What follows belongs to an exercise in optimizing a design on an open flow for small area and a short achievable clock period; a production flow would make more cautious choices.
RTL that was checked went through simulation tests only; none was proved equivalent to the original.
Not every run is shown, and edits may drop behaviour that the tests do not exercise.
For runs 2 to 4, only the layout was checked, not whether the RTL still works.

==> flow/design.v <==
`timescale 1ns / 1ps
module HalfAdder(
    input a,  
    input b,  
    output f,  
    output carryOut  
    );
    xor(f, a, b);
    and(carryOut, a, b);
endmodule
`timescale 1ns / 1ps
module FullAdder(
    input a,
    input b,
    input carryIn,
    output sum,
    output carryOut
    );
    wire ha1Sum, ha1CarryOut, ha2CarryOut;
    HalfAdder halfAdder1(a, b, ha1Sum, ha1CarryOut);
    HalfAdder halfAdder2(ha1Sum, carryIn, sum, ha2CarryOut);
    or(carryOut, ha1CarryOut, ha2CarryOut);
endmodule
`timescale 1ns / 1ps
module MultiAnd16(
    input [15:0] a,
    input b,
    output [15:0] c
    );
    and(c[0], a[0], b);
    and(c[1], a[1], b);
    and(c[2], a[2], b);
    and(c[3], a[3], b);
    and(c[4], a[4], b);
    and(c[5], a[5], b);
    and(c[6], a[6], b);
    and(c[7], a[7], b);
    and(c[8], a[8], b);
    and(c[9], a[9], b);
    and(c[10], a[10], b);
    and(c[11], a[11], b);
    and(c[12], a[12], b);
    and(c[13], a[13], b);
    and(c[14], a[14], b);
    and(c[15], a[15], b);
endmodule
`timescale 1ns / 1ps
module MultiAdd15(
    input [14:0] a,
    input [14:0] b,
    input [14:0] carryIn,
    output [14:0] sum,
    output [14:0] carryOut
    );
    FullAdder fa0(a[0], b[0], carryIn[0], sum[0], carryOut[0]);  
    FullAdder fa1(a[1], b[1], carryIn[1], sum[1], carryOut[1]);
    FullAdder fa2(a[2], b[2], carryIn[2], sum[2], carryOut[2]);
    FullAdder fa3(a[3], b[3], carryIn[3], sum[3], carryOut[3]);
    FullAdder fa4(a[4], b[4], carryIn[4], sum[4], carryOut[4]);
    FullAdder fa5(a[5], b[5], carryIn[5], sum[5], carryOut[5]);
    FullAdder fa6(a[6], b[6], carryIn[6], sum[6], carryOut[6]);
    FullAdder fa7(a[7], b[7], carryIn[7], sum[7], carryOut[7]);
    FullAdder fa8(a[8], b[8], carryIn[8], sum[8], carryOut[8]);
    FullAdder fa9(a[9], b[9], carryIn[9], sum[9], carryOut[9]);
    FullAdder fa10(a[10], b[10], carryIn[10], sum[10], carryOut[10]);
    FullAdder fa11(a[11], b[11], carryIn[11], sum[11], carryOut[11]);
    FullAdder fa12(a[12], b[12], carryIn[12], sum[12], carryOut[12]);
    FullAdder fa13(a[13], b[13], carryIn[13], sum[13], carryOut[13]);
    FullAdder fa14(a[14], b[14], carryIn[14], sum[14], carryOut[14]);
endmodule
`timescale 1ns / 1ps
module ArrayMultiplier(
    input [15:0] a,
    input [15:0] b,
    output [31:0] f
    );
    wire [15:0] tmpAnd [0:15];
    wire [14:0] tmpSum [0:14];
    wire [14:0] tmpCarry [0:15];
    MultiAnd16 and0(a, b[0], tmpAnd[0]);
    MultiAnd16 and1(a, b[1], tmpAnd[1]);
    MultiAnd16 and2(a, b[2], tmpAnd[2]);
    MultiAnd16 and3(a, b[3], tmpAnd[3]);
    MultiAnd16 and4(a, b[4], tmpAnd[4]);
    MultiAnd16 and5(a, b[5], tmpAnd[5]);
    MultiAnd16 and6(a, b[6], tmpAnd[6]);
    MultiAnd16 and7(a, b[7], tmpAnd[7]);
    MultiAnd16 and8(a, b[8], tmpAnd[8]);
    MultiAnd16 and9(a, b[9], tmpAnd[9]);
    MultiAnd16 and10(a, b[10], tmpAnd[10]);
    MultiAnd16 and11(a, b[11], tmpAnd[11]);
    MultiAnd16 and12(a, b[12], tmpAnd[12]);
    MultiAnd16 and13(a, b[13], tmpAnd[13]);
    MultiAnd16 and14(a, b[14], tmpAnd[14]);
    MultiAnd16 and15(a, b[15], tmpAnd[15]);
    MultiAdd15 add0(tmpAnd[0][15:1], tmpAnd[1][14:0], 15'd0, tmpSum[0], tmpCarry[0]);
    MultiAdd15 add1({tmpAnd[1][15], tmpSum[0][14:1]}, tmpAnd[2][14:0], tmpCarry[0], tmpSum[1], tmpCarry[1]);
    MultiAdd15 add2({tmpAnd[2][15], tmpSum[1][14:1]}, tmpAnd[3][14:0], tmpCarry[1], tmpSum[2], tmpCarry[2]);
    MultiAdd15 add3({tmpAnd[3][15], tmpSum[2][14:1]}, tmpAnd[4][14:0], tmpCarry[2], tmpSum[3], tmpCarry[3]);
    MultiAdd15 add4({tmpAnd[4][15], tmpSum[3][14:1]}, tmpAnd[5][14:0], tmpCarry[3], tmpSum[4], tmpCarry[4]);
    MultiAdd15 add5({tmpAnd[5][15], tmpSum[4][14:1]}, tmpAnd[6][14:0], tmpCarry[4], tmpSum[5], tmpCarry[5]);
    MultiAdd15 add6({tmpAnd[6][15], tmpSum[5][14:1]}, tmpAnd[7][14:0], tmpCarry[5], tmpSum[6], tmpCarry[6]);
    MultiAdd15 add7({tmpAnd[7][15], tmpSum[6][14:1]}, tmpAnd[8][14:0], tmpCarry[6], tmpSum[7], tmpCarry[7]);
    MultiAdd15 add8({tmpAnd[8][15], tmpSum[7][14:1]}, tmpAnd[9][14:0], tmpCarry[7], tmpSum[8], tmpCarry[8]);
    MultiAdd15 add9({tmpAnd[9][15], tmpSum[8][14:1]}, tmpAnd[10][14:0], tmpCarry[8], tmpSum[9], tmpCarry[9]);
    MultiAdd15 add10({tmpAnd[10][15], tmpSum[9][14:1]}, tmpAnd[11][14:0], tmpCarry[9], tmpSum[10], tmpCarry[10]);
    MultiAdd15 add11({tmpAnd[11][15], tmpSum[10][14:1]}, tmpAnd[12][14:0], tmpCarry[10], tmpSum[11], tmpCarry[11]);
    MultiAdd15 add12({tmpAnd[12][15], tmpSum[11][14:1]}, tmpAnd[13][14:0], tmpCarry[11], tmpSum[12], tmpCarry[12]);
    MultiAdd15 add13({tmpAnd[13][15], tmpSum[12][14:1]}, tmpAnd[14][14:0], tmpCarry[12], tmpSum[13], tmpCarry[13]);
    MultiAdd15 add14({tmpAnd[14][15], tmpSum[13][14:1]}, tmpAnd[15][14:0], tmpCarry[13], tmpSum[14], tmpCarry[14]);
    FullAdder add15(tmpSum[14][1], tmpCarry[14][0], 1'b0, f[16], tmpCarry[15][0]);
    FullAdder add16(tmpSum[14][2], tmpCarry[14][1], tmpCarry[15][0], f[17], tmpCarry[15][1]);
    FullAdder add17(tmpSum[14][3], tmpCarry[14][2], tmpCarry[15][1], f[18], tmpCarry[15][2]);
    FullAdder add18(tmpSum[14][4], tmpCarry[14][3], tmpCarry[15][2], f[19], tmpCarry[15][3]);
    FullAdder add19(tmpSum[14][5], tmpCarry[14][4], tmpCarry[15][3], f[20], tmpCarry[15][4]);
    FullAdder add20(tmpSum[14][6], tmpCarry[14][5], tmpCarry[15][4], f[21], tmpCarry[15][5]);
    FullAdder add21(tmpSum[14][7], tmpCarry[14][6], tmpCarry[15][5], f[22], tmpCarry[15][6]);
    FullAdder add22(tmpSum[14][8], tmpCarry[14][7], tmpCarry[15][6], f[23], tmpCarry[15][7]);
    FullAdder add23(tmpSum[14][9], tmpCarry[14][8], tmpCarry[15][7], f[24], tmpCarry[15][8]);
    FullAdder add24(tmpSum[14][10], tmpCarry[14][9], tmpCarry[15][8], f[25], tmpCarry[15][9]);
    FullAdder add25(tmpSum[14][11], tmpCarry[14][10], tmpCarry[15][9], f[26], tmpCarry[15][10]);
    FullAdder add26(tmpSum[14][12], tmpCarry[14][11], tmpCarry[15][10], f[27], tmpCarry[15][11]);
    FullAdder add27(tmpSum[14][13], tmpCarry[14][12], tmpCarry[15][11], f[28], tmpCarry[15][12]);
    FullAdder add28(tmpSum[14][14], tmpCarry[14][13], tmpCarry[15][12], f[29], tmpCarry[15][13]);
    FullAdder add29(tmpAnd[15][15], tmpCarry[14][14], tmpCarry[15][13], f[30], f[31]);
    assign f[0] = tmpAnd[0][0];
    assign f[1] = tmpSum[0][0];
    assign f[2] = tmpSum[1][0];
    assign f[3] = tmpSum[2][0];
    assign f[4] = tmpSum[3][0];
    assign f[5] = tmpSum[4][0];
    assign f[6] = tmpSum[5][0];
    assign f[7] = tmpSum[6][0];
    assign f[8] = tmpSum[7][0];
    assign f[9] = tmpSum[8][0];
    assign f[10] = tmpSum[9][0];
    assign f[11] = tmpSum[10][0];
    assign f[12] = tmpSum[11][0];
    assign f[13] = tmpSum[12][0];
    assign f[14] = tmpSum[13][0];
    assign f[15] = tmpSum[14][0];
endmodule
`timescale 1ns / 1ps
module RippleAdder8(
    input [7:0] a,
    input [7:0] b,
    input carryIn,
    output [7:0] sum,
    output carryOut
    );
    wire tmpCarry [0:6];
    FullAdder fa0(a[0], b[0], carryIn, sum[0], tmpCarry[0]);  
    FullAdder fa1(a[1], b[1], tmpCarry[0], sum[1], tmpCarry[1]);
    FullAdder fa2(a[2], b[2], tmpCarry[1], sum[2], tmpCarry[2]);
    FullAdder fa3(a[3], b[3], tmpCarry[2], sum[3], tmpCarry[3]);
    FullAdder fa4(a[4], b[4], tmpCarry[3], sum[4], tmpCarry[4]);
    FullAdder fa5(a[5], b[5], tmpCarry[4], sum[5], tmpCarry[5]);
    FullAdder fa6(a[6], b[6], tmpCarry[5], sum[6], tmpCarry[6]);
    FullAdder fa7(a[7], b[7], tmpCarry[6], sum[7], carryOut);  
endmodule
`timescale 1ns / 1ps
module Adder32(
    input [31:0] a,
    input [31:0] b,
    output [31:0] sum,
    output carryOut
    );
    wire tmpCarry [0:2];
    RippleAdder8 add0(a[7:0], b[7:0], 1'b0, sum[7:0], tmpCarry[0]);
    RippleAdder8 add1(a[15:8], b[15:8], tmpCarry[0], sum[15:8], tmpCarry[1]);
    RippleAdder8 add2(a[23:16], b[23:16], tmpCarry[1], sum[23:16], tmpCarry[2]);
    RippleAdder8 add3(a[31:24], b[31:24], tmpCarry[2], sum[31:24], carryOut);
endmodule
`timescale 1ns / 1ps
module MACRegister(
    input clk,
    input rst,
    input [1:0] opcode,
    input [15:0] a,
    input [15:0] b,
    output [31:0] dataOut
    );
    reg [31:0] register;
    assign dataOut = register;
    wire [31:0] product;
    wire [31:0] sum;
    ArrayMultiplier multiplier(a, b, product);
    Adder32 adder(register, product, sum);
    always @ (posedge clk) begin
        if (rst)
            register <= 32'd0;
        else case (opcode)
            2'd1:  
                register <= {a, b};
            2'd2:  
                register <= sum;
        endcase
    end
endmodule
==> flow/run.sh <==
#!/bin/bash
# synth_recipe.tcl (not shown) runs the flow's synth.tcl, then flattens the netlist and writes it again
# the make line also repeats each setting of config.mk as NAME=value (left out here)
make -C /OpenROAD-flow-scripts/flow DESIGN_CONFIG=/design/flow/config.mk WORK_HOME=/design/flow/orfs CLKGATE_MAP_FILE= SYNTH_SCRIPT=/design/flow/synth_recipe.tcl finish
==> flow/config.mk <==
export PLATFORM = sky130hd
export DESIGN_NAME = MACRegister
export DESIGN_NICKNAME = MACRegister
export VERILOG_FILES = /design/flow/design.v
export SDC_FILE = /design/flow/constraint.sdc
export NUM_CORES = 4
export LEC_CHECK = 0
export CAP_MARGIN = 20
export CORE_MARGIN = 2
export CORE_UTILIZATION = 40
export SETUP_SLACK_MARGIN = 1.0
export SLEW_MARGIN = 20
==> flow/constraint.sdc <==
create_clock -name core_clock -period 19.0 [get_ports {clk}]
set_input_delay 3.8000 -clock core_clock [delete_from_list [all_inputs] [get_ports {clk}]]
set_output_delay 3.8000 -clock core_clock [all_outputs]
set_load 0.01 [all_outputs]
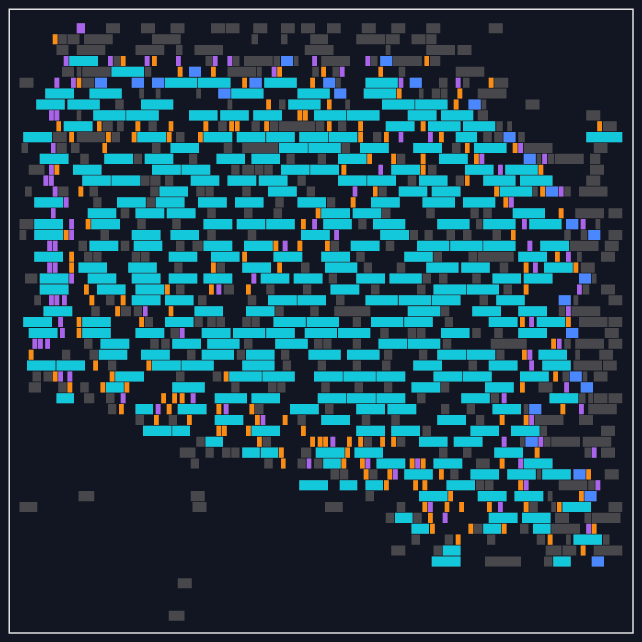
Figure 1: run 1, selected gate families.
Scale: 4 px per µm.
legend:
  inverters:
    colour: orange
    cells: 161
    where: spread over the die
  adder and majority cells:
    colour: cyan
    cells: 272
  NAND gates:
    colour: purple
    cells: 93
    where: spread over the die
  AND-OR and OR-AND gates:
    colour: blue
    cells: 27
    where: spread over the die
multi-input gate share of the layout cell area: 0.751
fin cells: 1225

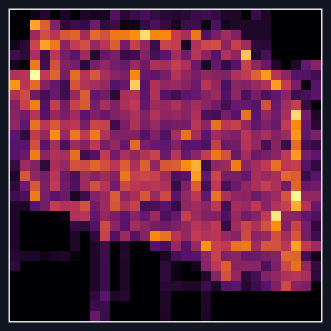
Figure 2: run 1, routed metal per tile.
Scale: 2 px per µm. The die is cut into 31 by 31 equal tiles; black is low, pale yellow is high, scaled to the fullest tile. Values are wire area over tile area, all layers added.
tiles over half the peak: 17%
fullest tile: 0.33
mean over tiles: 0.097
total routing resource utilization after global routing: 0.144
final WL: 15500 µm
drt wl/cell: 12.7 µm
vias after detailed routing: 5828

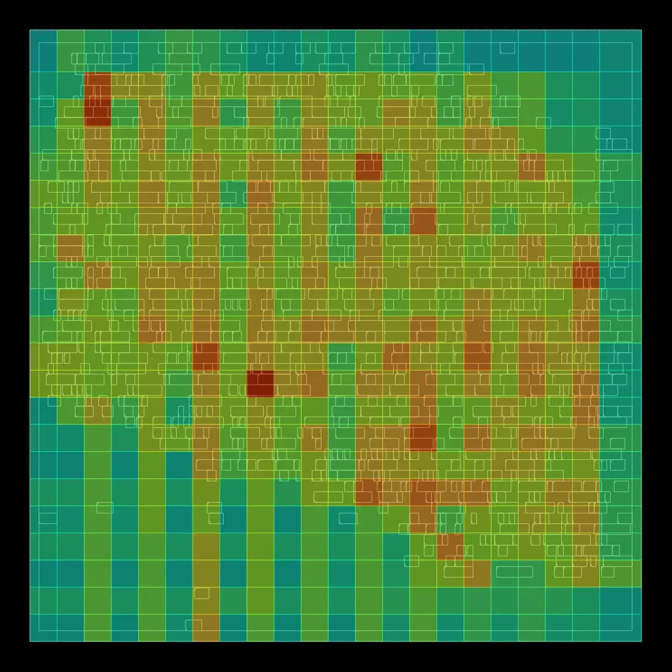
Figure 3: run 1, track usage over the die.
GR met3 Demand/Resource: 0.0167
global-route track usage on met2: 0.272

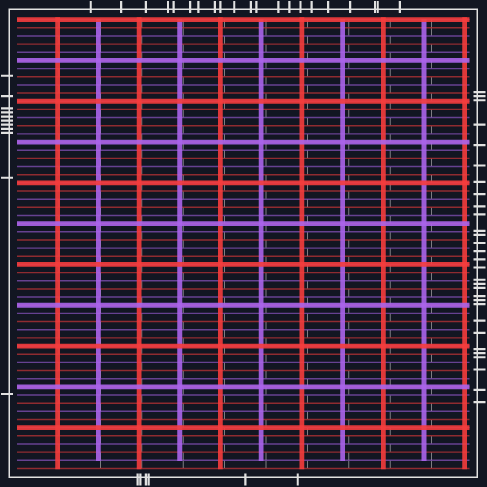
Figure 4: run 1, supply network.
Scale: 3 px per µm. Pins as bars on the die edge. Tap cells in grey.
legend:
  VDD:
    colour: purple
  VSS:
    colour: red
tap cells: 285
met1 rails: 56
met5 straps: 11
rows: 55
signal pins: 68
Die Y: 156 µm
core area: 22600 µm²
width of the chip: 156 µm

==> impl_results.html, run 1 <==
<table>
<tr><th>Metric</th><th>Value</th></tr>
<tr><th colspan="2">Timing</th></tr>
<tr><td>Number of slew-limit violations in the final report</td><td>0</td></tr>
<tr><td>Final Hold Fails</td><td>0</td></tr>
<tr><td>Worst Max-Slew Pin Slew</td><td>0.668 ns</td></tr>
<tr><td>Ratio of final minimum period to clock period</td><td>0.928</td></tr>
<tr><td>Unrepaired setup endpoints after global routing</td><td>no</td></tr>
<tr><td>Shortest clock period the worst path allows after layout</td><td>17.64 ns</td></tr>
<tr><td>Achievable Freq</td><td>56.7 MHz</td></tr>
<tr><td>Worst-case headroom to the max-slew limit</td><td>0.554</td></tr>
<tr><td>Sum of negative setup slack</td><td>0 ns</td></tr>
<tr><td>Final setup skew</td><td>0.00345 ns</td></tr>
<tr><td>Number of endpoints failing setup at the final stage</td><td>0</td></tr>
<tr><th colspan="2">CTS</th></tr>
<tr><td># H-tree levels</td><td>2</td></tr>
<tr><td>Maximum clock path buffer count</td><td>2</td></tr>
<tr><td>Root Buffer</td><td>sky130_fd_sc_hd__clkbuf_16</td></tr>
<tr><td>Clock tree from TritonCTS</td><td>yes</td></tr>
<tr><td>Clock latency reported for the late side of the worst-skew pair</td><td>0.29 ns</td></tr>
<tr><td>Post-CTS setup buffer count</td><td>0</td></tr>
<tr><td>Clock slew at reported path FFs</td><td>0.06 ns</td></tr>
<tr><td>Hold-fix buffers at CTS</td><td>0</td></tr>
<tr><td>Number of buffers created by CTS</td><td>5</td></tr>
<tr><td># resized after CTS</td><td>33</td></tr>
<tr><td>Number of sinks driven by the clock tree</td><td>32</td></tr>
<tr><th colspan="2">Logic synthesis</th></tr>
<tr><td>Most instantiated flip-flop cell in the synthesis netlist</td><td>sky130_fd_sc_hd__dfxtp_1</td></tr>
<tr><td>Yosys cell types</td><td>23</td></tr>
<tr><td>Top area cells in the synthesized netlist</td><td>sky130_fd_sc_hd__fa_1 (55%), sky130_fd_sc_hd__and2_1 (13%), sky130_fd_sc_hd__dfxtp_1 (7.0%), sky130_fd_sc_hd__inv_1 (6.6%), sky130_fd_sc_hd__nand2_1 (3.8%)</td></tr>
<tr><td>Area share of the largest cell type after synthesis</td><td>0.554</td></tr>
<tr><td>Synthesized netlist cell count</td><td>934</td></tr>
<tr><td>Most common cell in the synthesized netlist</td><td>sky130_fd_sc_hd__fa_1</td></tr>
<tr><td>Netlist Area Pre-Place</td><td>9190 µm²</td></tr>
<tr><td>Portion of the post-synthesis area used by sequential elements</td><td>0.0697</td></tr>
<tr><td>Synth area leader</td><td>sky130_fd_sc_hd__fa_1</td></tr>
<tr><td>Yosys warning total</td><td>4</td></tr>
<tr><td>Post-Synthesis Mean Instance Area</td><td>9.83 µm²</td></tr>
<tr><td>Share of async-settable or async-resettable flops after synthesis</td><td>0</td></tr>
<tr><td>Number of enable flip-flop cells after synthesis</td><td>0</td></tr>
<tr><td>Cell types with the highest counts after synthesis</td><td>sky130_fd_sc_hd__fa_1 (254), sky130_fd_sc_hd__and2_1 (192), sky130_fd_sc_hd__inv_1 (161), sky130_fd_sc_hd__nand2_1 (92), sky130_fd_sc_hd__clkbuf_1 (42)</td></tr>
<tr><td>Count of state elements after synthesis</td><td>32</td></tr>
<tr><th colspan="2">Placed design</th></tr>
<tr><td>Number of placed cells counting well taps</td><td>1215</td></tr>
<tr><td>Detailed-placement wirelength estimate</td><td>13500 µm</td></tr>
<tr><td>Number of port buffers</td><td>67</td></tr>
<tr><td>GP Congestion</td><td>0.758</td></tr>
<tr><th colspan="2">Cells and area</th></tr>
<tr><td>Footprint of the multi-input gates</td><td>7650 µm²</td></tr>
<tr><td>Number of nets in the final layout</td><td>1247</td></tr>
<tr><td>Area Growth Syn to Fin</td><td>10.9%</td></tr>
<tr><td>ANT cells</td><td>0</td></tr>
<tr><td>Biggest register</td><td>register</td></tr>
<tr><td>Layout cells sized above 1</td><td>0.107</td></tr>
<tr><td>Sequential cell area</td><td>641 µm²</td></tr>
<tr><td>Layout filler cell count</td><td>2219</td></tr>
<tr><td>Flip-flop count of the largest register after layout</td><td>32</td></tr>
<tr><td>Regs by FF count</td><td>register x32</td></tr>
<tr><th colspan="2">Route</th></tr>
<tr><td>DRC violation total after the first TritonRoute iteration</td><td>159</td></tr>
<tr><td>Post-route antenna net violation count</td><td>0</td></tr>
<tr><td>Count of TritonRoute iterations in the first routing pass</td><td>4</td></tr>
<tr><td>Post-route DRC</td><td>0</td></tr>
<tr><td>Drt via density</td><td>4.76</td></tr>
<tr><th colspan="2">Hold path</th></tr>
<tr><td>Path class of the lowest-slack min-delay path</td><td>reg -&gt; reg</td></tr>
<tr><th colspan="2">Worst setup path</th></tr>
<tr><td>Type of origin of the critical path</td><td>input port</td></tr>
<tr><td>Largest incremental delay on the critical path</td><td>0.59 ns</td></tr>
<tr><td>Most repeated library cell on the critical path</td><td>sky130_fd_sc_hd__fa_2</td></tr>
<tr><td>Kind of critical path</td><td>in -&gt; reg</td></tr>
<tr><td>Largest fanout of any net on the critical path</td><td>9</td></tr>
<tr><td>Req. time, crit path</td><td>19.20 ns</td></tr>
<tr><td>Worst Setup End Kind</td><td>flip-flop</td></tr>
<tr><td>Slowest cell on the critical path</td><td>sky130_fd_sc_hd__fa_2</td></tr>
<tr><td>Arrival time reported for the critical path endpoint</td><td>17.83 ns</td></tr>
<tr><th colspan="2">GRT</th></tr>
<tr><td>Global route total overflow</td><td>0</td></tr>
<tr><td>Number of antenna violations at the first check in global routing</td><td>0</td></tr>
<tr><td>Pin count of the biggest net entering global routing</td><td>65</td></tr>
<tr><td>Number of global-route vias before repair</td><td>6578</td></tr>
<tr><td>First-pass GRT wire length</td><td>29200 µm</td></tr>
<tr><th colspan="2">Floorplan</th></tr>
<tr><td>Initial core utilization</td><td>0.407</td></tr>
<tr><td>Number of primary I/O pins</td><td>68</td></tr>
<tr><td>Area of the die</td><td>24200 µm²</td></tr>
<tr><td>Number of core rows</td><td>55</td></tr>
<tr><th colspan="2">Run status</th></tr>
<tr><td>Outcome</td><td>complete, no violations</td></tr>
<tr><th colspan="2">Job</th></tr>
<tr><td>Max cap viols</td><td>0</td></tr>
</table>
run 1: layout by cell type, fill, tap and decap left out:
cell type / netlist / final
sky130_fd_sc_hd__buf_12: 0 / 1
sky130_fd_sc_hd__mux2i_1: 1 / 1
sky130_fd_sc_hd__a31oi_1: 1 / 1
sky130_fd_sc_hd__a211oi_1: 3 / 3
sky130_fd_sc_hd__buf_6: 4 / 2
sky130_fd_sc_hd__a21oi_2: 0 / 1
sky130_fd_sc_hd__and2_1: 192 / 192
sky130_fd_sc_hd__nor3_1: 3 / 3
sky130_fd_sc_hd__clkinv_2: 0 / 2
sky130_fd_sc_hd__inv_1: 161 / 159
sky130_fd_sc_hd__xor2_1: 1 / 1
sky130_fd_sc_hd__dfxtp_1: 32 / 32
sky130_fd_sc_hd__a211o_1: 27 / 27
sky130_fd_sc_hd__buf_4: 32 / 10
sky130_fd_sc_hd__clkdlybuf4s15_2: 0 / 2
sky130_fd_sc_hd__clkinv_4: 0 / 1
sky130_fd_sc_hd__clkbuf_16: 0 / 6
sky130_fd_sc_hd__inv_2: 0 / 2
sky130_fd_sc_hd__nor2_1: 29 / 29
sky130_fd_sc_hd__clkdlybuf4s50_1: 0 / 53
sky130_fd_sc_hd__dlymetal6s2s_1: 0 / 3
sky130_fd_sc_hd__nand4_1: 1 / 1
sky130_fd_sc_hd__o311ai_1: 0 / 1
sky130_fd_sc_hd__mux2_2: 1 / 1
sky130_fd_sc_hd__nor2b_1: 6 / 6
sky130_fd_sc_hd__fa_1: 254 / 190
sky130_fd_sc_hd__buf_2: 5 / 3
sky130_fd_sc_hd__dlygate4sd2_1: 0 / 2
sky130_fd_sc_hd__a21oi_1: 27 / 26
sky130_fd_sc_hd__nand2_1: 92 / 92
sky130_fd_sc_hd__nor4b_1: 1 / 1
sky130_fd_sc_hd__ha_4: 0 / 1
sky130_fd_sc_hd__ha_1: 18 / 16
sky130_fd_sc_hd__ha_2: 0 / 1
sky130_fd_sc_hd__fa_2: 0 / 64
sky130_fd_sc_hd__clkbuf_2: 0 / 4
run 1: worst max-delay path, delay by kind of cell:
| kind | cells | cell delay [ns] |
|---|---|---|
| compound gates | 1 | 0.12 |
| buf+inv | 5 | 0.45 |
| simple gates | 2 | 0.26 |
| fa+ha+maj | 31 | 12.96 |
| xor+xnor | 1 | 0.20 |
run 1: routing by layer:
metal,vias to the layer above,global-route usage,wire length (µm)
met4,0,0.0210,93
met3,6,0.0167,313
met5,-,0,0
met1,3073,0.181,7160
met2,56,0.272,7940
li1,2693,-,-
run 1: per-stage QoR:
| stage | hold WS, ns | area [µm²] | setup WS, ns | util |
|---|---|---|---|---|
| after floorplan | 0.445 | 9240 | 1.01 | - |
| after global placement | 0.461 | 9910 | 0.170 | 0.439 |
| after global routing | 0.503 | 10200 | 1.00 | 0.451 |
| after detailed placement | 0.473 | 9910 | 0.0241 | 0.439 |
| after CTS | 0.483 | 10100 | 1.02 | 0.447 |
| final | 0.480 | 10200 | 1.36 | 0.451 |
run 1: cell families (layout without fill, tap and decap cells):
| logic type | count (synthesis) | in the layout | share of synthesized area |
|---|---|---|---|
| flip-flops | 32 | 32 | 0.0697 |
| multiplexers | 2 | 2 | 0.00232 |
| adder cells (fa/ha/maj) | 272 | 272 | 0.578 |
| AO/OA/AOI/OAI | 59 | 59 | 0.0445 |
| XOR/XNOR | 1 | 1 | 0.000954 |
| buffers and inverters | 244 | 250 | 0.117 |
| AND/OR/NAND/NOR | 324 | 324 | 0.188 |
run 1: final timing paths:
check                                         startpoint  slack, ns                        end  cells past startpoint
worst max-delay path                                b[0]       1.36  register[31]$_SDFFE_PP0P_                     40
worst min-delay path            register[3]$_SDFFE_PP0P_       0.48   register[3]$_SDFFE_PP0P_                      2
worst max register to register  register[0]$_SDFFE_PP0P_       6.16  register[31]$_SDFFE_PP0P_                     35
worst min register to register  register[3]$_SDFFE_PP0P_       0.48   register[3]$_SDFFE_PP0P_                      2
run 1: layout make-up:
class,count,share of cell area
Multi-Input combinational cell,658,0.751
Timing Repair Buffer,81,0.0772
Sequential cell,32,0.0629
Inverter,161,0.0594
Tap cell,285,0.0350
Clock buffer,5,0.0123
Clock inverter,3,0.00184
Figure 5. Signal routing as the flow saved it (run 1).
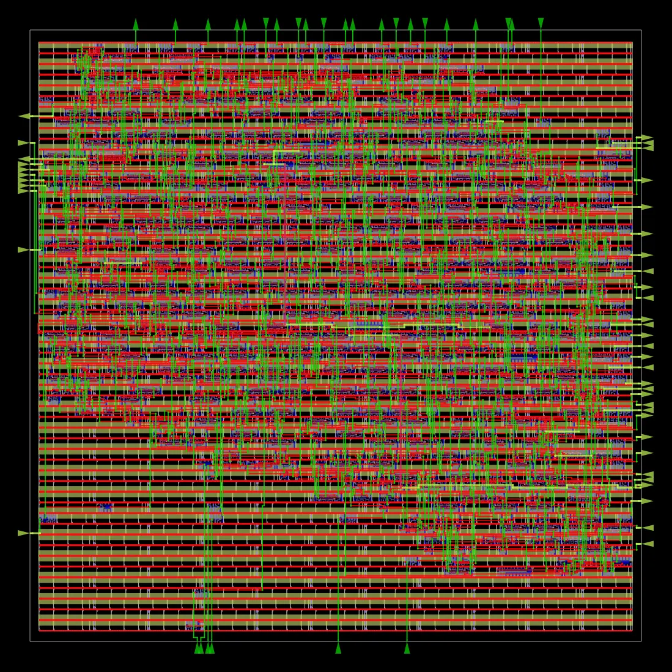

--- run 2 (changed files replaced; the others as in run 1) ---
removed: flow/run.sh
==> flow/design.v <==
`timescale 1ns / 1ps
module HalfAdder(
    input a,
    input b,
    output f,
    output carryOut
    );
    assign f = a ^ b;
    assign carryOut = a & b;
endmodule
`timescale 1ns / 1ps
module FullAdder(
    input a,
    input b,
    input carryIn,
    output sum,
    output carryOut
    );
    assign sum = a ^ b ^ carryIn;
    assign carryOut = (a & b) | (a & carryIn) | (b & carryIn);
endmodule
`timescale 1ns / 1ps
module Inv(input a, output y);
    assign y = ~a;
endmodule
module Nand2(input a, input b, output y);
    assign y = ~(a & b);
endmodule
module Nor2(input a, input b, output y);
    assign y = ~(a | b);
endmodule
module Aoi21(input a, input b, input c, output y);
    assign y = ~((a & b) | c);
endmodule
module Oai21(input a, input b, input c, output y);
    assign y = ~((a | b) & c);
endmodule
module Xor2(input a, input b, output y);
    assign y = a ^ b;
endmodule
`timescale 1ns / 1ps
module MACRegister(
    input clk,
    input rst,
    input [1:0] opcode,
    input [15:0] a,
    input [15:0] b,
    output [31:0] dataOut
    );
    reg [31:0] register;
    assign dataOut = register;
    wire mac = ~rst & (opcode == 2'd2);
    wire [31:0] base = rst ? 32'd0 : (opcode == 2'd1) ? {a, b} : register;
    wire [15:0] bg = b & {16{mac}};
    wire [31:0] rt = ~base;
    wire pp0_0 = ~(a[0] & bg[0]), pp0_1 = ~(a[0] & bg[1]), pp0_2 = ~(a[0] & bg[2]), pp0_3 = ~(a[0] & bg[3]), pp0_4 = ~(a[0] & bg[4]), pp0_5 = ~(a[0] & bg[5]), pp0_6 = ~(a[0] & bg[6]), pp0_7 = ~(a[0] & bg[7]), pp0_8 = ~(a[0] & bg[8]), pp0_9 = ~(a[0] & bg[9]), pp0_10 = ~(a[0] & bg[10]), pp0_11 = ~(a[0] & bg[11]), pp0_12 = ~(a[0] & bg[12]), pp0_13 = ~(a[0] & bg[13]), pp0_14 = ~(a[0] & bg[14]), pp0_15 = ~(a[0] & bg[15]);
    wire pp1_0 = ~(a[1] & bg[0]), pp1_1 = ~(a[1] & bg[1]), pp1_2 = ~(a[1] & bg[2]), pp1_3 = ~(a[1] & bg[3]), pp1_4 = ~(a[1] & bg[4]), pp1_5 = ~(a[1] & bg[5]), pp1_6 = ~(a[1] & bg[6]), pp1_7 = ~(a[1] & bg[7]), pp1_8 = ~(a[1] & bg[8]), pp1_9 = ~(a[1] & bg[9]), pp1_10 = ~(a[1] & bg[10]), pp1_11 = ~(a[1] & bg[11]), pp1_12 = ~(a[1] & bg[12]), pp1_13 = ~(a[1] & bg[13]), pp1_14 = ~(a[1] & bg[14]), pp1_15 = ~(a[1] & bg[15]);
    wire pp2_0 = ~(a[2] & bg[0]), pp2_1 = ~(a[2] & bg[1]), pp2_2 = ~(a[2] & bg[2]), pp2_3 = ~(a[2] & bg[3]), pp2_4 = ~(a[2] & bg[4]), pp2_5 = ~(a[2] & bg[5]), pp2_6 = ~(a[2] & bg[6]), pp2_7 = ~(a[2] & bg[7]), pp2_8 = ~(a[2] & bg[8]), pp2_9 = ~(a[2] & bg[9]), pp2_10 = ~(a[2] & bg[10]), pp2_11 = ~(a[2] & bg[11]), pp2_12 = ~(a[2] & bg[12]), pp2_13 = ~(a[2] & bg[13]), pp2_14 = ~(a[2] & bg[14]), pp2_15 = ~(a[2] & bg[15]);
    wire pp3_0 = ~(a[3] & bg[0]), pp3_1 = ~(a[3] & bg[1]), pp3_2 = ~(a[3] & bg[2]), pp3_3 = ~(a[3] & bg[3]), pp3_4 = ~(a[3] & bg[4]), pp3_5 = ~(a[3] & bg[5]), pp3_6 = ~(a[3] & bg[6]), pp3_7 = ~(a[3] & bg[7]), pp3_8 = ~(a[3] & bg[8]), pp3_9 = ~(a[3] & bg[9]), pp3_10 = ~(a[3] & bg[10]), pp3_11 = ~(a[3] & bg[11]), pp3_12 = ~(a[3] & bg[12]), pp3_13 = ~(a[3] & bg[13]), pp3_14 = ~(a[3] & bg[14]), pp3_15 = ~(a[3] & bg[15]);
    wire pp4_0 = ~(a[4] & bg[0]), pp4_1 = ~(a[4] & bg[1]), pp4_2 = ~(a[4] & bg[2]), pp4_3 = ~(a[4] & bg[3]), pp4_4 = ~(a[4] & bg[4]), pp4_5 = ~(a[4] & bg[5]), pp4_6 = ~(a[4] & bg[6]), pp4_7 = ~(a[4] & bg[7]), pp4_8 = ~(a[4] & bg[8]), pp4_9 = ~(a[4] & bg[9]), pp4_10 = ~(a[4] & bg[10]), pp4_11 = ~(a[4] & bg[11]), pp4_12 = ~(a[4] & bg[12]), pp4_13 = ~(a[4] & bg[13]), pp4_14 = ~(a[4] & bg[14]), pp4_15 = ~(a[4] & bg[15]);
    wire pp5_0 = ~(a[5] & bg[0]), pp5_1 = ~(a[5] & bg[1]), pp5_2 = ~(a[5] & bg[2]), pp5_3 = ~(a[5] & bg[3]), pp5_4 = ~(a[5] & bg[4]), pp5_5 = ~(a[5] & bg[5]), pp5_6 = ~(a[5] & bg[6]), pp5_7 = ~(a[5] & bg[7]), pp5_8 = ~(a[5] & bg[8]), pp5_9 = ~(a[5] & bg[9]), pp5_10 = ~(a[5] & bg[10]), pp5_11 = ~(a[5] & bg[11]), pp5_12 = ~(a[5] & bg[12]), pp5_13 = ~(a[5] & bg[13]), pp5_14 = ~(a[5] & bg[14]), pp5_15 = ~(a[5] & bg[15]);
    wire pp6_0 = ~(a[6] & bg[0]), pp6_1 = ~(a[6] & bg[1]), pp6_2 = ~(a[6] & bg[2]), pp6_3 = ~(a[6] & bg[3]), pp6_4 = ~(a[6] & bg[4]), pp6_5 = ~(a[6] & bg[5]), pp6_6 = ~(a[6] & bg[6]), pp6_7 = ~(a[6] & bg[7]), pp6_8 = ~(a[6] & bg[8]), pp6_9 = ~(a[6] & bg[9]), pp6_10 = ~(a[6] & bg[10]), pp6_11 = ~(a[6] & bg[11]), pp6_12 = ~(a[6] & bg[12]), pp6_13 = ~(a[6] & bg[13]), pp6_14 = ~(a[6] & bg[14]), pp6_15 = ~(a[6] & bg[15]);
    wire pp7_0 = ~(a[7] & bg[0]), pp7_1 = ~(a[7] & bg[1]), pp7_2 = ~(a[7] & bg[2]), pp7_3 = ~(a[7] & bg[3]), pp7_4 = ~(a[7] & bg[4]), pp7_5 = ~(a[7] & bg[5]), pp7_6 = ~(a[7] & bg[6]), pp7_7 = ~(a[7] & bg[7]), pp7_8 = ~(a[7] & bg[8]), pp7_9 = ~(a[7] & bg[9]), pp7_10 = ~(a[7] & bg[10]), pp7_11 = ~(a[7] & bg[11]), pp7_12 = ~(a[7] & bg[12]), pp7_13 = ~(a[7] & bg[13]), pp7_14 = ~(a[7] & bg[14]), pp7_15 = ~(a[7] & bg[15]);
    wire pp8_0 = ~(a[8] & bg[0]), pp8_1 = ~(a[8] & bg[1]), pp8_2 = ~(a[8] & bg[2]), pp8_3 = ~(a[8] & bg[3]), pp8_4 = ~(a[8] & bg[4]), pp8_5 = ~(a[8] & bg[5]), pp8_6 = ~(a[8] & bg[6]), pp8_7 = ~(a[8] & bg[7]), pp8_8 = ~(a[8] & bg[8]), pp8_9 = ~(a[8] & bg[9]), pp8_10 = ~(a[8] & bg[10]), pp8_11 = ~(a[8] & bg[11]), pp8_12 = ~(a[8] & bg[12]), pp8_13 = ~(a[8] & bg[13]), pp8_14 = ~(a[8] & bg[14]), pp8_15 = ~(a[8] & bg[15]);
    wire pp9_0 = ~(a[9] & bg[0]), pp9_1 = ~(a[9] & bg[1]), pp9_2 = ~(a[9] & bg[2]), pp9_3 = ~(a[9] & bg[3]), pp9_4 = ~(a[9] & bg[4]), pp9_5 = ~(a[9] & bg[5]), pp9_6 = ~(a[9] & bg[6]), pp9_7 = ~(a[9] & bg[7]), pp9_8 = ~(a[9] & bg[8]), pp9_9 = ~(a[9] & bg[9]), pp9_10 = ~(a[9] & bg[10]), pp9_11 = ~(a[9] & bg[11]), pp9_12 = ~(a[9] & bg[12]), pp9_13 = ~(a[9] & bg[13]), pp9_14 = ~(a[9] & bg[14]), pp9_15 = ~(a[9] & bg[15]);
    wire pp10_0 = ~(a[10] & bg[0]), pp10_1 = ~(a[10] & bg[1]), pp10_2 = ~(a[10] & bg[2]), pp10_3 = ~(a[10] & bg[3]), pp10_4 = ~(a[10] & bg[4]), pp10_5 = ~(a[10] & bg[5]), pp10_6 = ~(a[10] & bg[6]), pp10_7 = ~(a[10] & bg[7]), pp10_8 = ~(a[10] & bg[8]), pp10_9 = ~(a[10] & bg[9]), pp10_10 = ~(a[10] & bg[10]), pp10_11 = ~(a[10] & bg[11]), pp10_12 = ~(a[10] & bg[12]), pp10_13 = ~(a[10] & bg[13]), pp10_14 = ~(a[10] & bg[14]), pp10_15 = ~(a[10] & bg[15]);
    wire pp11_0 = ~(a[11] & bg[0]), pp11_1 = ~(a[11] & bg[1]), pp11_2 = ~(a[11] & bg[2]), pp11_3 = ~(a[11] & bg[3]), pp11_4 = ~(a[11] & bg[4]), pp11_5 = ~(a[11] & bg[5]), pp11_6 = ~(a[11] & bg[6]), pp11_7 = ~(a[11] & bg[7]), pp11_8 = ~(a[11] & bg[8]), pp11_9 = ~(a[11] & bg[9]), pp11_10 = ~(a[11] & bg[10]), pp11_11 = ~(a[11] & bg[11]), pp11_12 = ~(a[11] & bg[12]), pp11_13 = ~(a[11] & bg[13]), pp11_14 = ~(a[11] & bg[14]), pp11_15 = ~(a[11] & bg[15]);
    wire pp12_0 = ~(a[12] & bg[0]), pp12_1 = ~(a[12] & bg[1]), pp12_2 = ~(a[12] & bg[2]), pp12_3 = ~(a[12] & bg[3]), pp12_4 = ~(a[12] & bg[4]), pp12_5 = ~(a[12] & bg[5]), pp12_6 = ~(a[12] & bg[6]), pp12_7 = ~(a[12] & bg[7]), pp12_8 = ~(a[12] & bg[8]), pp12_9 = ~(a[12] & bg[9]), pp12_10 = ~(a[12] & bg[10]), pp12_11 = ~(a[12] & bg[11]), pp12_12 = ~(a[12] & bg[12]), pp12_13 = ~(a[12] & bg[13]), pp12_14 = ~(a[12] & bg[14]), pp12_15 = ~(a[12] & bg[15]);
    wire pp13_0 = ~(a[13] & bg[0]), pp13_1 = ~(a[13] & bg[1]), pp13_2 = ~(a[13] & bg[2]), pp13_3 = ~(a[13] & bg[3]), pp13_4 = ~(a[13] & bg[4]), pp13_5 = ~(a[13] & bg[5]), pp13_6 = ~(a[13] & bg[6]), pp13_7 = ~(a[13] & bg[7]), pp13_8 = ~(a[13] & bg[8]), pp13_9 = ~(a[13] & bg[9]), pp13_10 = ~(a[13] & bg[10]), pp13_11 = ~(a[13] & bg[11]), pp13_12 = ~(a[13] & bg[12]), pp13_13 = ~(a[13] & bg[13]), pp13_14 = ~(a[13] & bg[14]), pp13_15 = ~(a[13] & bg[15]);
    wire pp14_0 = ~(a[14] & bg[0]), pp14_1 = ~(a[14] & bg[1]), pp14_2 = ~(a[14] & bg[2]), pp14_3 = ~(a[14] & bg[3]), pp14_4 = ~(a[14] & bg[4]), pp14_5 = ~(a[14] & bg[5]), pp14_6 = ~(a[14] & bg[6]), pp14_7 = ~(a[14] & bg[7]), pp14_8 = ~(a[14] & bg[8]), pp14_9 = ~(a[14] & bg[9]), pp14_10 = ~(a[14] & bg[10]), pp14_11 = ~(a[14] & bg[11]), pp14_12 = ~(a[14] & bg[12]), pp14_13 = ~(a[14] & bg[13]), pp14_14 = ~(a[14] & bg[14]), pp14_15 = ~(a[14] & bg[15]);
    wire pp15_0 = ~(a[15] & bg[0]), pp15_1 = ~(a[15] & bg[1]), pp15_2 = ~(a[15] & bg[2]), pp15_3 = ~(a[15] & bg[3]), pp15_4 = ~(a[15] & bg[4]), pp15_5 = ~(a[15] & bg[5]), pp15_6 = ~(a[15] & bg[6]), pp15_7 = ~(a[15] & bg[7]), pp15_8 = ~(a[15] & bg[8]), pp15_9 = ~(a[15] & bg[9]), pp15_10 = ~(a[15] & bg[10]), pp15_11 = ~(a[15] & bg[11]), pp15_12 = ~(a[15] & bg[12]), pp15_13 = ~(a[15] & bg[13]), pp15_14 = ~(a[15] & bg[14]), pp15_15 = ~(a[15] & bg[15]);
    wire s1, c2, s3, c4, s5, c6, s7, c8, s9, c10, s11, c12, s13, c14, s15, c16;
    wire s17, c18, s19, c20, s21, c22, s23, c24, s25, c26, s27, c28, s29, c30, s31, c32;
    wire s33, c34, s35, c36, s37, c38, s39, c40, s41, c42, s43, c44, s45, c46, s47, c48;
    wire s49, c50, s51, c52, s53, c54, s55, c56, s57, c58, s59, c60, s61, c62, s63, c64;
    wire s65, c66, s67, c68, s69, c70, s71, c72, s73, c74, s75, c76, s77, c78, s79, c80;
    wire s81, c82, s83, c84, s85, c86, s87, c88, s89, c90, s91, c92, s93, c94, s95, c96;
    wire s97, c98, s99, c100, s101, c102, s103, c104, s105, c106, s107, c108, s109, c110, s111, c112;
    wire s113, c114, s115, c116, s117, c118, s119, c120, s121, c122, s123, c124, s125, c126, s127, c128;
    wire s129, c130, s131, c132, s133, c134, s135, c136, s137, c138, s139, c140, s141, c142, s143, c144;
    wire s145, c146, s147, c148, s149, c150, s151, c152, s153, c154, s155, c156, s157, c158, s159, c160;
    wire s161, c162, s163, c164, s165, c166, s167, c168, s169, c170, s171, c172, s173, c174, s175, c176;
    wire s177, c178, s179, c180, s181, c182, s183, c184, s185, c186, s187, c188, s189, c190, s191, c192;
    wire s193, c194, s195, c196, s197, c198, s199, c200, s201, c202, s203, c204, s205, c206, s207, c208;
    wire s209, c210, s211, c212, s213, c214, s215, c216, s217, c218, s219, c220, s221, c222, s223, c224;
    wire s225, c226, s227, c228, s229, c230, s231, c232, s233, c234, s235, c236, s237, c238, s239, c240;
    wire s241, c242, s243, c244, s245, c246, s247, c248, s249, c250, s251, c252, s253, c254, s255, c256;
    wire s257, c258, s259, c260, s261, c262, s263, c264, s265, c266, s267, c268, s269, c270, s271, c272;
    wire s273, c274, s275, c276, s277, c278, s279, c280, s281, c282, s283, c284, s285, c286, s287, c288;
    wire s289, c290, s291, c292, s293, c294, s295, c296, s297, c298, s299, c300, s301, c302, s303, c304;
    wire s305, c306, s307, c308, s309, c310, s311, c312, s313, c314, s315, c316, s317, c318, s319, c320;
    wire s321, c322, s323, c324, s325, c326, s327, c328, s329, c330, s331, c332, s333, c334, s335, c336;
    wire s337, c338, s339, c340, s341, c342, s343, c344, s345, c346, s347, c348, s349, c350, s351, c352;
    wire s353, c354, s355, c356, s357, c358, s359, c360, s361, c362, s363, c364, s365, c366, s367, c368;
    wire s369, c370, s371, c372, s373, c374, s375, c376, s377, c378, s379, c380, s381, c382, s383, c384;
    wire s385, c386, s387, c388, s389, c390, s391, c392, s393, c394, s395, c396, s397, c398, s399, c400;
    wire s401, c402, s403, c404, s405, c406, s407, c408, s409, c410, s411, c412, s413, c414, s415, c416;
    wire s417, c418, s419, c420, s421, c422, s423, c424, s425, c426, s427, c428, s429, c430, s431, c432;
    wire s433, c434, s435, c436, s437, c438, s439, c440, s441, c442, s443, c444, s445, c446, s447, c448;
    wire s449, c450, s451, c452, s453, c454, s455, c456, s457, c458, s459, c460, s461, c462, s463, c464;
    wire s465, c466, s467, c468, s469, c470, s471, c472, s473, c474, s475, c476, s477, c478, s479, c480;
    wire s481, c482, s483, c484, s485, c486, s487, c488, s489, c490, s491, c492;
    FullAdder fa0(rt[0], pp0_0, 1'b1, s1, c2);
    FullAdder fa1(rt[1], pp0_1, pp1_0, s3, c4);
    FullAdder fa2(c2, s3, 1'b1, s5, c6);
    FullAdder fa3(rt[2], pp0_2, pp1_1, s7, c8);
    FullAdder fa4(pp2_0, c4, s7, s9, c10);
    FullAdder fa5(c6, s9, 1'b1, s11, c12);
    FullAdder fa6(rt[3], pp0_3, pp1_2, s13, c14);
    FullAdder fa7(pp2_1, pp3_0, c8, s15, c16);
    FullAdder fa8(s13, c10, s15, s17, c18);
    FullAdder fa9(s17, c12, 1'b1, s19, c20);
    FullAdder fa10(rt[4], pp0_4, pp1_3, s21, c22);
    FullAdder fa11(pp2_2, pp3_1, pp4_0, s23, c24);
    FullAdder fa12(c14, s21, s23, s25, c26);
    FullAdder fa13(c16, s25, c18, s27, c28);
    FullAdder fa14(s27, c20, 1'b1, s29, c30);
    FullAdder fa15(rt[5], pp0_5, pp1_4, s31, c32);
    FullAdder fa16(pp2_3, pp3_2, pp4_1, s33, c34);
    FullAdder fa17(pp5_0, c22, c24, s35, c36);
    FullAdder fa18(s31, s33, c26, s37, c38);
    FullAdder fa19(s35, s37, c28, s39, c40);
    FullAdder fa20(s39, c30, 1'b1, s41, c42);
    FullAdder fa21(rt[6], pp0_6, pp1_5, s43, c44);
    FullAdder fa22(pp2_4, pp3_3, pp4_2, s45, c46);
    FullAdder fa23(pp5_1, pp6_0, c32, s47, c48);
    FullAdder fa24(c34, s43, s45, s49, c50);
    FullAdder fa25(c36, s47, s49, s51, c52);
    FullAdder fa26(c38, s51, c40, s53, c54);
    FullAdder fa27(rt[7], pp0_7, pp1_6, s55, c56);
    FullAdder fa28(pp2_5, pp3_4, pp4_3, s57, c58);
    FullAdder fa29(pp5_2, pp6_1, pp7_0, s59, c60);
    FullAdder fa30(c44, c46, s55, s61, c62);
    FullAdder fa31(s57, s59, c48, s63, c64);
    FullAdder fa32(c50, s61, s63, s65, c66);
    FullAdder fa33(c52, s65, 1'b1, s67, c68);
    FullAdder fa34(rt[8], pp0_8, pp1_7, s69, c70);
    FullAdder fa35(pp2_6, pp3_5, pp4_4, s71, c72);
    FullAdder fa36(pp5_3, pp6_2, pp7_1, s73, c74);
    FullAdder fa37(pp8_0, c56, c58, s75, c76);
    FullAdder fa38(c60, s69, s71, s77, c78);
    FullAdder fa39(s73, c62, s75, s79, c80);
    FullAdder fa40(s77, c64, s79, s81, c82);
    FullAdder fa41(c66, s81, 1'b1, s83, c84);
    FullAdder fa42(rt[9], pp0_9, pp1_8, s85, c86);
    FullAdder fa43(pp2_7, pp3_6, pp4_5, s87, c88);
    FullAdder fa44(pp5_4, pp6_3, pp7_2, s89, c90);
    FullAdder fa45(pp8_1, pp9_0, c70, s91, c92);
    FullAdder fa46(c72, c74, s85, s93, c94);
    FullAdder fa47(s87, s89, c76, s95, c96);
    FullAdder fa48(s91, c78, s93, s97, c98);
    FullAdder fa49(s95, c80, s97, s99, c100);
    FullAdder fa50(c82, s99, 1'b1, s101, c102);
    FullAdder fa51(rt[10], pp0_10, pp10_0, s103, c104);
    FullAdder fa52(pp1_9, pp2_8, pp3_7, s105, c106);
    FullAdder fa53(pp4_6, pp5_5, pp6_4, s107, c108);
    FullAdder fa54(pp7_3, pp8_2, pp9_1, s109, c110);
    FullAdder fa55(c86, c88, c90, s111, c112);
    FullAdder fa56(s103, s105, s107, s113, c114);
    FullAdder fa57(s109, c92, c94, s115, c116);
    FullAdder fa58(s111, s113, c96, s117, c118);
    FullAdder fa59(c98, s115, s117, s119, c120);
    FullAdder fa60(c100, s119, 1'b1, s121, c122);
    FullAdder fa61(rt[11], pp0_11, pp10_1, s123, c124);
    FullAdder fa62(pp11_0, pp1_10, pp2_9, s125, c126);
    FullAdder fa63(pp3_8, pp4_7, pp5_6, s127, c128);
    FullAdder fa64(pp6_5, pp7_4, pp8_3, s129, c130);
    FullAdder fa65(pp9_2, c104, c106, s131, c132);
    FullAdder fa66(c108, c110, s123, s133, c134);
    FullAdder fa67(s125, s127, s129, s135, c136);
    FullAdder fa68(c112, s131, c114, s137, c138);
    FullAdder fa69(s133, s135, c116, s139, c140);
    FullAdder fa70(s137, c118, s139, s141, c142);
    FullAdder fa71(c120, s141, 1'b1, s143, c144);
    FullAdder fa72(rt[12], pp0_12, pp10_2, s145, c146);
    FullAdder fa73(pp11_1, pp12_0, pp1_11, s147, c148);
    FullAdder fa74(pp2_10, pp3_9, pp4_8, s149, c150);
    FullAdder fa75(pp5_7, pp6_6, pp7_5, s151, c152);
    FullAdder fa76(pp8_4, pp9_3, c124, s153, c154);
    FullAdder fa77(c126, c128, c130, s155, c156);
    FullAdder fa78(s145, s147, s149, s157, c158);
    FullAdder fa79(s151, c132, s153, s159, c160);
    FullAdder fa80(c134, c136, s155, s161, c162);
    FullAdder fa81(s157, s159, c138, s163, c164);
    FullAdder fa82(s161, c140, s163, s165, c166);
    FullAdder fa83(c142, s165, 1'b1, s167, c168);
    FullAdder fa84(rt[13], pp0_13, pp10_3, s169, c170);
    FullAdder fa85(pp11_2, pp12_1, pp13_0, s171, c172);
    FullAdder fa86(pp1_12, pp2_11, pp3_10, s173, c174);
    FullAdder fa87(pp4_9, pp5_8, pp6_7, s175, c176);
    FullAdder fa88(pp7_6, pp8_5, pp9_4, s177, c178);
    FullAdder fa89(c146, c148, c150, s179, c180);
    FullAdder fa90(c152, s169, s171, s181, c182);
    FullAdder fa91(s173, s175, s177, s183, c184);
    FullAdder fa92(c154, c156, c158, s185, c186);
    FullAdder fa93(s179, s181, s183, s187, c188);
    FullAdder fa94(c160, c162, s185, s189, c190);
    FullAdder fa95(s187, c164, s189, s191, c192);
    FullAdder fa96(c166, s191, 1'b1, s193, c194);
    FullAdder fa97(rt[14], pp0_14, pp10_4, s195, c196);
    FullAdder fa98(pp11_3, pp12_2, pp13_1, s197, c198);
    FullAdder fa99(pp14_0, pp1_13, pp2_12, s199, c200);
    FullAdder fa100(pp3_11, pp4_10, pp5_9, s201, c202);
    FullAdder fa101(pp6_8, pp7_7, pp8_6, s203, c204);
    FullAdder fa102(pp9_5, c170, c172, s205, c206);
    FullAdder fa103(c174, c176, c178, s207, c208);
    FullAdder fa104(s195, s197, s199, s209, c210);
    FullAdder fa105(s201, s203, c180, s211, c212);
    FullAdder fa106(s205, c182, c184, s213, c214);
    FullAdder fa107(s207, s209, s211, s215, c216);
    FullAdder fa108(c186, c188, s213, s217, c218);
    FullAdder fa109(s215, c190, s217, s219, c220);
    FullAdder fa110(c192, s219, 1'b1, s221, c222);
    FullAdder fa111(rt[15], pp0_15, pp10_5, s223, c224);
    FullAdder fa112(pp11_4, pp12_3, pp13_2, s225, c226);
    FullAdder fa113(pp14_1, pp15_0, pp1_14, s227, c228);
    FullAdder fa114(pp2_13, pp3_12, pp4_11, s229, c230);
    FullAdder fa115(pp5_10, pp6_9, pp7_8, s231, c232);
    FullAdder fa116(pp8_7, pp9_6, c196, s233, c234);
    FullAdder fa117(c198, c200, c202, s235, c236);
    FullAdder fa118(c204, s223, s225, s237, c238);
    FullAdder fa119(s227, s229, s231, s239, c240);
    FullAdder fa120(c206, s233, c208, s241, c242);
    FullAdder fa121(c210, s235, s237, s243, c244);
    FullAdder fa122(s239, c212, c214, s245, c246);
    FullAdder fa123(s241, s243, c216, s247, c248);
    FullAdder fa124(c218, s245, s247, s249, c250);
    FullAdder fa125(c220, s249, 1'b1, s251, c252);
    FullAdder fa126(rt[16], pp10_6, pp11_5, s253, c254);
    FullAdder fa127(pp12_4, pp13_3, pp14_2, s255, c256);
    FullAdder fa128(pp15_1, pp1_15, pp2_14, s257, c258);
    FullAdder fa129(pp3_13, pp4_12, pp5_11, s259, c260);
    FullAdder fa130(pp6_10, pp7_9, pp8_8, s261, c262);
    FullAdder fa131(pp9_7, c224, c226, s263, c264);
    FullAdder fa132(c228, c230, c232, s265, c266);
    FullAdder fa133(s253, s255, s257, s267, c268);
    FullAdder fa134(s259, s261, c234, s269, c270);
    FullAdder fa135(s263, c236, c238, s271, c272);
    FullAdder fa136(c240, s265, s267, s273, c274);
    FullAdder fa137(s269, c242, c244, s275, c276);
    FullAdder fa138(s271, s273, c246, s277, c278);
    FullAdder fa139(s275, c248, s277, s279, c280);
    FullAdder fa140(c250, s279, 1'b1, s281, c282);
    FullAdder fa141(rt[17], pp10_7, pp11_6, s283, c284);
    FullAdder fa142(pp12_5, pp13_4, pp14_3, s285, c286);
    FullAdder fa143(pp15_2, pp2_15, pp3_14, s287, c288);
    FullAdder fa144(pp4_13, pp5_12, pp6_11, s289, c290);
    FullAdder fa145(pp7_10, pp8_9, pp9_8, s291, c292);
    FullAdder fa146(c254, c256, c258, s293, c294);
    FullAdder fa147(c260, c262, s283, s295, c296);
    FullAdder fa148(s285, s287, s289, s297, c298);
    FullAdder fa149(s291, c264, c266, s299, c300);
    FullAdder fa150(c268, s293, s295, s301, c302);
    FullAdder fa151(s297, c270, c272, s303, c304);
    FullAdder fa152(s299, c274, s301, s305, c306);
    FullAdder fa153(c276, s303, s305, s307, c308);
    FullAdder fa154(c278, s307, c280, s309, c310);
    FullAdder fa155(rt[18], pp10_8, pp11_7, s311, c312);
    FullAdder fa156(pp12_6, pp13_5, pp14_4, s313, c314);
    FullAdder fa157(pp15_3, pp3_15, pp4_14, s315, c316);
    FullAdder fa158(pp5_13, pp6_12, pp7_11, s317, c318);
    FullAdder fa159(pp8_10, pp9_9, c284, s319, c320);
    FullAdder fa160(c286, c288, c290, s321, c322);
    FullAdder fa161(c292, s311, s313, s323, c324);
    FullAdder fa162(s315, s317, s319, s325, c326);
    FullAdder fa163(c294, c296, c298, s327, c328);
    FullAdder fa164(s321, s323, c300, s329, c330);
    FullAdder fa165(s325, c302, s327, s331, c332);
    FullAdder fa166(c304, s329, c306, s333, c334);
    FullAdder fa167(s331, c308, s333, s335, c336);
    FullAdder fa168(rt[19], pp10_9, pp11_8, s337, c338);
    FullAdder fa169(pp12_7, pp13_6, pp14_5, s339, c340);
    FullAdder fa170(pp15_4, pp4_15, pp5_14, s341, c342);
    FullAdder fa171(pp6_13, pp7_12, pp8_11, s343, c344);
    FullAdder fa172(pp9_10, c312, c314, s345, c346);
    FullAdder fa173(c316, c318, s337, s347, c348);
    FullAdder fa174(s339, s341, s343, s349, c350);
    FullAdder fa175(c320, s345, c322, s351, c352);
    FullAdder fa176(c324, s347, s349, s353, c354);
    FullAdder fa177(c326, c328, s351, s355, c356);
    FullAdder fa178(s353, c330, c332, s357, c358);
    FullAdder fa179(s355, c334, s357, s359, c360);
    FullAdder fa180(rt[20], pp10_10, pp11_9, s361, c362);
    FullAdder fa181(pp12_8, pp13_7, pp14_6, s363, c364);
    FullAdder fa182(pp15_5, pp5_15, pp6_14, s365, c366);
    FullAdder fa183(pp7_13, pp8_12, pp9_11, s367, c368);
    FullAdder fa184(c338, c340, c342, s369, c370);
    FullAdder fa185(c344, s361, s363, s371, c372);
    FullAdder fa186(s365, s367, c346, s373, c374);
    FullAdder fa187(c348, s369, c350, s375, c376);
    FullAdder fa188(s371, s373, c352, s377, c378);
    FullAdder fa189(c354, s375, c356, s379, c380);
    FullAdder fa190(s377, c358, s379, s381, c382);
    FullAdder fa191(rt[21], pp10_11, pp11_10, s383, c384);
    FullAdder fa192(pp12_9, pp13_8, pp14_7, s385, c386);
    FullAdder fa193(pp15_6, pp6_15, pp7_14, s387, c388);
    FullAdder fa194(pp8_13, pp9_12, c362, s389, c390);
    FullAdder fa195(c364, c366, c368, s391, c392);
    FullAdder fa196(s383, s385, s387, s393, c394);
    FullAdder fa197(s389, c370, c372, s395, c396);
    FullAdder fa198(s391, s393, c374, s397, c398);
    FullAdder fa199(s395, c376, s397, s399, c400);
    FullAdder fa200(c378, s399, c380, s401, c402);
    FullAdder fa201(rt[22], pp10_12, pp11_11, s403, c404);
    FullAdder fa202(pp12_10, pp13_9, pp14_8, s405, c406);
    FullAdder fa203(pp15_7, pp7_15, pp8_14, s407, c408);
    FullAdder fa204(pp9_13, c384, c386, s409, c410);
    FullAdder fa205(c388, s403, s405, s411, c412);
    FullAdder fa206(s407, c390, s409, s413, c414);
    FullAdder fa207(c392, c394, s411, s415, c416);
    FullAdder fa208(c396, s413, s415, s417, c418);
    FullAdder fa209(c398, s417, c400, s419, c420);
    FullAdder fa210(rt[23], pp10_13, pp11_12, s421, c422);
    FullAdder fa211(pp12_11, pp13_10, pp14_9, s423, c424);
    FullAdder fa212(pp15_8, pp8_15, pp9_14, s425, c426);
    FullAdder fa213(c404, c406, c408, s427, c428);
    FullAdder fa214(s421, s423, s425, s429, c430);
    FullAdder fa215(c410, c412, s427, s431, c432);
    FullAdder fa216(s429, c414, c416, s433, c434);
    FullAdder fa217(s431, c418, s433, s435, c436);
    FullAdder fa218(rt[24], pp10_14, pp11_13, s437, c438);
    FullAdder fa219(pp12_12, pp13_11, pp14_10, s439, c440);
    FullAdder fa220(pp15_9, pp9_15, c422, s441, c442);
    FullAdder fa221(c424, c426, s437, s443, c444);
    FullAdder fa222(s439, s441, c428, s445, c446);
    FullAdder fa223(c430, s443, c432, s447, c448);
    FullAdder fa224(s445, c434, s447, s449, c450);
    FullAdder fa225(rt[25], pp10_15, pp11_14, s451, c452);
    FullAdder fa226(pp12_13, pp13_12, pp14_11, s453, c454);
    FullAdder fa227(pp15_10, c438, c440, s455, c456);
    FullAdder fa228(s451, s453, c442, s457, c458);
    FullAdder fa229(s455, c444, s457, s459, c460);
    FullAdder fa230(c446, s459, c448, s461, c462);
    FullAdder fa231(rt[26], pp11_15, pp12_14, s463, c464);
    FullAdder fa232(pp13_13, pp14_12, pp15_11, s465, c466);
    FullAdder fa233(c452, c454, s463, s467, c468);
    FullAdder fa234(s465, c456, s467, s469, c470);
    FullAdder fa235(c458, s469, c460, s471, c472);
    FullAdder fa236(rt[27], pp12_15, pp13_14, s473, c474);
    FullAdder fa237(pp14_13, pp15_12, c464, s475, c476);
    FullAdder fa238(c466, s473, s475, s477, c478);
    FullAdder fa239(c468, c470, s477, s479, c480);
    FullAdder fa240(rt[28], pp13_15, pp14_14, s481, c482);
    FullAdder fa241(pp15_13, c474, s481, s483, c484);
    FullAdder fa242(c476, s483, c478, s485, c486);
    FullAdder fa243(rt[29], pp14_15, pp15_14, s487, c488);
    FullAdder fa244(c482, s487, c484, s489, c490);
    FullAdder fa245(rt[30], pp15_15, c488, s491, c492);
    wire [31:0] x = {rt[31], s491, s489, s485, s479, s471, s461, c436, s435, s419, s401, c360, c336, s335, s309, c252, c222, c194, c168, c144, c122, c102, c84, c68, s67, s53, s41, s29, s19, s11, s5, s1};
    wire [31:0] y = {c492, c490, c486, c480, c472, c462, c450, s449, c420, c402, c382, s381, s359, c310, c282, s281, s251, s221, s193, s167, s143, s121, s101, s83, c54, c42, 1'b1, 1'b1, 1'b1, 1'b1, 1'b1, 1'b1};
    wire [31:0] st;
    wire n493, n494, n495, n496, n497, n498, n499, n500, n501, n502, n503, n504, n505, n506, n507, n508, n509, n510, n511, n512, n513, n514, n515, n516, n517, n518, n519, n520, n521, n522, n523, n524, n525, n526, n527, n528, n529, n530, n531, n532, n533, n534, n535, n536, n537, n538, n539, n540, n541, n542, n543, n544, n545, n546, n547, n548, n549, n550, n551, n552, n553, n554, n555, n556, n557, n558, n559, n560, n561, n562, n563, n564, n565, n566, n567, n568, n569, n570, n571, n572, n573, n574, n575, n576, n577, n578, n579, n580, n581, n582, n583, n584, n585, n586, n587, n588, n589, n590, n591, n592, n593, n594, n595, n596, n597, n598, n599, n600, n601, n602, n603, n604, n605, n606, n607, n608, n609, n610, n611, n612, n613, n614, n615, n616, n617, n618, n619, n620, n621, n622, n623, n624, n625, n626, n627, n628, n629, n630, n631, n632, n633, n634, n635, n636, n637, n638, n639, n640, n641, n642, n643, n644, n645, n646, n647, n648, n649, n650, n651, n652;
    assign st[5:0] = x[5:0];
    Nor2 u_n493(x[6], y[6], n493);
    Nand2 u_n494(x[7], y[7], n494);
    Nor2 u_n495(x[7], y[7], n495);
    Nand2 u_n496(x[8], y[8], n496);
    Nor2 u_n497(x[8], y[8], n497);
    Nand2 u_n498(x[9], y[9], n498);
    Nor2 u_n499(x[9], y[9], n499);
    Nand2 u_n500(x[10], y[10], n500);
    Nor2 u_n501(x[10], y[10], n501);
    Nand2 u_n502(x[11], y[11], n502);
    Nor2 u_n503(x[11], y[11], n503);
    Nand2 u_n504(x[12], y[12], n504);
    Nor2 u_n505(x[12], y[12], n505);
    Nand2 u_n506(x[13], y[13], n506);
    Nor2 u_n507(x[13], y[13], n507);
    Nand2 u_n508(x[14], y[14], n508);
    Nor2 u_n509(x[14], y[14], n509);
    Nand2 u_n510(x[15], y[15], n510);
    Nor2 u_n511(x[15], y[15], n511);
    Nand2 u_n512(x[16], y[16], n512);
    Nor2 u_n513(x[16], y[16], n513);
    Nand2 u_n514(x[17], y[17], n514);
    Nor2 u_n515(x[17], y[17], n515);
    Nand2 u_n516(x[18], y[18], n516);
    Nor2 u_n517(x[18], y[18], n517);
    Nand2 u_n518(x[19], y[19], n518);
    Nor2 u_n519(x[19], y[19], n519);
    Nand2 u_n520(x[20], y[20], n520);
    Nor2 u_n521(x[20], y[20], n521);
    Nand2 u_n522(x[21], y[21], n522);
    Nor2 u_n523(x[21], y[21], n523);
    Nand2 u_n524(x[22], y[22], n524);
    Nor2 u_n525(x[22], y[22], n525);
    Nand2 u_n526(x[23], y[23], n526);
    Nor2 u_n527(x[23], y[23], n527);
    Nand2 u_n528(x[24], y[24], n528);
    Nor2 u_n529(x[24], y[24], n529);
    Nand2 u_n530(x[25], y[25], n530);
    Nor2 u_n531(x[25], y[25], n531);
    Nand2 u_n532(x[26], y[26], n532);
    Nor2 u_n533(x[26], y[26], n533);
    Nand2 u_n534(x[27], y[27], n534);
    Nor2 u_n535(x[27], y[27], n535);
    Nand2 u_n536(x[28], y[28], n536);
    Nor2 u_n537(x[28], y[28], n537);
    Nand2 u_n538(x[29], y[29], n538);
    Nor2 u_n539(x[29], y[29], n539);
    Nand2 u_n540(x[30], y[30], n540);
    Nor2 u_n541(x[30], y[30], n541);
    Nand2 u_n542(x[31], y[31], n542);
    Nor2 u_n543(x[31], y[31], n543);
    Oai21 u_n544(n495, n493, n494, n544);
    Oai21 u_n545(n499, n496, n498, n545);
    Nor2 u_n546(n499, n497, n546);
    Oai21 u_n547(n503, n500, n502, n547);
    Nor2 u_n548(n503, n501, n548);
    Oai21 u_n549(n507, n504, n506, n549);
    Nor2 u_n550(n507, n505, n550);
    Oai21 u_n551(n511, n508, n510, n551);
    Nor2 u_n552(n511, n509, n552);
    Oai21 u_n553(n515, n512, n514, n553);
    Nor2 u_n554(n515, n513, n554);
    Oai21 u_n555(n519, n516, n518, n555);
    Nor2 u_n556(n519, n517, n556);
    Oai21 u_n557(n523, n520, n522, n557);
    Nor2 u_n558(n523, n521, n558);
    Oai21 u_n559(n527, n524, n526, n559);
    Nor2 u_n560(n527, n525, n560);
    Oai21 u_n561(n531, n528, n530, n561);
    Nor2 u_n562(n531, n529, n562);
    Oai21 u_n563(n535, n532, n534, n563);
    Nor2 u_n564(n535, n533, n564);
    Oai21 u_n565(n539, n536, n538, n565);
    Nor2 u_n566(n539, n537, n566);
    Oai21 u_n567(n543, n540, n542, n567);
    Nor2 u_n568(n543, n541, n568);
    Inv u_n569(n544, n569);
    Oai21 u_n570(n497, n569, n496, n570);
    Aoi21 u_n571(n546, n544, n545, n571);
    Inv u_n572(n547, n572);
    Oai21 u_n573(n505, n572, n504, n573);
    Inv u_n574(n548, n574);
    Nor2 u_n575(n505, n574, n575);
    Aoi21 u_n576(n550, n547, n549, n576);
    Nand2 u_n577(n550, n548, n577);
    Inv u_n578(n551, n578);
    Oai21 u_n579(n513, n578, n512, n579);
    Inv u_n580(n552, n580);
    Nor2 u_n581(n513, n580, n581);
    Aoi21 u_n582(n554, n551, n553, n582);
    Nand2 u_n583(n554, n552, n583);
    Inv u_n584(n555, n584);
    Oai21 u_n585(n521, n584, n520, n585);
    Inv u_n586(n556, n586);
    Nor2 u_n587(n521, n586, n587);
    Aoi21 u_n588(n558, n555, n557, n588);
    Nand2 u_n589(n558, n556, n589);
    Inv u_n590(n559, n590);
    Oai21 u_n591(n529, n590, n528, n591);
    Inv u_n592(n560, n592);
    Nor2 u_n593(n529, n592, n593);
    Aoi21 u_n594(n562, n559, n561, n594);
    Nand2 u_n595(n562, n560, n595);
    Inv u_n596(n563, n596);
    Oai21 u_n597(n537, n596, n536, n597);
    Inv u_n598(n564, n598);
    Nor2 u_n599(n537, n598, n599);
    Aoi21 u_n600(n566, n563, n565, n600);
    Nand2 u_n601(n566, n564, n601);
    Oai21 u_n602(n501, n571, n500, n602);
    Inv u_n603(n571, n603);
    Aoi21 u_n604(n548, n603, n547, n604);
    Aoi21 u_n605(n575, n603, n573, n605);
    Oai21 u_n606(n577, n571, n576, n606);
    Oai21 u_n607(n517, n582, n516, n607);
    Nor2 u_n608(n517, n583, n608);
    Inv u_n609(n582, n609);
    Aoi21 u_n610(n556, n609, n555, n610);
    Inv u_n611(n583, n611);
    Nand2 u_n612(n556, n611, n612);
    Aoi21 u_n613(n587, n609, n585, n613);
    Nand2 u_n614(n587, n611, n614);
    Oai21 u_n615(n589, n582, n588, n615);
    Nor2 u_n616(n589, n583, n616);
    Oai21 u_n617(n533, n594, n532, n617);
    Nor2 u_n618(n533, n595, n618);
    Inv u_n619(n594, n619);
    Aoi21 u_n620(n564, n619, n563, n620);
    Inv u_n621(n595, n621);
    Nand2 u_n622(n564, n621, n622);
    Aoi21 u_n623(n599, n619, n597, n623);
    Nand2 u_n624(n599, n621, n624);
    Oai21 u_n625(n601, n594, n600, n625);
    Nor2 u_n626(n601, n595, n626);
    Inv u_n627(n606, n627);
    Oai21 u_n628(n509, n627, n508, n628);
    Aoi21 u_n629(n552, n606, n551, n629);
    Aoi21 u_n630(n581, n606, n579, n630);
    Oai21 u_n631(n583, n627, n582, n631);
    Aoi21 u_n632(n608, n606, n607, n632);
    Oai21 u_n633(n612, n627, n610, n633);
    Oai21 u_n634(n614, n627, n613, n634);
    Aoi21 u_n635(n616, n606, n615, n635);
    Inv u_n636(n625, n636);
    Oai21 u_n637(n541, n636, n540, n637);
    Inv u_n638(n626, n638);
    Nor2 u_n639(n541, n638, n639);
    Aoi21 u_n640(n568, n625, n567, n640);
    Nand2 u_n641(n568, n626, n641);
    Oai21 u_n642(n525, n635, n524, n642);
    Inv u_n643(n635, n643);
    Aoi21 u_n644(n560, n643, n559, n644);
    Aoi21 u_n645(n593, n643, n591, n645);
    Oai21 u_n646(n595, n635, n594, n646);
    Aoi21 u_n647(n618, n643, n617, n647);
    Oai21 u_n648(n622, n635, n620, n648);
    Oai21 u_n649(n624, n635, n623, n649);
    Aoi21 u_n650(n626, n643, n625, n650);
    Aoi21 u_n651(n639, n643, n637, n651);
    Oai21 u_n652(n641, n635, n640, n652);
    wire [31:6] p;
    Xor2 u_p6(x[6], y[6], p[6]);
    Xor2 u_p7(x[7], y[7], p[7]);
    Xor2 u_p8(x[8], y[8], p[8]);
    Xor2 u_p9(x[9], y[9], p[9]);
    Xor2 u_p10(x[10], y[10], p[10]);
    Xor2 u_p11(x[11], y[11], p[11]);
    Xor2 u_p12(x[12], y[12], p[12]);
    Xor2 u_p13(x[13], y[13], p[13]);
    Xor2 u_p14(x[14], y[14], p[14]);
    Xor2 u_p15(x[15], y[15], p[15]);
    Xor2 u_p16(x[16], y[16], p[16]);
    Xor2 u_p17(x[17], y[17], p[17]);
    Xor2 u_p18(x[18], y[18], p[18]);
    Xor2 u_p19(x[19], y[19], p[19]);
    Xor2 u_p20(x[20], y[20], p[20]);
    Xor2 u_p21(x[21], y[21], p[21]);
    Xor2 u_p22(x[22], y[22], p[22]);
    Xor2 u_p23(x[23], y[23], p[23]);
    Xor2 u_p24(x[24], y[24], p[24]);
    Xor2 u_p25(x[25], y[25], p[25]);
    Xor2 u_p26(x[26], y[26], p[26]);
    Xor2 u_p27(x[27], y[27], p[27]);
    Xor2 u_p28(x[28], y[28], p[28]);
    Xor2 u_p29(x[29], y[29], p[29]);
    Xor2 u_p30(x[30], y[30], p[30]);
    Xor2 u_p31(x[31], y[31], p[31]);
    assign st[6] = p[6] ^ 1'b1;
    assign st[7] = p[7] ^ ~n493;
    assign st[8] = p[8] ^ n544;
    assign st[9] = p[9] ^ n570;
    assign st[10] = p[10] ^ ~n571;
    assign st[11] = p[11] ^ n602;
    assign st[12] = p[12] ^ ~n604;
    assign st[13] = p[13] ^ ~n605;
    assign st[14] = p[14] ^ n606;
    assign st[15] = p[15] ^ n628;
    assign st[16] = p[16] ^ ~n629;
    assign st[17] = p[17] ^ ~n630;
    assign st[18] = p[18] ^ n631;
    assign st[19] = p[19] ^ ~n632;
    assign st[20] = p[20] ^ n633;
    assign st[21] = p[21] ^ n634;
    assign st[22] = p[22] ^ ~n635;
    assign st[23] = p[23] ^ n642;
    assign st[24] = p[24] ^ ~n644;
    assign st[25] = p[25] ^ ~n645;
    assign st[26] = p[26] ^ n646;
    assign st[27] = p[27] ^ ~n647;
    assign st[28] = p[28] ^ n648;
    assign st[29] = p[29] ^ n649;
    assign st[30] = p[30] ^ ~n650;
    assign st[31] = p[31] ^ ~n651;
    always @ (posedge clk)
        register <= ~st;
endmodule
==> flow/flow/run.sh <==
#!/bin/bash
# Standard ORFS layout, with the port buffers made of buf_2 cells instead of the default choice.
set -euo pipefail
bash standard.sh "BUFFER_PORTS_ARGS=-buffer_cell sky130_fd_sc_hd__buf_2" finish > make_finish.log 2>&1
==> flow/standard.sh <==
#!/bin/bash
# synth_recipe.tcl (not shown) runs the flow's synth.tcl, then flattens the netlist and writes it again
# the make line also repeats each setting of config.mk as NAME=value (left out here)
make -C /OpenROAD-flow-scripts/flow DESIGN_CONFIG=/design/flow/config.mk WORK_HOME=/design/flow/orfs CLKGATE_MAP_FILE= SYNTH_SCRIPT=/design/flow/synth_recipe.tcl "${@:-finish}"
==> flow/config.mk <==
export PLATFORM = sky130hd
export DESIGN_NAME = MACRegister
export DESIGN_NICKNAME = MACRegister
export VERILOG_FILES = /design/flow/design.v
export SDC_FILE = /design/flow/constraint.sdc
export NUM_CORES = 4
export LEC_CHECK = 0
export CAP_MARGIN = 20
export CORE_MARGIN = 2
export CORE_UTILIZATION = 40
export SETUP_SLACK_MARGIN = 1.0
export SLEW_MARGIN = 20
export SYNTH_HIERARCHICAL = 1
export SYNTH_MINIMUM_KEEP_SIZE = 0
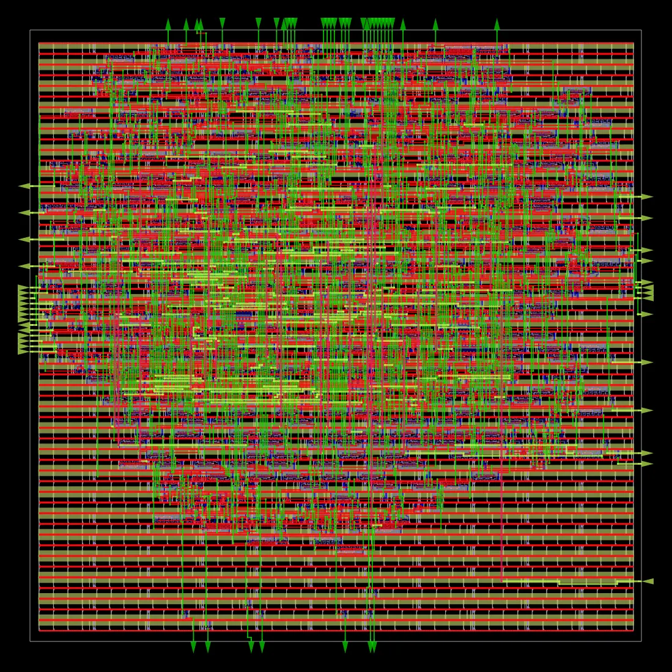
Figure 6: run 2, signal routing as the flow saved it.
M1 wire length: 10100 µm
final WL: 24000 µm

==> run 2 against run 1 <==
Against the previous run: still clean; global-route usage up 6.8 points; worst hold slack improved by 0.33 ns; fmax increased by 78%; synthesized cell count is 1.1% lower; final area is 4.9% lower; critical endpoint is now register[25]$_DFF_P_; highest routed layer unchanged.
==> impl_results.html, run 2 <==
<table>
<tr><th>Metric</th><th>Value</th></tr>
<tr><th colspan="2">Run status</th></tr>
<tr><td>Outcome</td><td>complete, no violations (unchanged)</td></tr>
<tr><th colspan="2">Placed design</th></tr>
<tr><td>GP Congestion</td><td>0.853 (was 0.758)</td></tr>
<tr><td>Detailed-placement wirelength estimate</td><td>18500 µm (was 13500 µm)</td></tr>
<tr><td>Number of port buffers</td><td>67 (unchanged)</td></tr>
<tr><td>Area post-placement</td><td>9510 µm² (was 9910 µm²)</td></tr>
<tr><th colspan="2">Worst setup path</th></tr>
<tr><td>Most repeated library cell on the critical path</td><td>sky130_fd_sc_hd__fa_1 (was sky130_fd_sc_hd__fa_2)</td></tr>
<tr><td>Worst Setup End Kind</td><td>flip-flop (unchanged)</td></tr>
<tr><td>Slowest cell on the critical path</td><td>sky130_fd_sc_hd__and3b_1 (was sky130_fd_sc_hd__fa_2)</td></tr>
<tr><td>Kind of critical path</td><td>in -&gt; reg (unchanged)</td></tr>
<tr><td>Sequence of cells on the critical path</td><td>buf_2, and3b_1, nand2_1, fa_1, fa_1, fa_1, fa_1, fa_1, fa_1, fa_1, nor2_1, nor2_1, a21oi_2, o21ai_1, a21oi_2, inv_1, a21oi_2, xor2_1</td></tr>
<tr><td>Arrival time reported for the critical path endpoint</td><td>10.12 ns (was 17.83 ns)</td></tr>
<tr><td>Reg-to-reg critical path startpoint</td><td>register[13]$_DFF_P_ (was register[0]$_SDFFE_PP0P_)</td></tr>
<tr><td>Critical Path Start</td><td>opcode[1] (was b[0])</td></tr>
<tr><td>Largest fanout of any net on the critical path</td><td>34 (was 9)</td></tr>
<tr><td>Largest incremental delay on the critical path</td><td>0.87 ns (was 0.59 ns)</td></tr>
<tr><td>Req. time, crit path</td><td>19.23 ns (was 19.20 ns)</td></tr>
<tr><td>Type of origin of the critical path</td><td>input port (unchanged)</td></tr>
<tr><th colspan="2">Timing</th></tr>
<tr><td>Sum of negative setup slack</td><td>0 ns (unchanged)</td></tr>
<tr><td>Final Hold Fails</td><td>0 (unchanged)</td></tr>
<tr><td>Unrepaired setup endpoints after global routing</td><td>no (unchanged)</td></tr>
<tr><td>Number of slew-limit violations in the final report</td><td>0 (unchanged)</td></tr>
<tr><td>Worst Max-Slew Pin Slew</td><td>0.978 ns (was 0.668 ns)</td></tr>
<tr><td>Ratio of final minimum period to clock period</td><td>0.520 (was 0.928)</td></tr>
<tr><td>Worst-case headroom to the max-slew limit</td><td>0.348 (was 0.554)</td></tr>
<tr><td>Number of endpoints failing setup at the final stage</td><td>0 (unchanged)</td></tr>
<tr><td>Achievable Freq</td><td>101 MHz (was 56.7 MHz)</td></tr>
<tr><td>Shortest clock period the worst path allows after layout</td><td>9.89 ns (was 17.64 ns)</td></tr>
<tr><td>Final setup skew</td><td>0.0114 ns (was 0.00345 ns)</td></tr>
<tr><th colspan="2">Logic synthesis</th></tr>
<tr><td>Count of state elements after synthesis</td><td>32 (unchanged)</td></tr>
<tr><td>Yosys warning total</td><td>7 (was 4)</td></tr>
<tr><td>Cell types with the highest counts after synthesis</td><td>sky130_fd_sc_hd__fa_1 (246), sky130_fd_sc_hd__nand2_1 (244), sky130_fd_sc_hd__nor2_1 (46), sky130_fd_sc_hd__nand2_2 (45), sky130_fd_sc_hd__buf_2 (42) (was sky130_fd_sc_hd__fa_1 (254), sky130_fd_sc_hd__and2_1 (192), sky130_fd_sc_hd__inv_1 (161), sky130_fd_sc_hd__nand2_1 (92), sky130_fd_sc_hd__clkbuf_1 (42))</td></tr>
<tr><td>Share of async-settable or async-resettable flops after synthesis</td><td>0 (unchanged)</td></tr>
<tr><td>Most instantiated flip-flop cell in the synthesis netlist</td><td>sky130_fd_sc_hd__dfxtp_1 (unchanged)</td></tr>
<tr><td>Yosys cell types</td><td>27 (was 23)</td></tr>
<tr><td>Top area cells in the synthesized netlist</td><td>sky130_fd_sc_hd__fa_1 (54%), sky130_fd_sc_hd__nand2_1 (10%), sky130_fd_sc_hd__dfxtp_1 (7.0%), sky130_fd_sc_hd__xor2_1 (3.7%), sky130_fd_sc_hd__nand2_2 (3.1%) (was sky130_fd_sc_hd__fa_1 (55%), sky130_fd_sc_hd__and2_1 (13%), sky130_fd_sc_hd__dfxtp_1 (7.0%), sky130_fd_sc_hd__inv_1 (6.6%), sky130_fd_sc_hd__nand2_1 (3.8%))</td></tr>
<tr><td>Most common cell in the synthesized netlist</td><td>sky130_fd_sc_hd__fa_1 (unchanged)</td></tr>
<tr><td>Post-Synthesis Mean Instance Area</td><td>9.96 µm² (was 9.83 µm²)</td></tr>
<tr><td>Number of enable flip-flop cells after synthesis</td><td>0 (unchanged)</td></tr>
<tr><td>Synthesized netlist cell count</td><td>924 (was 934)</td></tr>
<tr><td>Synth area leader</td><td>sky130_fd_sc_hd__fa_1 (unchanged)</td></tr>
<tr><td>Netlist Area Pre-Place</td><td>9200 µm² (was 9190 µm²)</td></tr>
<tr><td>Area share of the largest cell type after synthesis</td><td>0.535 (was 0.554)</td></tr>
<tr><td>Portion of the post-synthesis area used by sequential elements</td><td>0.0696 (was 0.0697)</td></tr>
<tr><th colspan="2">Floorplan</th></tr>
<tr><td>Number of primary I/O pins</td><td>68 (unchanged)</td></tr>
<tr><td>Number of core rows</td><td>55 (unchanged)</td></tr>
<tr><td>Die Y</td><td>156 µm (about the same)</td></tr>
<tr><td>Area of the die</td><td>24200 µm² (about the same)</td></tr>
<tr><td>Width of the chip</td><td>156 µm (about the same)</td></tr>
<tr><td>Core area</td><td>22600 µm² (about the same)</td></tr>
<tr><td>Initial core utilization</td><td>0.407 (about the same)</td></tr>
<tr><th colspan="2">Hold path</th></tr>
<tr><td>Path class of the lowest-slack min-delay path</td><td>reg -&gt; reg (unchanged)</td></tr>
<tr><td>Startpoint of the lowest-slack hold path</td><td>register[0]$_DFF_P_ (was register[3]$_SDFFE_PP0P_)</td></tr>
<tr><th colspan="2">Cells and area</th></tr>
<tr><td>Layout cells sized above 1</td><td>0.172 (was 0.107)</td></tr>
<tr><td>Regs by FF count</td><td>register x32 (unchanged)</td></tr>
<tr><td>Final core utilization</td><td>0.428 (was 0.451)</td></tr>
<tr><td>Area Growth Syn to Fin</td><td>5.26% (was 10.9%)</td></tr>
<tr><td>Flip-flop count of the largest register after layout</td><td>32 (unchanged)</td></tr>
<tr><td>Layout Cell Area excl Fill</td><td>9690 µm² (was 10200 µm²)</td></tr>
<tr><td>Biggest register</td><td>register (unchanged)</td></tr>
<tr><td>Number of nets in the final layout</td><td>1233 (was 1247)</td></tr>
<tr><td>Most frequent cells in the layout</td><td>sky130_fd_sc_hd__fa_1 (246), sky130_fd_sc_hd__nand2_1 (244), sky130_fd_sc_hd__buf_2 (67), sky130_fd_sc_hd__nor2_1 (46), sky130_fd_sc_hd__nand2_2 (45) (was sky130_fd_sc_hd__and2_1 (192), sky130_fd_sc_hd__fa_1 (190), sky130_fd_sc_hd__inv_1 (159), sky130_fd_sc_hd__nand2_1 (92), sky130_fd_sc_hd__fa_2 (64))</td></tr>
<tr><td>Most common cell after layout, fill and taps aside</td><td>sky130_fd_sc_hd__fa_1 (was sky130_fd_sc_hd__and2_1)</td></tr>
<tr><td>ANT cells</td><td>0 (unchanged)</td></tr>
<tr><th colspan="2">GRT</th></tr>
<tr><td>Number of antenna violations at the first check in global routing</td><td>0 (unchanged)</td></tr>
<tr><td>First-pass GRT wire length</td><td>39400 µm (was 29200 µm)</td></tr>
<tr><td>Met1 Usage GRT</td><td>0.294 (was 0.181)</td></tr>
<tr><td>Routing layer with the top usage in global route</td><td>met2 (unchanged)</td></tr>
<tr><td>GR met3 Demand/Resource</td><td>0.0308 (was 0.0167)</td></tr>
<tr><td>Global route total overflow</td><td>0 (unchanged)</td></tr>
<tr><td>Number of global-route vias before repair</td><td>7276 (was 6578)</td></tr>
<tr><td>Pin count of the biggest net entering global routing</td><td>50 (was 65)</td></tr>
<tr><td>Global-route track usage on met2</td><td>0.337 (was 0.272)</td></tr>
<tr><th colspan="2">CTS</th></tr>
<tr><td>Maximum clock path buffer count</td><td>2 (unchanged)</td></tr>
<tr><td>Root Buffer</td><td>sky130_fd_sc_hd__clkbuf_16 (unchanged)</td></tr>
<tr><td>Clock slew at reported path FFs</td><td>0.06 ns (about the same)</td></tr>
<tr><td>Number of sinks driven by the clock tree</td><td>32 (unchanged)</td></tr>
<tr><td>Hold-fix buffers at CTS</td><td>0 (unchanged)</td></tr>
<tr><td>Clock tree from TritonCTS</td><td>yes (unchanged)</td></tr>
<tr><td>Post-CTS setup buffer count</td><td>0 (unchanged)</td></tr>
<tr><td>Clock latency reported for the late side of the worst-skew pair</td><td>0.31 ns (was 0.29 ns)</td></tr>
<tr><td>Number of buffers created by CTS</td><td>5 (unchanged)</td></tr>
<tr><td># resized after CTS</td><td>0 (was 33)</td></tr>
<tr><td># H-tree levels</td><td>2 (unchanged)</td></tr>
<tr><th colspan="2">Route</th></tr>
<tr><td>Drt via density</td><td>5.30 (was 4.76)</td></tr>
<tr><td>Count of TritonRoute iterations in the first routing pass</td><td>6 (was 4)</td></tr>
<tr><td>Post-route antenna net violation count</td><td>0 (unchanged)</td></tr>
<tr><td>Post-route DRC</td><td>0 (unchanged)</td></tr>
<tr><td>DRC violation total after the first TritonRoute iteration</td><td>530 (was 159)</td></tr>
<tr><th colspan="2">Job</th></tr>
<tr><td>Max cap viols</td><td>0 (unchanged)</td></tr>
</table>
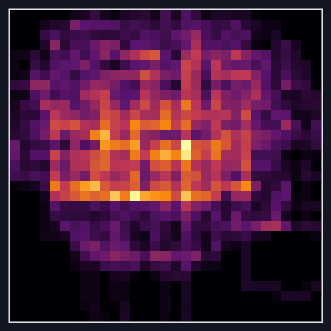
Figure 7: run 2, routed metal per tile.
Scale: 2 px per µm. The die is cut into 31 by 31 equal tiles; black is low, pale yellow is high, scaled to the fullest tile. Values are wire area over tile area, all layers added.
mean over tiles: 0.16
tiles over half the peak: 12%
nearly empty tiles: 23%
densest ninth of the die: centre
fullest tile: 0.76
vias after detailed routing: 6562
total routing resource utilization after global routing: 0.212
drt wl/cell: 19.4 µm

## run 2: changes by cell type after synthesis, moves of 30 or more
| cell | change |
|---|---|
| sky130_fd_sc_hd__and2_1 | -192 |
| sky130_fd_sc_hd__buf_2 | +37 |
| sky130_fd_sc_hd__buf_4 | -30 |
| sky130_fd_sc_hd__clkbuf_1 | -37 |
| sky130_fd_sc_hd__inv_1 | -134 |
| sky130_fd_sc_hd__nand2_1 | +152 |
| sky130_fd_sc_hd__nand2_2 | +45 |
| sky130_fd_sc_hd__o21ai_1 | +33 |
| sky130_fd_sc_hd__xor2_1 | +38 |
## run 2: final timing paths
check                                       endpoint  slack [ns]  cells past startpoint
worst min-delay path             register[0]$_DFF_P_        0.81                      3
worst max register to register  register[25]$_DFF_P_       13.47                     16
worst max-delay path            register[25]$_DFF_P_        9.11                     18
worst min register to register   register[0]$_DFF_P_        0.81                      3
## run 2: kinds of logic (layout without fill, tap and decap cells)
family / after synthesis / in the layout / share of synthesized area
AOI/OAI and AO/OA: 70 / 70 / 0.0488
xor gates and xnor gates: 51 / 51 / 0.0485
adders and majority gates: 246 / 246 / 0.535
buffers and inverters: 107 / 120 / 0.0742
DFF: 32 / 32 / 0.0696
muxes: 16 / 16 / 0.0174
other: 1 / 16 / 0.000407
and+or+nand+nor: 401 / 401 / 0.206
## run 2: modules after synthesis, one instance, submodules excluded, excerpt
| module | cell area [µm²] | cells | flip-flops and latches |
|---|---|---|---|
| Aoi21 | 8.76 | 1 | 0 |
| FullAdder | 20.0 | 1 | 0 |
| Inv | 3.75 | 1 | 0 |
| MACRegister | 3330 | 499 | 32 |
| Oai21 | 5.00 | 1 | 0 |
| Xor2 | 8.76 | 1 | 0 |
## run 2: metrics by stage
step / cells / hold slack [ns] / setup WS, ns
finish: 1237 / 0.813 / 9.11
floorplan: 939 / 0.804 / 10.03
CTS: 1237 / 0.814 / 9.09
detailed placement: 1229 / 0.795 / 8.80
global route: 1237 / 0.915 / 8.74
global placement: 1229 / 0.814 / 8.96
## run 2: worst max-delay path, delay by kind of cell
kind | cells | cell delay (ns)
buffers and inverters | 2 | 0.66
and+or+nand+nor | 4 | 1.35
adders and majority gates | 7 | 3.28
xor gates and xnor gates | 1 | 0.15
AOI/OAI and AO/OA | 4 | 0.87
## run 2: cell type report
cell class                      count  area (µm²)
Sequential cell                    32         641
Tap cell                          285         357
Clock inverter                      1        30.0
Inverter                           27         101
Fill cell                        2194       13000
Timing Repair Buffer               85         470
Multi-Input combinational cell    800        7940
Clock buffer                        7         153
## run 2: per-layer routing
metal | share of wire | wire length (µm)
met1 | 0.42 | 10100
met2 | 0.47 | 11300
met3 | 0.069 | 1660
met4 | 0.037 | 878
met5 | 0 | 0
Figure 8. Routed metal, one colour a layer (run 2).
Scale: 3 px per µm. Two of the layers only.
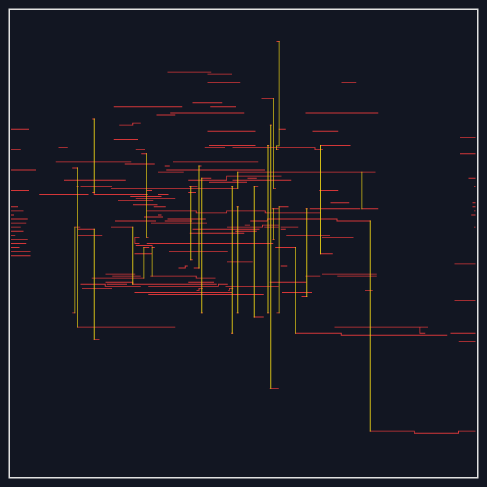

==> run 3, diff against run 2 <==
==> flow/flow/run.sh (replaced) <==
#!/bin/bash
# Standard ORFS layout, with buf_2 port buffers, and timing repair aiming for 10 ns of
# setup slack at the design's clock period (i.e. a tighter internal target).
set -euo pipefail
bash standard.sh "BUFFER_PORTS_ARGS=-buffer_cell sky130_fd_sc_hd__buf_2" "SETUP_SLACK_MARGIN=10" finish > make_finish.log 2>&1
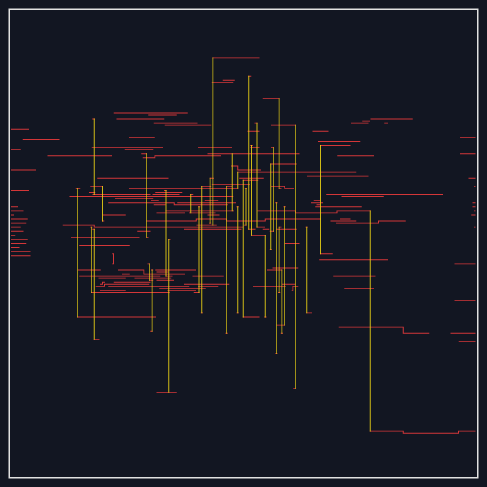
Figure 9: run 3, routed metal, one colour a layer.
Scale: 3 px per µm. Two of the layers only.
legend:
  metal 4:
    colour: yellow
    wire_length: 1170 µm
  metal 3:
    colour: red
    wire_length: 1680 µm
final WL: 25400 µm
total routing resource utilization after global routing: 0.218
vias after detailed routing: 6970

==> run 3 against run 2 <==
Against the previous run: area after synthesis stayed put; non-clock buffer count is 74 higher; via count is 6.2% higher; critical path depth is 2 higher; core utilization is 4.0 points higher; flip-flop and latch count stayed put; sequential share of layout area is 0.56 points lower; die area stayed put; register-to-register slack better by 0.43 ns; final area is 9.2% higher; highest routed layer unchanged.
==> impl_results.html, run 3 <==
<table>
<tr><th>Metric</th><th>Value</th></tr>
<tr><th colspan="2">Worst setup path</th></tr>
<tr><td>Arrival time reported for the critical path endpoint</td><td>8.99 ns (was 10.12 ns)</td></tr>
<tr><td>Largest fanout of any net on the critical path</td><td>25 (was 34)</td></tr>
<tr><td>Req. time, crit path</td><td>19.19 ns (was 19.23 ns)</td></tr>
<tr><td>Type of origin of the critical path</td><td>input port (unchanged)</td></tr>
<tr><td>Kind of critical path</td><td>in -&gt; reg (unchanged)</td></tr>
<tr><td>Worst Setup End Kind</td><td>flip-flop (unchanged)</td></tr>
<tr><th colspan="2">Placed design</th></tr>
<tr><td>GP Congestion</td><td>0.853 (unchanged)</td></tr>
<tr><td>Detailed-placement wirelength estimate</td><td>18500 µm (unchanged)</td></tr>
<tr><td>Number of placed cells counting well taps</td><td>1229 (unchanged)</td></tr>
<tr><td>Number of port buffers</td><td>67 (unchanged)</td></tr>
<tr><th colspan="2">GRT</th></tr>
<tr><td>Global route total overflow</td><td>0 (unchanged)</td></tr>
<tr><td>Number of global-route vias before repair</td><td>7579 (was 7276)</td></tr>
<tr><td>Number of antenna violations at the first check in global routing</td><td>0 (unchanged)</td></tr>
<tr><td>First-pass GRT wire length</td><td>40400 µm (was 39400 µm)</td></tr>
<tr><td>Met1 Usage GRT</td><td>0.292 (was 0.294)</td></tr>
<tr><td>GR met3 Demand/Resource</td><td>0.0319 (was 0.0308)</td></tr>
<tr><td>Pin count of the biggest net entering global routing</td><td>50 (unchanged)</td></tr>
<tr><th colspan="2">Timing</th></tr>
<tr><td>Final Hold Fails</td><td>0 (unchanged)</td></tr>
<tr><td>Achievable Freq</td><td>114 MHz (was 101 MHz)</td></tr>
<tr><td>Number of slew-limit violations in the final report</td><td>0 (unchanged)</td></tr>
<tr><td>Sum of negative setup slack</td><td>0 ns (unchanged)</td></tr>
<tr><td>Final setup skew</td><td>0.0132 ns (was 0.0114 ns)</td></tr>
<tr><td>Shortest clock period the worst path allows after layout</td><td>8.80 ns (was 9.89 ns)</td></tr>
<tr><td>Ratio of final minimum period to clock period</td><td>0.463 (was 0.520)</td></tr>
<tr><td>Number of endpoints failing setup at the final stage</td><td>0 (unchanged)</td></tr>
<tr><td>Unrepaired setup endpoints after global routing</td><td>no (unchanged)</td></tr>
<tr><th colspan="2">Route</th></tr>
<tr><td>Post-route DRC</td><td>0 (unchanged)</td></tr>
<tr><td>Count of TritonRoute iterations in the first routing pass</td><td>7 (was 6)</td></tr>
<tr><td>Post-route antenna net violation count</td><td>0 (unchanged)</td></tr>
<tr><td>DRC violation total after the first TritonRoute iteration</td><td>606 (was 530)</td></tr>
<tr><td>Drt via density</td><td>5.32 (was 5.30)</td></tr>
<tr><th colspan="2">Cells and area</th></tr>
<tr><td>Fin cells</td><td>1311 (was 1237)</td></tr>
<tr><td>Layout filler cell count</td><td>2123 (was 2194)</td></tr>
<tr><td>Biggest register</td><td>register (unchanged)</td></tr>
<tr><td>Regs by FF count</td><td>register x32 (unchanged)</td></tr>
<tr><td>Area Growth Syn to Fin</td><td>15.0% (was 5.26%)</td></tr>
<tr><td>Flip-flop count of the largest register after layout</td><td>32 (unchanged)</td></tr>
<tr><td>ANT cells</td><td>0 (unchanged)</td></tr>
<tr><td>Layout cells sized above 1</td><td>0.265 (was 0.172)</td></tr>
<tr><td>Most frequent cells in the layout</td><td>sky130_fd_sc_hd__nand2_1 (243), sky130_fd_sc_hd__fa_1 (243), sky130_fd_sc_hd__buf_4 (72), sky130_fd_sc_hd__buf_2 (65), sky130_fd_sc_hd__nand2_2 (46) (was sky130_fd_sc_hd__fa_1 (246), sky130_fd_sc_hd__nand2_1 (244), sky130_fd_sc_hd__buf_2 (67), sky130_fd_sc_hd__nor2_1 (46), sky130_fd_sc_hd__nand2_2 (45))</td></tr>
<tr><td>Number of nets in the final layout</td><td>1307 (was 1233)</td></tr>
<tr><th colspan="2">CTS</th></tr>
<tr><td>Root Buffer</td><td>sky130_fd_sc_hd__clkbuf_16 (unchanged)</td></tr>
<tr><td># H-tree levels</td><td>2 (unchanged)</td></tr>
<tr><td>Clock tree from TritonCTS</td><td>yes (unchanged)</td></tr>
<tr><td>Number of buffers created by CTS</td><td>5 (unchanged)</td></tr>
<tr><td>Clock slew at reported path FFs</td><td>0.06 ns (about the same)</td></tr>
<tr><td>Number of sinks driven by the clock tree</td><td>32 (unchanged)</td></tr>
<tr><td>Clock latency reported for the late side of the worst-skew pair</td><td>0.31 ns (about the same)</td></tr>
<tr><td>Maximum clock path buffer count</td><td>2 (unchanged)</td></tr>
<tr><td>Hold-fix buffers at CTS</td><td>0 (unchanged)</td></tr>
<tr><th colspan="2">Run status</th></tr>
<tr><td>Outcome</td><td>complete, no violations (unchanged)</td></tr>
<tr><th colspan="2">Logic synthesis</th></tr>
<tr><td>Synth area leader</td><td>sky130_fd_sc_hd__fa_1 (unchanged)</td></tr>
<tr><td>Netlist Area Pre-Place</td><td>9200 µm² (unchanged)</td></tr>
<tr><td>Count of state elements after synthesis</td><td>32 (unchanged)</td></tr>
<tr><td>Most instantiated flip-flop cell in the synthesis netlist</td><td>sky130_fd_sc_hd__dfxtp_1 (unchanged)</td></tr>
<tr><td>Synthesized netlist cell count</td><td>924 (unchanged)</td></tr>
<tr><td>Top area cells in the synthesized netlist</td><td>sky130_fd_sc_hd__fa_1 (54%), sky130_fd_sc_hd__nand2_1 (10%), sky130_fd_sc_hd__dfxtp_1 (7.0%), sky130_fd_sc_hd__xor2_1 (3.7%), sky130_fd_sc_hd__nand2_2 (3.1%) (unchanged)</td></tr>
<tr><td>Number of enable flip-flop cells after synthesis</td><td>0 (unchanged)</td></tr>
<tr><td>Share of async-settable or async-resettable flops after synthesis</td><td>0 (unchanged)</td></tr>
<tr><td>Yosys warning total</td><td>7 (unchanged)</td></tr>
<tr><td>Post-Synthesis Mean Instance Area</td><td>9.96 µm² (unchanged)</td></tr>
<tr><td>Cell types with the highest counts after synthesis</td><td>sky130_fd_sc_hd__fa_1 (246), sky130_fd_sc_hd__nand2_1 (244), sky130_fd_sc_hd__nor2_1 (46), sky130_fd_sc_hd__nand2_2 (45), sky130_fd_sc_hd__buf_2 (42) (unchanged)</td></tr>
<tr><td>Most common cell in the synthesized netlist</td><td>sky130_fd_sc_hd__fa_1 (unchanged)</td></tr>
<tr><td>Area share of the largest cell type after synthesis</td><td>0.535 (unchanged)</td></tr>
<tr><td>Portion of the post-synthesis area used by sequential elements</td><td>0.0696 (unchanged)</td></tr>
<tr><td>Yosys cell types</td><td>27 (unchanged)</td></tr>
<tr><th colspan="2">Hold path</th></tr>
<tr><td>Path class of the lowest-slack min-delay path</td><td>reg -&gt; reg (unchanged)</td></tr>
<tr><th colspan="2">Floorplan</th></tr>
<tr><td>Area of the die</td><td>24200 µm² (unchanged)</td></tr>
<tr><td>Number of core rows</td><td>55 (unchanged)</td></tr>
<tr><td>Core area</td><td>22600 µm² (unchanged)</td></tr>
<tr><td>Initial core utilization</td><td>0.407 (unchanged)</td></tr>
<tr><td>Number of primary I/O pins</td><td>68 (unchanged)</td></tr>
<tr><td>Width of the chip</td><td>156 µm (unchanged)</td></tr>
<tr><td>Die Y</td><td>156 µm (unchanged)</td></tr>
<tr><th colspan="2">Job</th></tr>
<tr><td>Max cap viols</td><td>0 (unchanged)</td></tr>
</table>
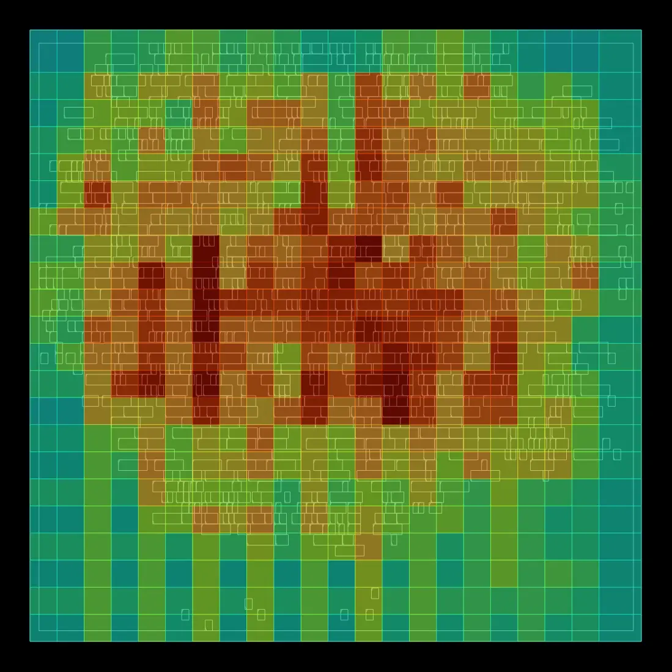
Figure 10: run 3, track usage over the die.
global-route track usage on met2: 0.349
routing layer with the top usage in global route: met2
drt wl/cell: 19.3 µm
final core utilization: 0.467

-- run 3: cells by family (layout without fill, tap and decap cells) --
family                   count (synthesis)  in the layout  synth area share
buffers and inverters                  107            194            0.0742
adder cells (fa/ha/maj)                246            246             0.535
AND/OR/NAND/NOR                        401            401             0.206
AO/OA/AOI/OAI                           70             70            0.0488
flip-flops                              32             32            0.0696
multiplexers                            16             16            0.0174
other                                    1             16          0.000407
XOR/XNOR                                51             51            0.0485
-- run 3: area by class of cell --
| class | instances | area [µm²] | area share |
|---|---|---|---|
| Clock buffer | 7 | 153 | 0.0144 |
| Clock inverter | 1 | 30.0 | 0.00284 |
| Inverter | 27 | 105 | 0.00993 |
| Multi-Input combinational cell | 800 | 8110 | 0.766 |
| Sequential cell | 32 | 641 | 0.0605 |
| Tap cell | 285 | 357 | 0.0337 |
| Timing Repair Buffer | 159 | 1190 | 0.112 |
-- run 3: worst paths after layout --
path | start | to | slack [ns] | cells past startpoint
setup / recovery | rst | register[28]$_DFF_P_ | 10.20 | 20
hold / removal | register[0]$_DFF_P_ | register[0]$_DFF_P_ | 0.82 | 3
setup reg to reg | register[13]$_DFF_P_ | register[28]$_DFF_P_ | 13.90 | 16
hold reg to reg | register[0]$_DFF_P_ | register[0]$_DFF_P_ | 0.82 | 3
-- run 3: layer usage --
metal / part of all wire / wire (µm)
met5: 0 / 0
met2: 0.48 / 12200
met3: 0.066 / 1680
met4: 0.046 / 1170
met1: 0.41 / 10300
-- run 3: modules after synthesis (local to each module, per instance) --
module | area [µm²] | cells | flip-flops and latches
MACRegister | 3330 | 499 | 32
FullAdder | 20.0 | 1 | 0
Aoi21 | 8.76 | 1 | 0
Xor2 | 8.76 | 1 | 0
Oai21 | 5.00 | 1 | 0
Inv | 3.75 | 1 | 0
Nand2 | 3.75 | 1 | 0
Nor2 | 3.75 | 1 | 0
-- run 3: worst max-delay path, stage by stage --
cell and delay (ns):
sky130_fd_sc_hd__buf_2 0.14, sky130_fd_sc_hd__buf_12 0.17, sky130_fd_sc_hd__clkinvlp_4 0.15, sky130_fd_sc_hd__buf_4 0.20, sky130_fd_sc_hd__a31oi_1 0.13, sky130_fd_sc_hd__fa_2 0.44, sky130_fd_sc_hd__fa_1 0.44, sky130_fd_sc_hd__fa_1 0.45
sky130_fd_sc_hd__fa_1 0.39, sky130_fd_sc_hd__fa_1 0.51, sky130_fd_sc_hd__fa_1 0.43, sky130_fd_sc_hd__fa_1 0.51, sky130_fd_sc_hd__nor2_2 0.18, sky130_fd_sc_hd__o21ai_2 0.10, sky130_fd_sc_hd__a21oi_2 0.23, sky130_fd_sc_hd__o21ai_2 0.11
sky130_fd_sc_hd__a21oi_4 0.22, sky130_fd_sc_hd__buf_6 0.16, sky130_fd_sc_hd__o21ai_1 0.09, sky130_fd_sc_hd__xnor2_1 0.14
-- run 3: through the flow --
stage	setup WS, ns	utilization	hold slack (ns)	instance area (µm²)
6_report	10.20	0.467	0.817	10600
5_1_grt	9.94	0.467	0.913	10600
4_1_cts	10.00	0.448	0.811	10100
3_5_place_dp	8.80	0.420	0.795	9510
3_3_place_gp	8.96	0.420	0.814	9510
2_1_floorplan	10.03	-	0.804	9260
-- run 3: timing repair --
item | 4_1_cts | 5_1_grt
endpoints found under the hold margin | 0 | 0
pin swaps | 0 | 5
resized for setup | 47 | 29
setup buffers | 36 | 37
setup endpoints to repair | 18 | 14
cloned | 0 | 1
Figure 11. Routed metal per tile (run 3).
Scale: 2 px per µm. The die is cut into 31 by 31 equal tiles; black is low, pale yellow is high, scaled to the fullest tile. Values are wire area over tile area, all layers added.
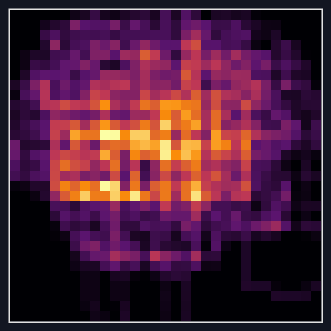

==> run 4, diff against run 3 <==
==> flow/flow/run.sh (replaced) <==
#!/bin/bash
# Standard ORFS layout, with buf_2 port buffers, and timing repair aiming for 11 ns of
# setup slack at the design's clock period (i.e. a tighter internal target).
set -euo pipefail
bash standard.sh "BUFFER_PORTS_ARGS=-buffer_cell sky130_fd_sc_hd__buf_2" "SETUP_SLACK_MARGIN=11" finish > make_finish.log 2>&1
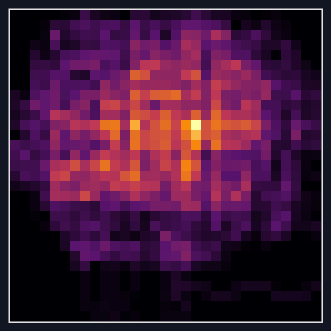
Figure 12: run 4, routed metal per tile.
Scale: 2 px per µm. The die is cut into 31 by 31 equal tiles; black is low, pale yellow is high, scaled to the fullest tile. Values are wire area over tile area, all layers added.
densest ninth of the die: centre
tiles over half the peak: 8.1%
nearly empty tiles: 23%
drt wl/cell: 21.1 µm
final WL: 29800 µm

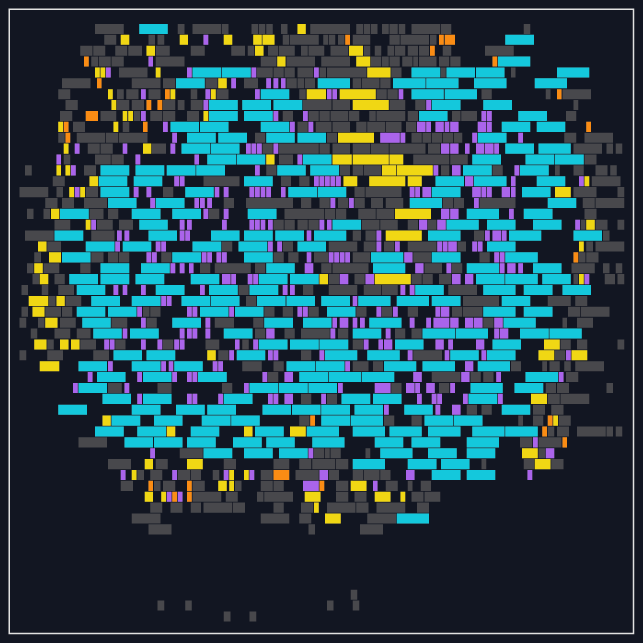
Figure 13: run 4, selected gate families.
Scale: 4 px per µm.
legend:
  NAND gates:
    colour: purple
    cells: 290
  inverters:
    colour: orange
    cells: 27
    where: spread over the die
  adder and majority cells:
    colour: cyan
    cells: 246
  NOR gates:
    colour: yellow
    cells: 95
    where: spread over the die
multi-input gate share of the layout cell area: 0.715
most common cell after layout, fill and taps aside: sky130_fd_sc_hd__nand2_1
fin cells: 1412

==> run 4 against run 3 <==
Against the previous run: flip-flop and latch count unchanged; wire length rose by 17%; cell count up 7.7%; critical endpoint is now register[23]$_DFF_P_; first-iteration DRC count rose by 15%; largest cell class unchanged.
==> impl_results.html, run 4 <==
<table>
<tr><th>Metric</th><th>Value</th></tr>
<tr><th colspan="2">Cells and area</th></tr>
<tr><td>Flip-flop count of the largest register after layout</td><td>32 (unchanged)</td></tr>
<tr><td>Layout Cell Area excl Fill</td><td>12100 µm² (was 10600 µm²)</td></tr>
<tr><td>Regs by FF count</td><td>register x32 (unchanged)</td></tr>
<tr><td>Layout filler cell count</td><td>1944 (was 2123)</td></tr>
<tr><td>Layout cells sized above 1</td><td>0.416 (was 0.265)</td></tr>
<tr><td>Biggest register</td><td>register (unchanged)</td></tr>
<tr><td>ANT cells</td><td>0 (unchanged)</td></tr>
<tr><td>Most frequent cells in the layout</td><td>sky130_fd_sc_hd__nand2_1 (236), sky130_fd_sc_hd__fa_1 (194), sky130_fd_sc_hd__buf_4 (142), sky130_fd_sc_hd__buf_2 (66), sky130_fd_sc_hd__fa_2 (52) (was sky130_fd_sc_hd__nand2_1 (243), sky130_fd_sc_hd__fa_1 (243), sky130_fd_sc_hd__buf_4 (72), sky130_fd_sc_hd__buf_2 (65), sky130_fd_sc_hd__nand2_2 (46))</td></tr>
<tr><td>Number of nets in the final layout</td><td>1409 (was 1307)</td></tr>
<tr><td>Area Growth Syn to Fin</td><td>31.6% (was 15.0%)</td></tr>
<tr><th colspan="2">Placed design</th></tr>
<tr><td>Post-Place Worst Slack</td><td>9.11 ns (was 8.80 ns)</td></tr>
<tr><td>Number of port buffers</td><td>67 (unchanged)</td></tr>
<tr><td>Number of placed cells counting well taps</td><td>1228 (was 1229)</td></tr>
<tr><td>GP Congestion</td><td>0.841 (was 0.853)</td></tr>
<tr><td>Detailed-placement wirelength estimate</td><td>18600 µm (was 18500 µm)</td></tr>
<tr><td>Area post-placement</td><td>9650 µm² (was 9510 µm²)</td></tr>
<tr><th colspan="2">Logic synthesis</th></tr>
<tr><td>Count of state elements after synthesis</td><td>32 (unchanged)</td></tr>
<tr><td>Yosys warning total</td><td>7 (unchanged)</td></tr>
<tr><td>Most instantiated flip-flop cell in the synthesis netlist</td><td>sky130_fd_sc_hd__dfxtp_1 (unchanged)</td></tr>
<tr><td>Portion of the post-synthesis area used by sequential elements</td><td>0.0696 (unchanged)</td></tr>
<tr><td>Synthesized netlist cell count</td><td>924 (unchanged)</td></tr>
<tr><td>Synth area leader</td><td>sky130_fd_sc_hd__fa_1 (unchanged)</td></tr>
<tr><td>Yosys cell types</td><td>27 (unchanged)</td></tr>
<tr><td>Netlist Area Pre-Place</td><td>9200 µm² (unchanged)</td></tr>
<tr><td>Post-Synthesis Mean Instance Area</td><td>9.96 µm² (unchanged)</td></tr>
<tr><td>Area share of the largest cell type after synthesis</td><td>0.535 (unchanged)</td></tr>
<tr><td>Share of async-settable or async-resettable flops after synthesis</td><td>0 (unchanged)</td></tr>
<tr><td>Number of enable flip-flop cells after synthesis</td><td>0 (unchanged)</td></tr>
<tr><td>Cell types with the highest counts after synthesis</td><td>sky130_fd_sc_hd__fa_1 (246), sky130_fd_sc_hd__nand2_1 (244), sky130_fd_sc_hd__nor2_1 (46), sky130_fd_sc_hd__nand2_2 (45), sky130_fd_sc_hd__buf_2 (42) (unchanged)</td></tr>
<tr><td>Most common cell in the synthesized netlist</td><td>sky130_fd_sc_hd__fa_1 (unchanged)</td></tr>
<tr><td>Top area cells in the synthesized netlist</td><td>sky130_fd_sc_hd__fa_1 (54%), sky130_fd_sc_hd__nand2_1 (10%), sky130_fd_sc_hd__dfxtp_1 (7.0%), sky130_fd_sc_hd__xor2_1 (3.7%), sky130_fd_sc_hd__nand2_2 (3.1%) (unchanged)</td></tr>
<tr><th colspan="2">CTS</th></tr>
<tr><td>Number of buffers created by CTS</td><td>5 (unchanged)</td></tr>
<tr><td># H-tree levels</td><td>2 (unchanged)</td></tr>
<tr><td>Clock latency reported for the late side of the worst-skew pair</td><td>0.31 ns (about the same)</td></tr>
<tr><td>Clock tree from TritonCTS</td><td>yes (unchanged)</td></tr>
<tr><td>Number of sinks driven by the clock tree</td><td>32 (unchanged)</td></tr>
<tr><td>Clock slew at reported path FFs</td><td>0.06 ns (about the same)</td></tr>
<tr><td>Hold-fix buffers at CTS</td><td>0 (unchanged)</td></tr>
<tr><td>Root Buffer</td><td>sky130_fd_sc_hd__clkbuf_16 (unchanged)</td></tr>
<tr><td>Maximum clock path buffer count</td><td>2 (unchanged)</td></tr>
<tr><th colspan="2">Hold path</th></tr>
<tr><td>Startpoint of the lowest-slack hold path</td><td>register[0]$_DFF_P_ (unchanged)</td></tr>
<tr><td>Number of stages on the worst hold path</td><td>3 (unchanged)</td></tr>
<tr><td>Hold Path End</td><td>register[0]$_DFF_P_ (unchanged)</td></tr>
<tr><td>Path class of the lowest-slack min-delay path</td><td>reg -&gt; reg (unchanged)</td></tr>
<tr><th colspan="2">Worst setup path</th></tr>
<tr><td>Reg-to-reg critical path startpoint</td><td>register[16]$_DFF_P_ (was register[13]$_DFF_P_)</td></tr>
<tr><td>Type of origin of the critical path</td><td>input port (unchanged)</td></tr>
<tr><td>Worst-case register-to-register setup slack</td><td>14.05 ns (was 13.90 ns)</td></tr>
<tr><td>Worst Setup End Kind</td><td>flip-flop (unchanged)</td></tr>
<tr><td>Req. time, crit path</td><td>19.23 ns (was 19.19 ns)</td></tr>
<tr><td>Arrival time reported for the critical path endpoint</td><td>8.82 ns (was 8.99 ns)</td></tr>
<tr><td>Kind of critical path</td><td>in -&gt; reg (unchanged)</td></tr>
<tr><td>Endpoint of the worst-slack reg-to-reg timing path</td><td>register[23]$_DFF_P_ (was register[28]$_DFF_P_)</td></tr>
<tr><td>Depth of the most critical reg-to-reg path</td><td>17 (was 16)</td></tr>
<tr><td>Largest fanout of any net on the critical path</td><td>8 (was 25)</td></tr>
<tr><th colspan="2">Route</th></tr>
<tr><td>Post-route DRC</td><td>0 (unchanged)</td></tr>
<tr><td>DRC violation total after the first TritonRoute iteration</td><td>697 (was 606)</td></tr>
<tr><td>Vias after detailed routing</td><td>7709 (was 6970)</td></tr>
<tr><td>Count of TritonRoute iterations in the first routing pass</td><td>6 (was 7)</td></tr>
<tr><td>Drt via density</td><td>5.46 (was 5.32)</td></tr>
<tr><td>Post-route antenna net violation count</td><td>0 (unchanged)</td></tr>
<tr><th colspan="2">Floorplan</th></tr>
<tr><td>Area of the die</td><td>24200 µm² (unchanged)</td></tr>
<tr><td>Die Y</td><td>156 µm (unchanged)</td></tr>
<tr><td>Initial core utilization</td><td>0.407 (unchanged)</td></tr>
<tr><td>Core area</td><td>22600 µm² (unchanged)</td></tr>
<tr><td>Width of the chip</td><td>156 µm (unchanged)</td></tr>
<tr><td>Number of core rows</td><td>55 (unchanged)</td></tr>
<tr><td>Number of primary I/O pins</td><td>68 (unchanged)</td></tr>
<tr><th colspan="2">GRT</th></tr>
<tr><td>Number of global-route vias before repair</td><td>8078 (was 7579)</td></tr>
<tr><td>Total routing resource utilization after global routing</td><td>0.245 (was 0.218)</td></tr>
<tr><td>Global route total overflow</td><td>0 (unchanged)</td></tr>
<tr><td>Number of antenna violations at the first check in global routing</td><td>0 (unchanged)</td></tr>
<tr><td>Pin count of the biggest net entering global routing</td><td>39 (was 50)</td></tr>
<tr><td>First-pass GRT wire length</td><td>44900 µm (was 40400 µm)</td></tr>
<tr><th colspan="2">Job</th></tr>
<tr><td>Max cap viols</td><td>0 (unchanged)</td></tr>
<tr><th colspan="2">Timing</th></tr>
<tr><td>Number of endpoints failing setup at the final stage</td><td>0 (unchanged)</td></tr>
<tr><td>Ratio of final minimum period to clock period</td><td>0.452 (was 0.463)</td></tr>
<tr><td>Final worst-path setup slack</td><td>10.41 ns (was 10.20 ns)</td></tr>
<tr><td>Unrepaired setup endpoints after global routing</td><td>yes (was no)</td></tr>
<tr><td>Final setup skew</td><td>0.0147 ns (was 0.0132 ns)</td></tr>
<tr><td>Sum of negative setup slack</td><td>0 ns (unchanged)</td></tr>
<tr><td>Achievable Freq</td><td>116 MHz (was 114 MHz)</td></tr>
<tr><td>Final Hold Fails</td><td>0 (unchanged)</td></tr>
<tr><td>Shortest clock period the worst path allows after layout</td><td>8.59 ns (was 8.80 ns)</td></tr>
<tr><td>Number of slew-limit violations in the final report</td><td>0 (unchanged)</td></tr>
<tr><th colspan="2">Run status</th></tr>
<tr><td>Outcome</td><td>complete, no violations (unchanged)</td></tr>
</table>
==> run 4: cell counts after synthesis <==
Identical to the previous run, type by type.
==> run 4: worst max-delay path: stages <==
cell and delay (ns):
sky130_fd_sc_hd__buf_12 0.12, sky130_fd_sc_hd__buf_16 0.15, sky130_fd_sc_hd__nor2b_1 0.17, sky130_fd_sc_hd__buf_6 0.18, sky130_fd_sc_hd__nand2_1 0.09, sky130_fd_sc_hd__fa_2 0.39
sky130_fd_sc_hd__fa_1 0.50, sky130_fd_sc_hd__fa_2 0.40, sky130_fd_sc_hd__fa_2 0.34, sky130_fd_sc_hd__fa_1 0.51, sky130_fd_sc_hd__fa_2 0.44, sky130_fd_sc_hd__fa_2 0.61
sky130_fd_sc_hd__nor2_4 0.06, sky130_fd_sc_hd__nor2_4 0.16, sky130_fd_sc_hd__a21oi_4 0.09, sky130_fd_sc_hd__o21ai_2 0.18, sky130_fd_sc_hd__a21oi_4 0.05, sky130_fd_sc_hd__buf_12 0.15
sky130_fd_sc_hd__buf_6 0.12, sky130_fd_sc_hd__o21ai_4 0.14, sky130_fd_sc_hd__xnor2_1 0.13
==> run 4: Yosys stat by module (local to each module, per instance) <==
module       flops+latches  cells  cell area, µm²  times used
Oai21                    0      1            5.00          33
FullAdder                0      1            20.0         246
Xor2                     0      1            8.76          26
Nor2                     0      1            3.75          46
MACRegister             32    499            3330           1
Inv                      0      1            3.75          20
Aoi21                    0      1            8.76          21
Nand2                    0      1            3.75          33
==> run 4: area by class of cell <==
cell class	count	area (µm²)	share of cell area
clock buffers	7	153	0.0126
inverters	27	118	0.00971
multi-input cells	804	8670	0.715
flip-flops and latches	32	641	0.0529
well taps	285	357	0.0294
repair buffers	257	2180	0.180
==> run 4: logic make-up after synthesis <==
family | synth area share
AOI/OAI and AO/OA | 0.0488
xor gates and xnor gates | 0.0485
adders and majority gates | 0.535
buffers and inverters | 0.0742
DFF | 0.0696
muxes | 0.0174
other | 0.000407
and+or+nand+nor | 0.206
==> run 4: how the worst max path moves through the flow <==
stage / from / end / slack (ns) / cells after the start
2_1_floorplan: opcode[1] / register[25]$_DFF_P_ / 10.59 / 19
3_3_place_gp: opcode[1] / register[31]$_DFF_P_ / 9.19 / 18
3_5_place_dp: opcode[1] / register[31]$_DFF_P_ / 9.11 / 18
4_1_cts: rst / register[31]$_DFF_P_ / 10.41 / 19
5_1_grt: rst / register[28]$_DFF_P_ / 10.30 / 21
6_report: rst / register[23]$_DFF_P_ / 10.41 / 21
==> run 4: routing by layer <==
layer	GRT usage	routed length, µm	part of all wire	vias up
li1	-	-	-	3235
met1	0.313	11300	0.38	3920
met2	0.413	14800	0.50	424
met3	0.0447	2220	0.075	130
met4	0.102	1520	0.051	0
met5	0	0	0	-
==> run 4: what timing repair did <==
item / 4_1_cts / 5_1_grt
gates resized for setup: 104 / 94
setup endpoints to repair: 25 / 22
pin swaps: 18 / 40
hold endpoints to repair: 0 / 0
setup buffers: 112 / 52
gates cloned: 8 / 5
==> run 4: per-stage QoR <==
stage	hold WS, ns	util
final	0.874	0.535
after global routing	0.926	0.535
after CTS	0.867	0.495
after detailed placement	0.816	0.426
after global placement	0.803	0.426
after floorplan	0.804	-

-- separate check: timing with driven ports --
In the flow no input, the clock included, has a driving cell. The finished layouts below were timed again as built, in two steps.
Step 1 assumes that a clkbuf_16 drives the clock port and a buf_2 every other input.
Step 2 times the ports against the registers' clock, not the clock port: input delays grow and output delays shrink by t, the midpoint of the rising clock arrivals with the driver on.
Three values: no drivers, after step 1, after step 2; two values: the first two.
run	shift t [ns]	setup slack, ns	worst setup path at the end
run 1	0.329	1.365 / 1.386 / 1.058	input to register
run 2	0.349	9.115 / 9.138 / 8.790	input to register
run 3	0.350	10.199 / 10.225 / 9.875	input to register
run 4	0.348	10.409 / 10.404 / 10.057	input to register
After both steps setup and hold are still met in every run listed. The setup slack of run 4, which loses most, moves by -0.005 ns with the drivers and by -0.352 ns with both steps.
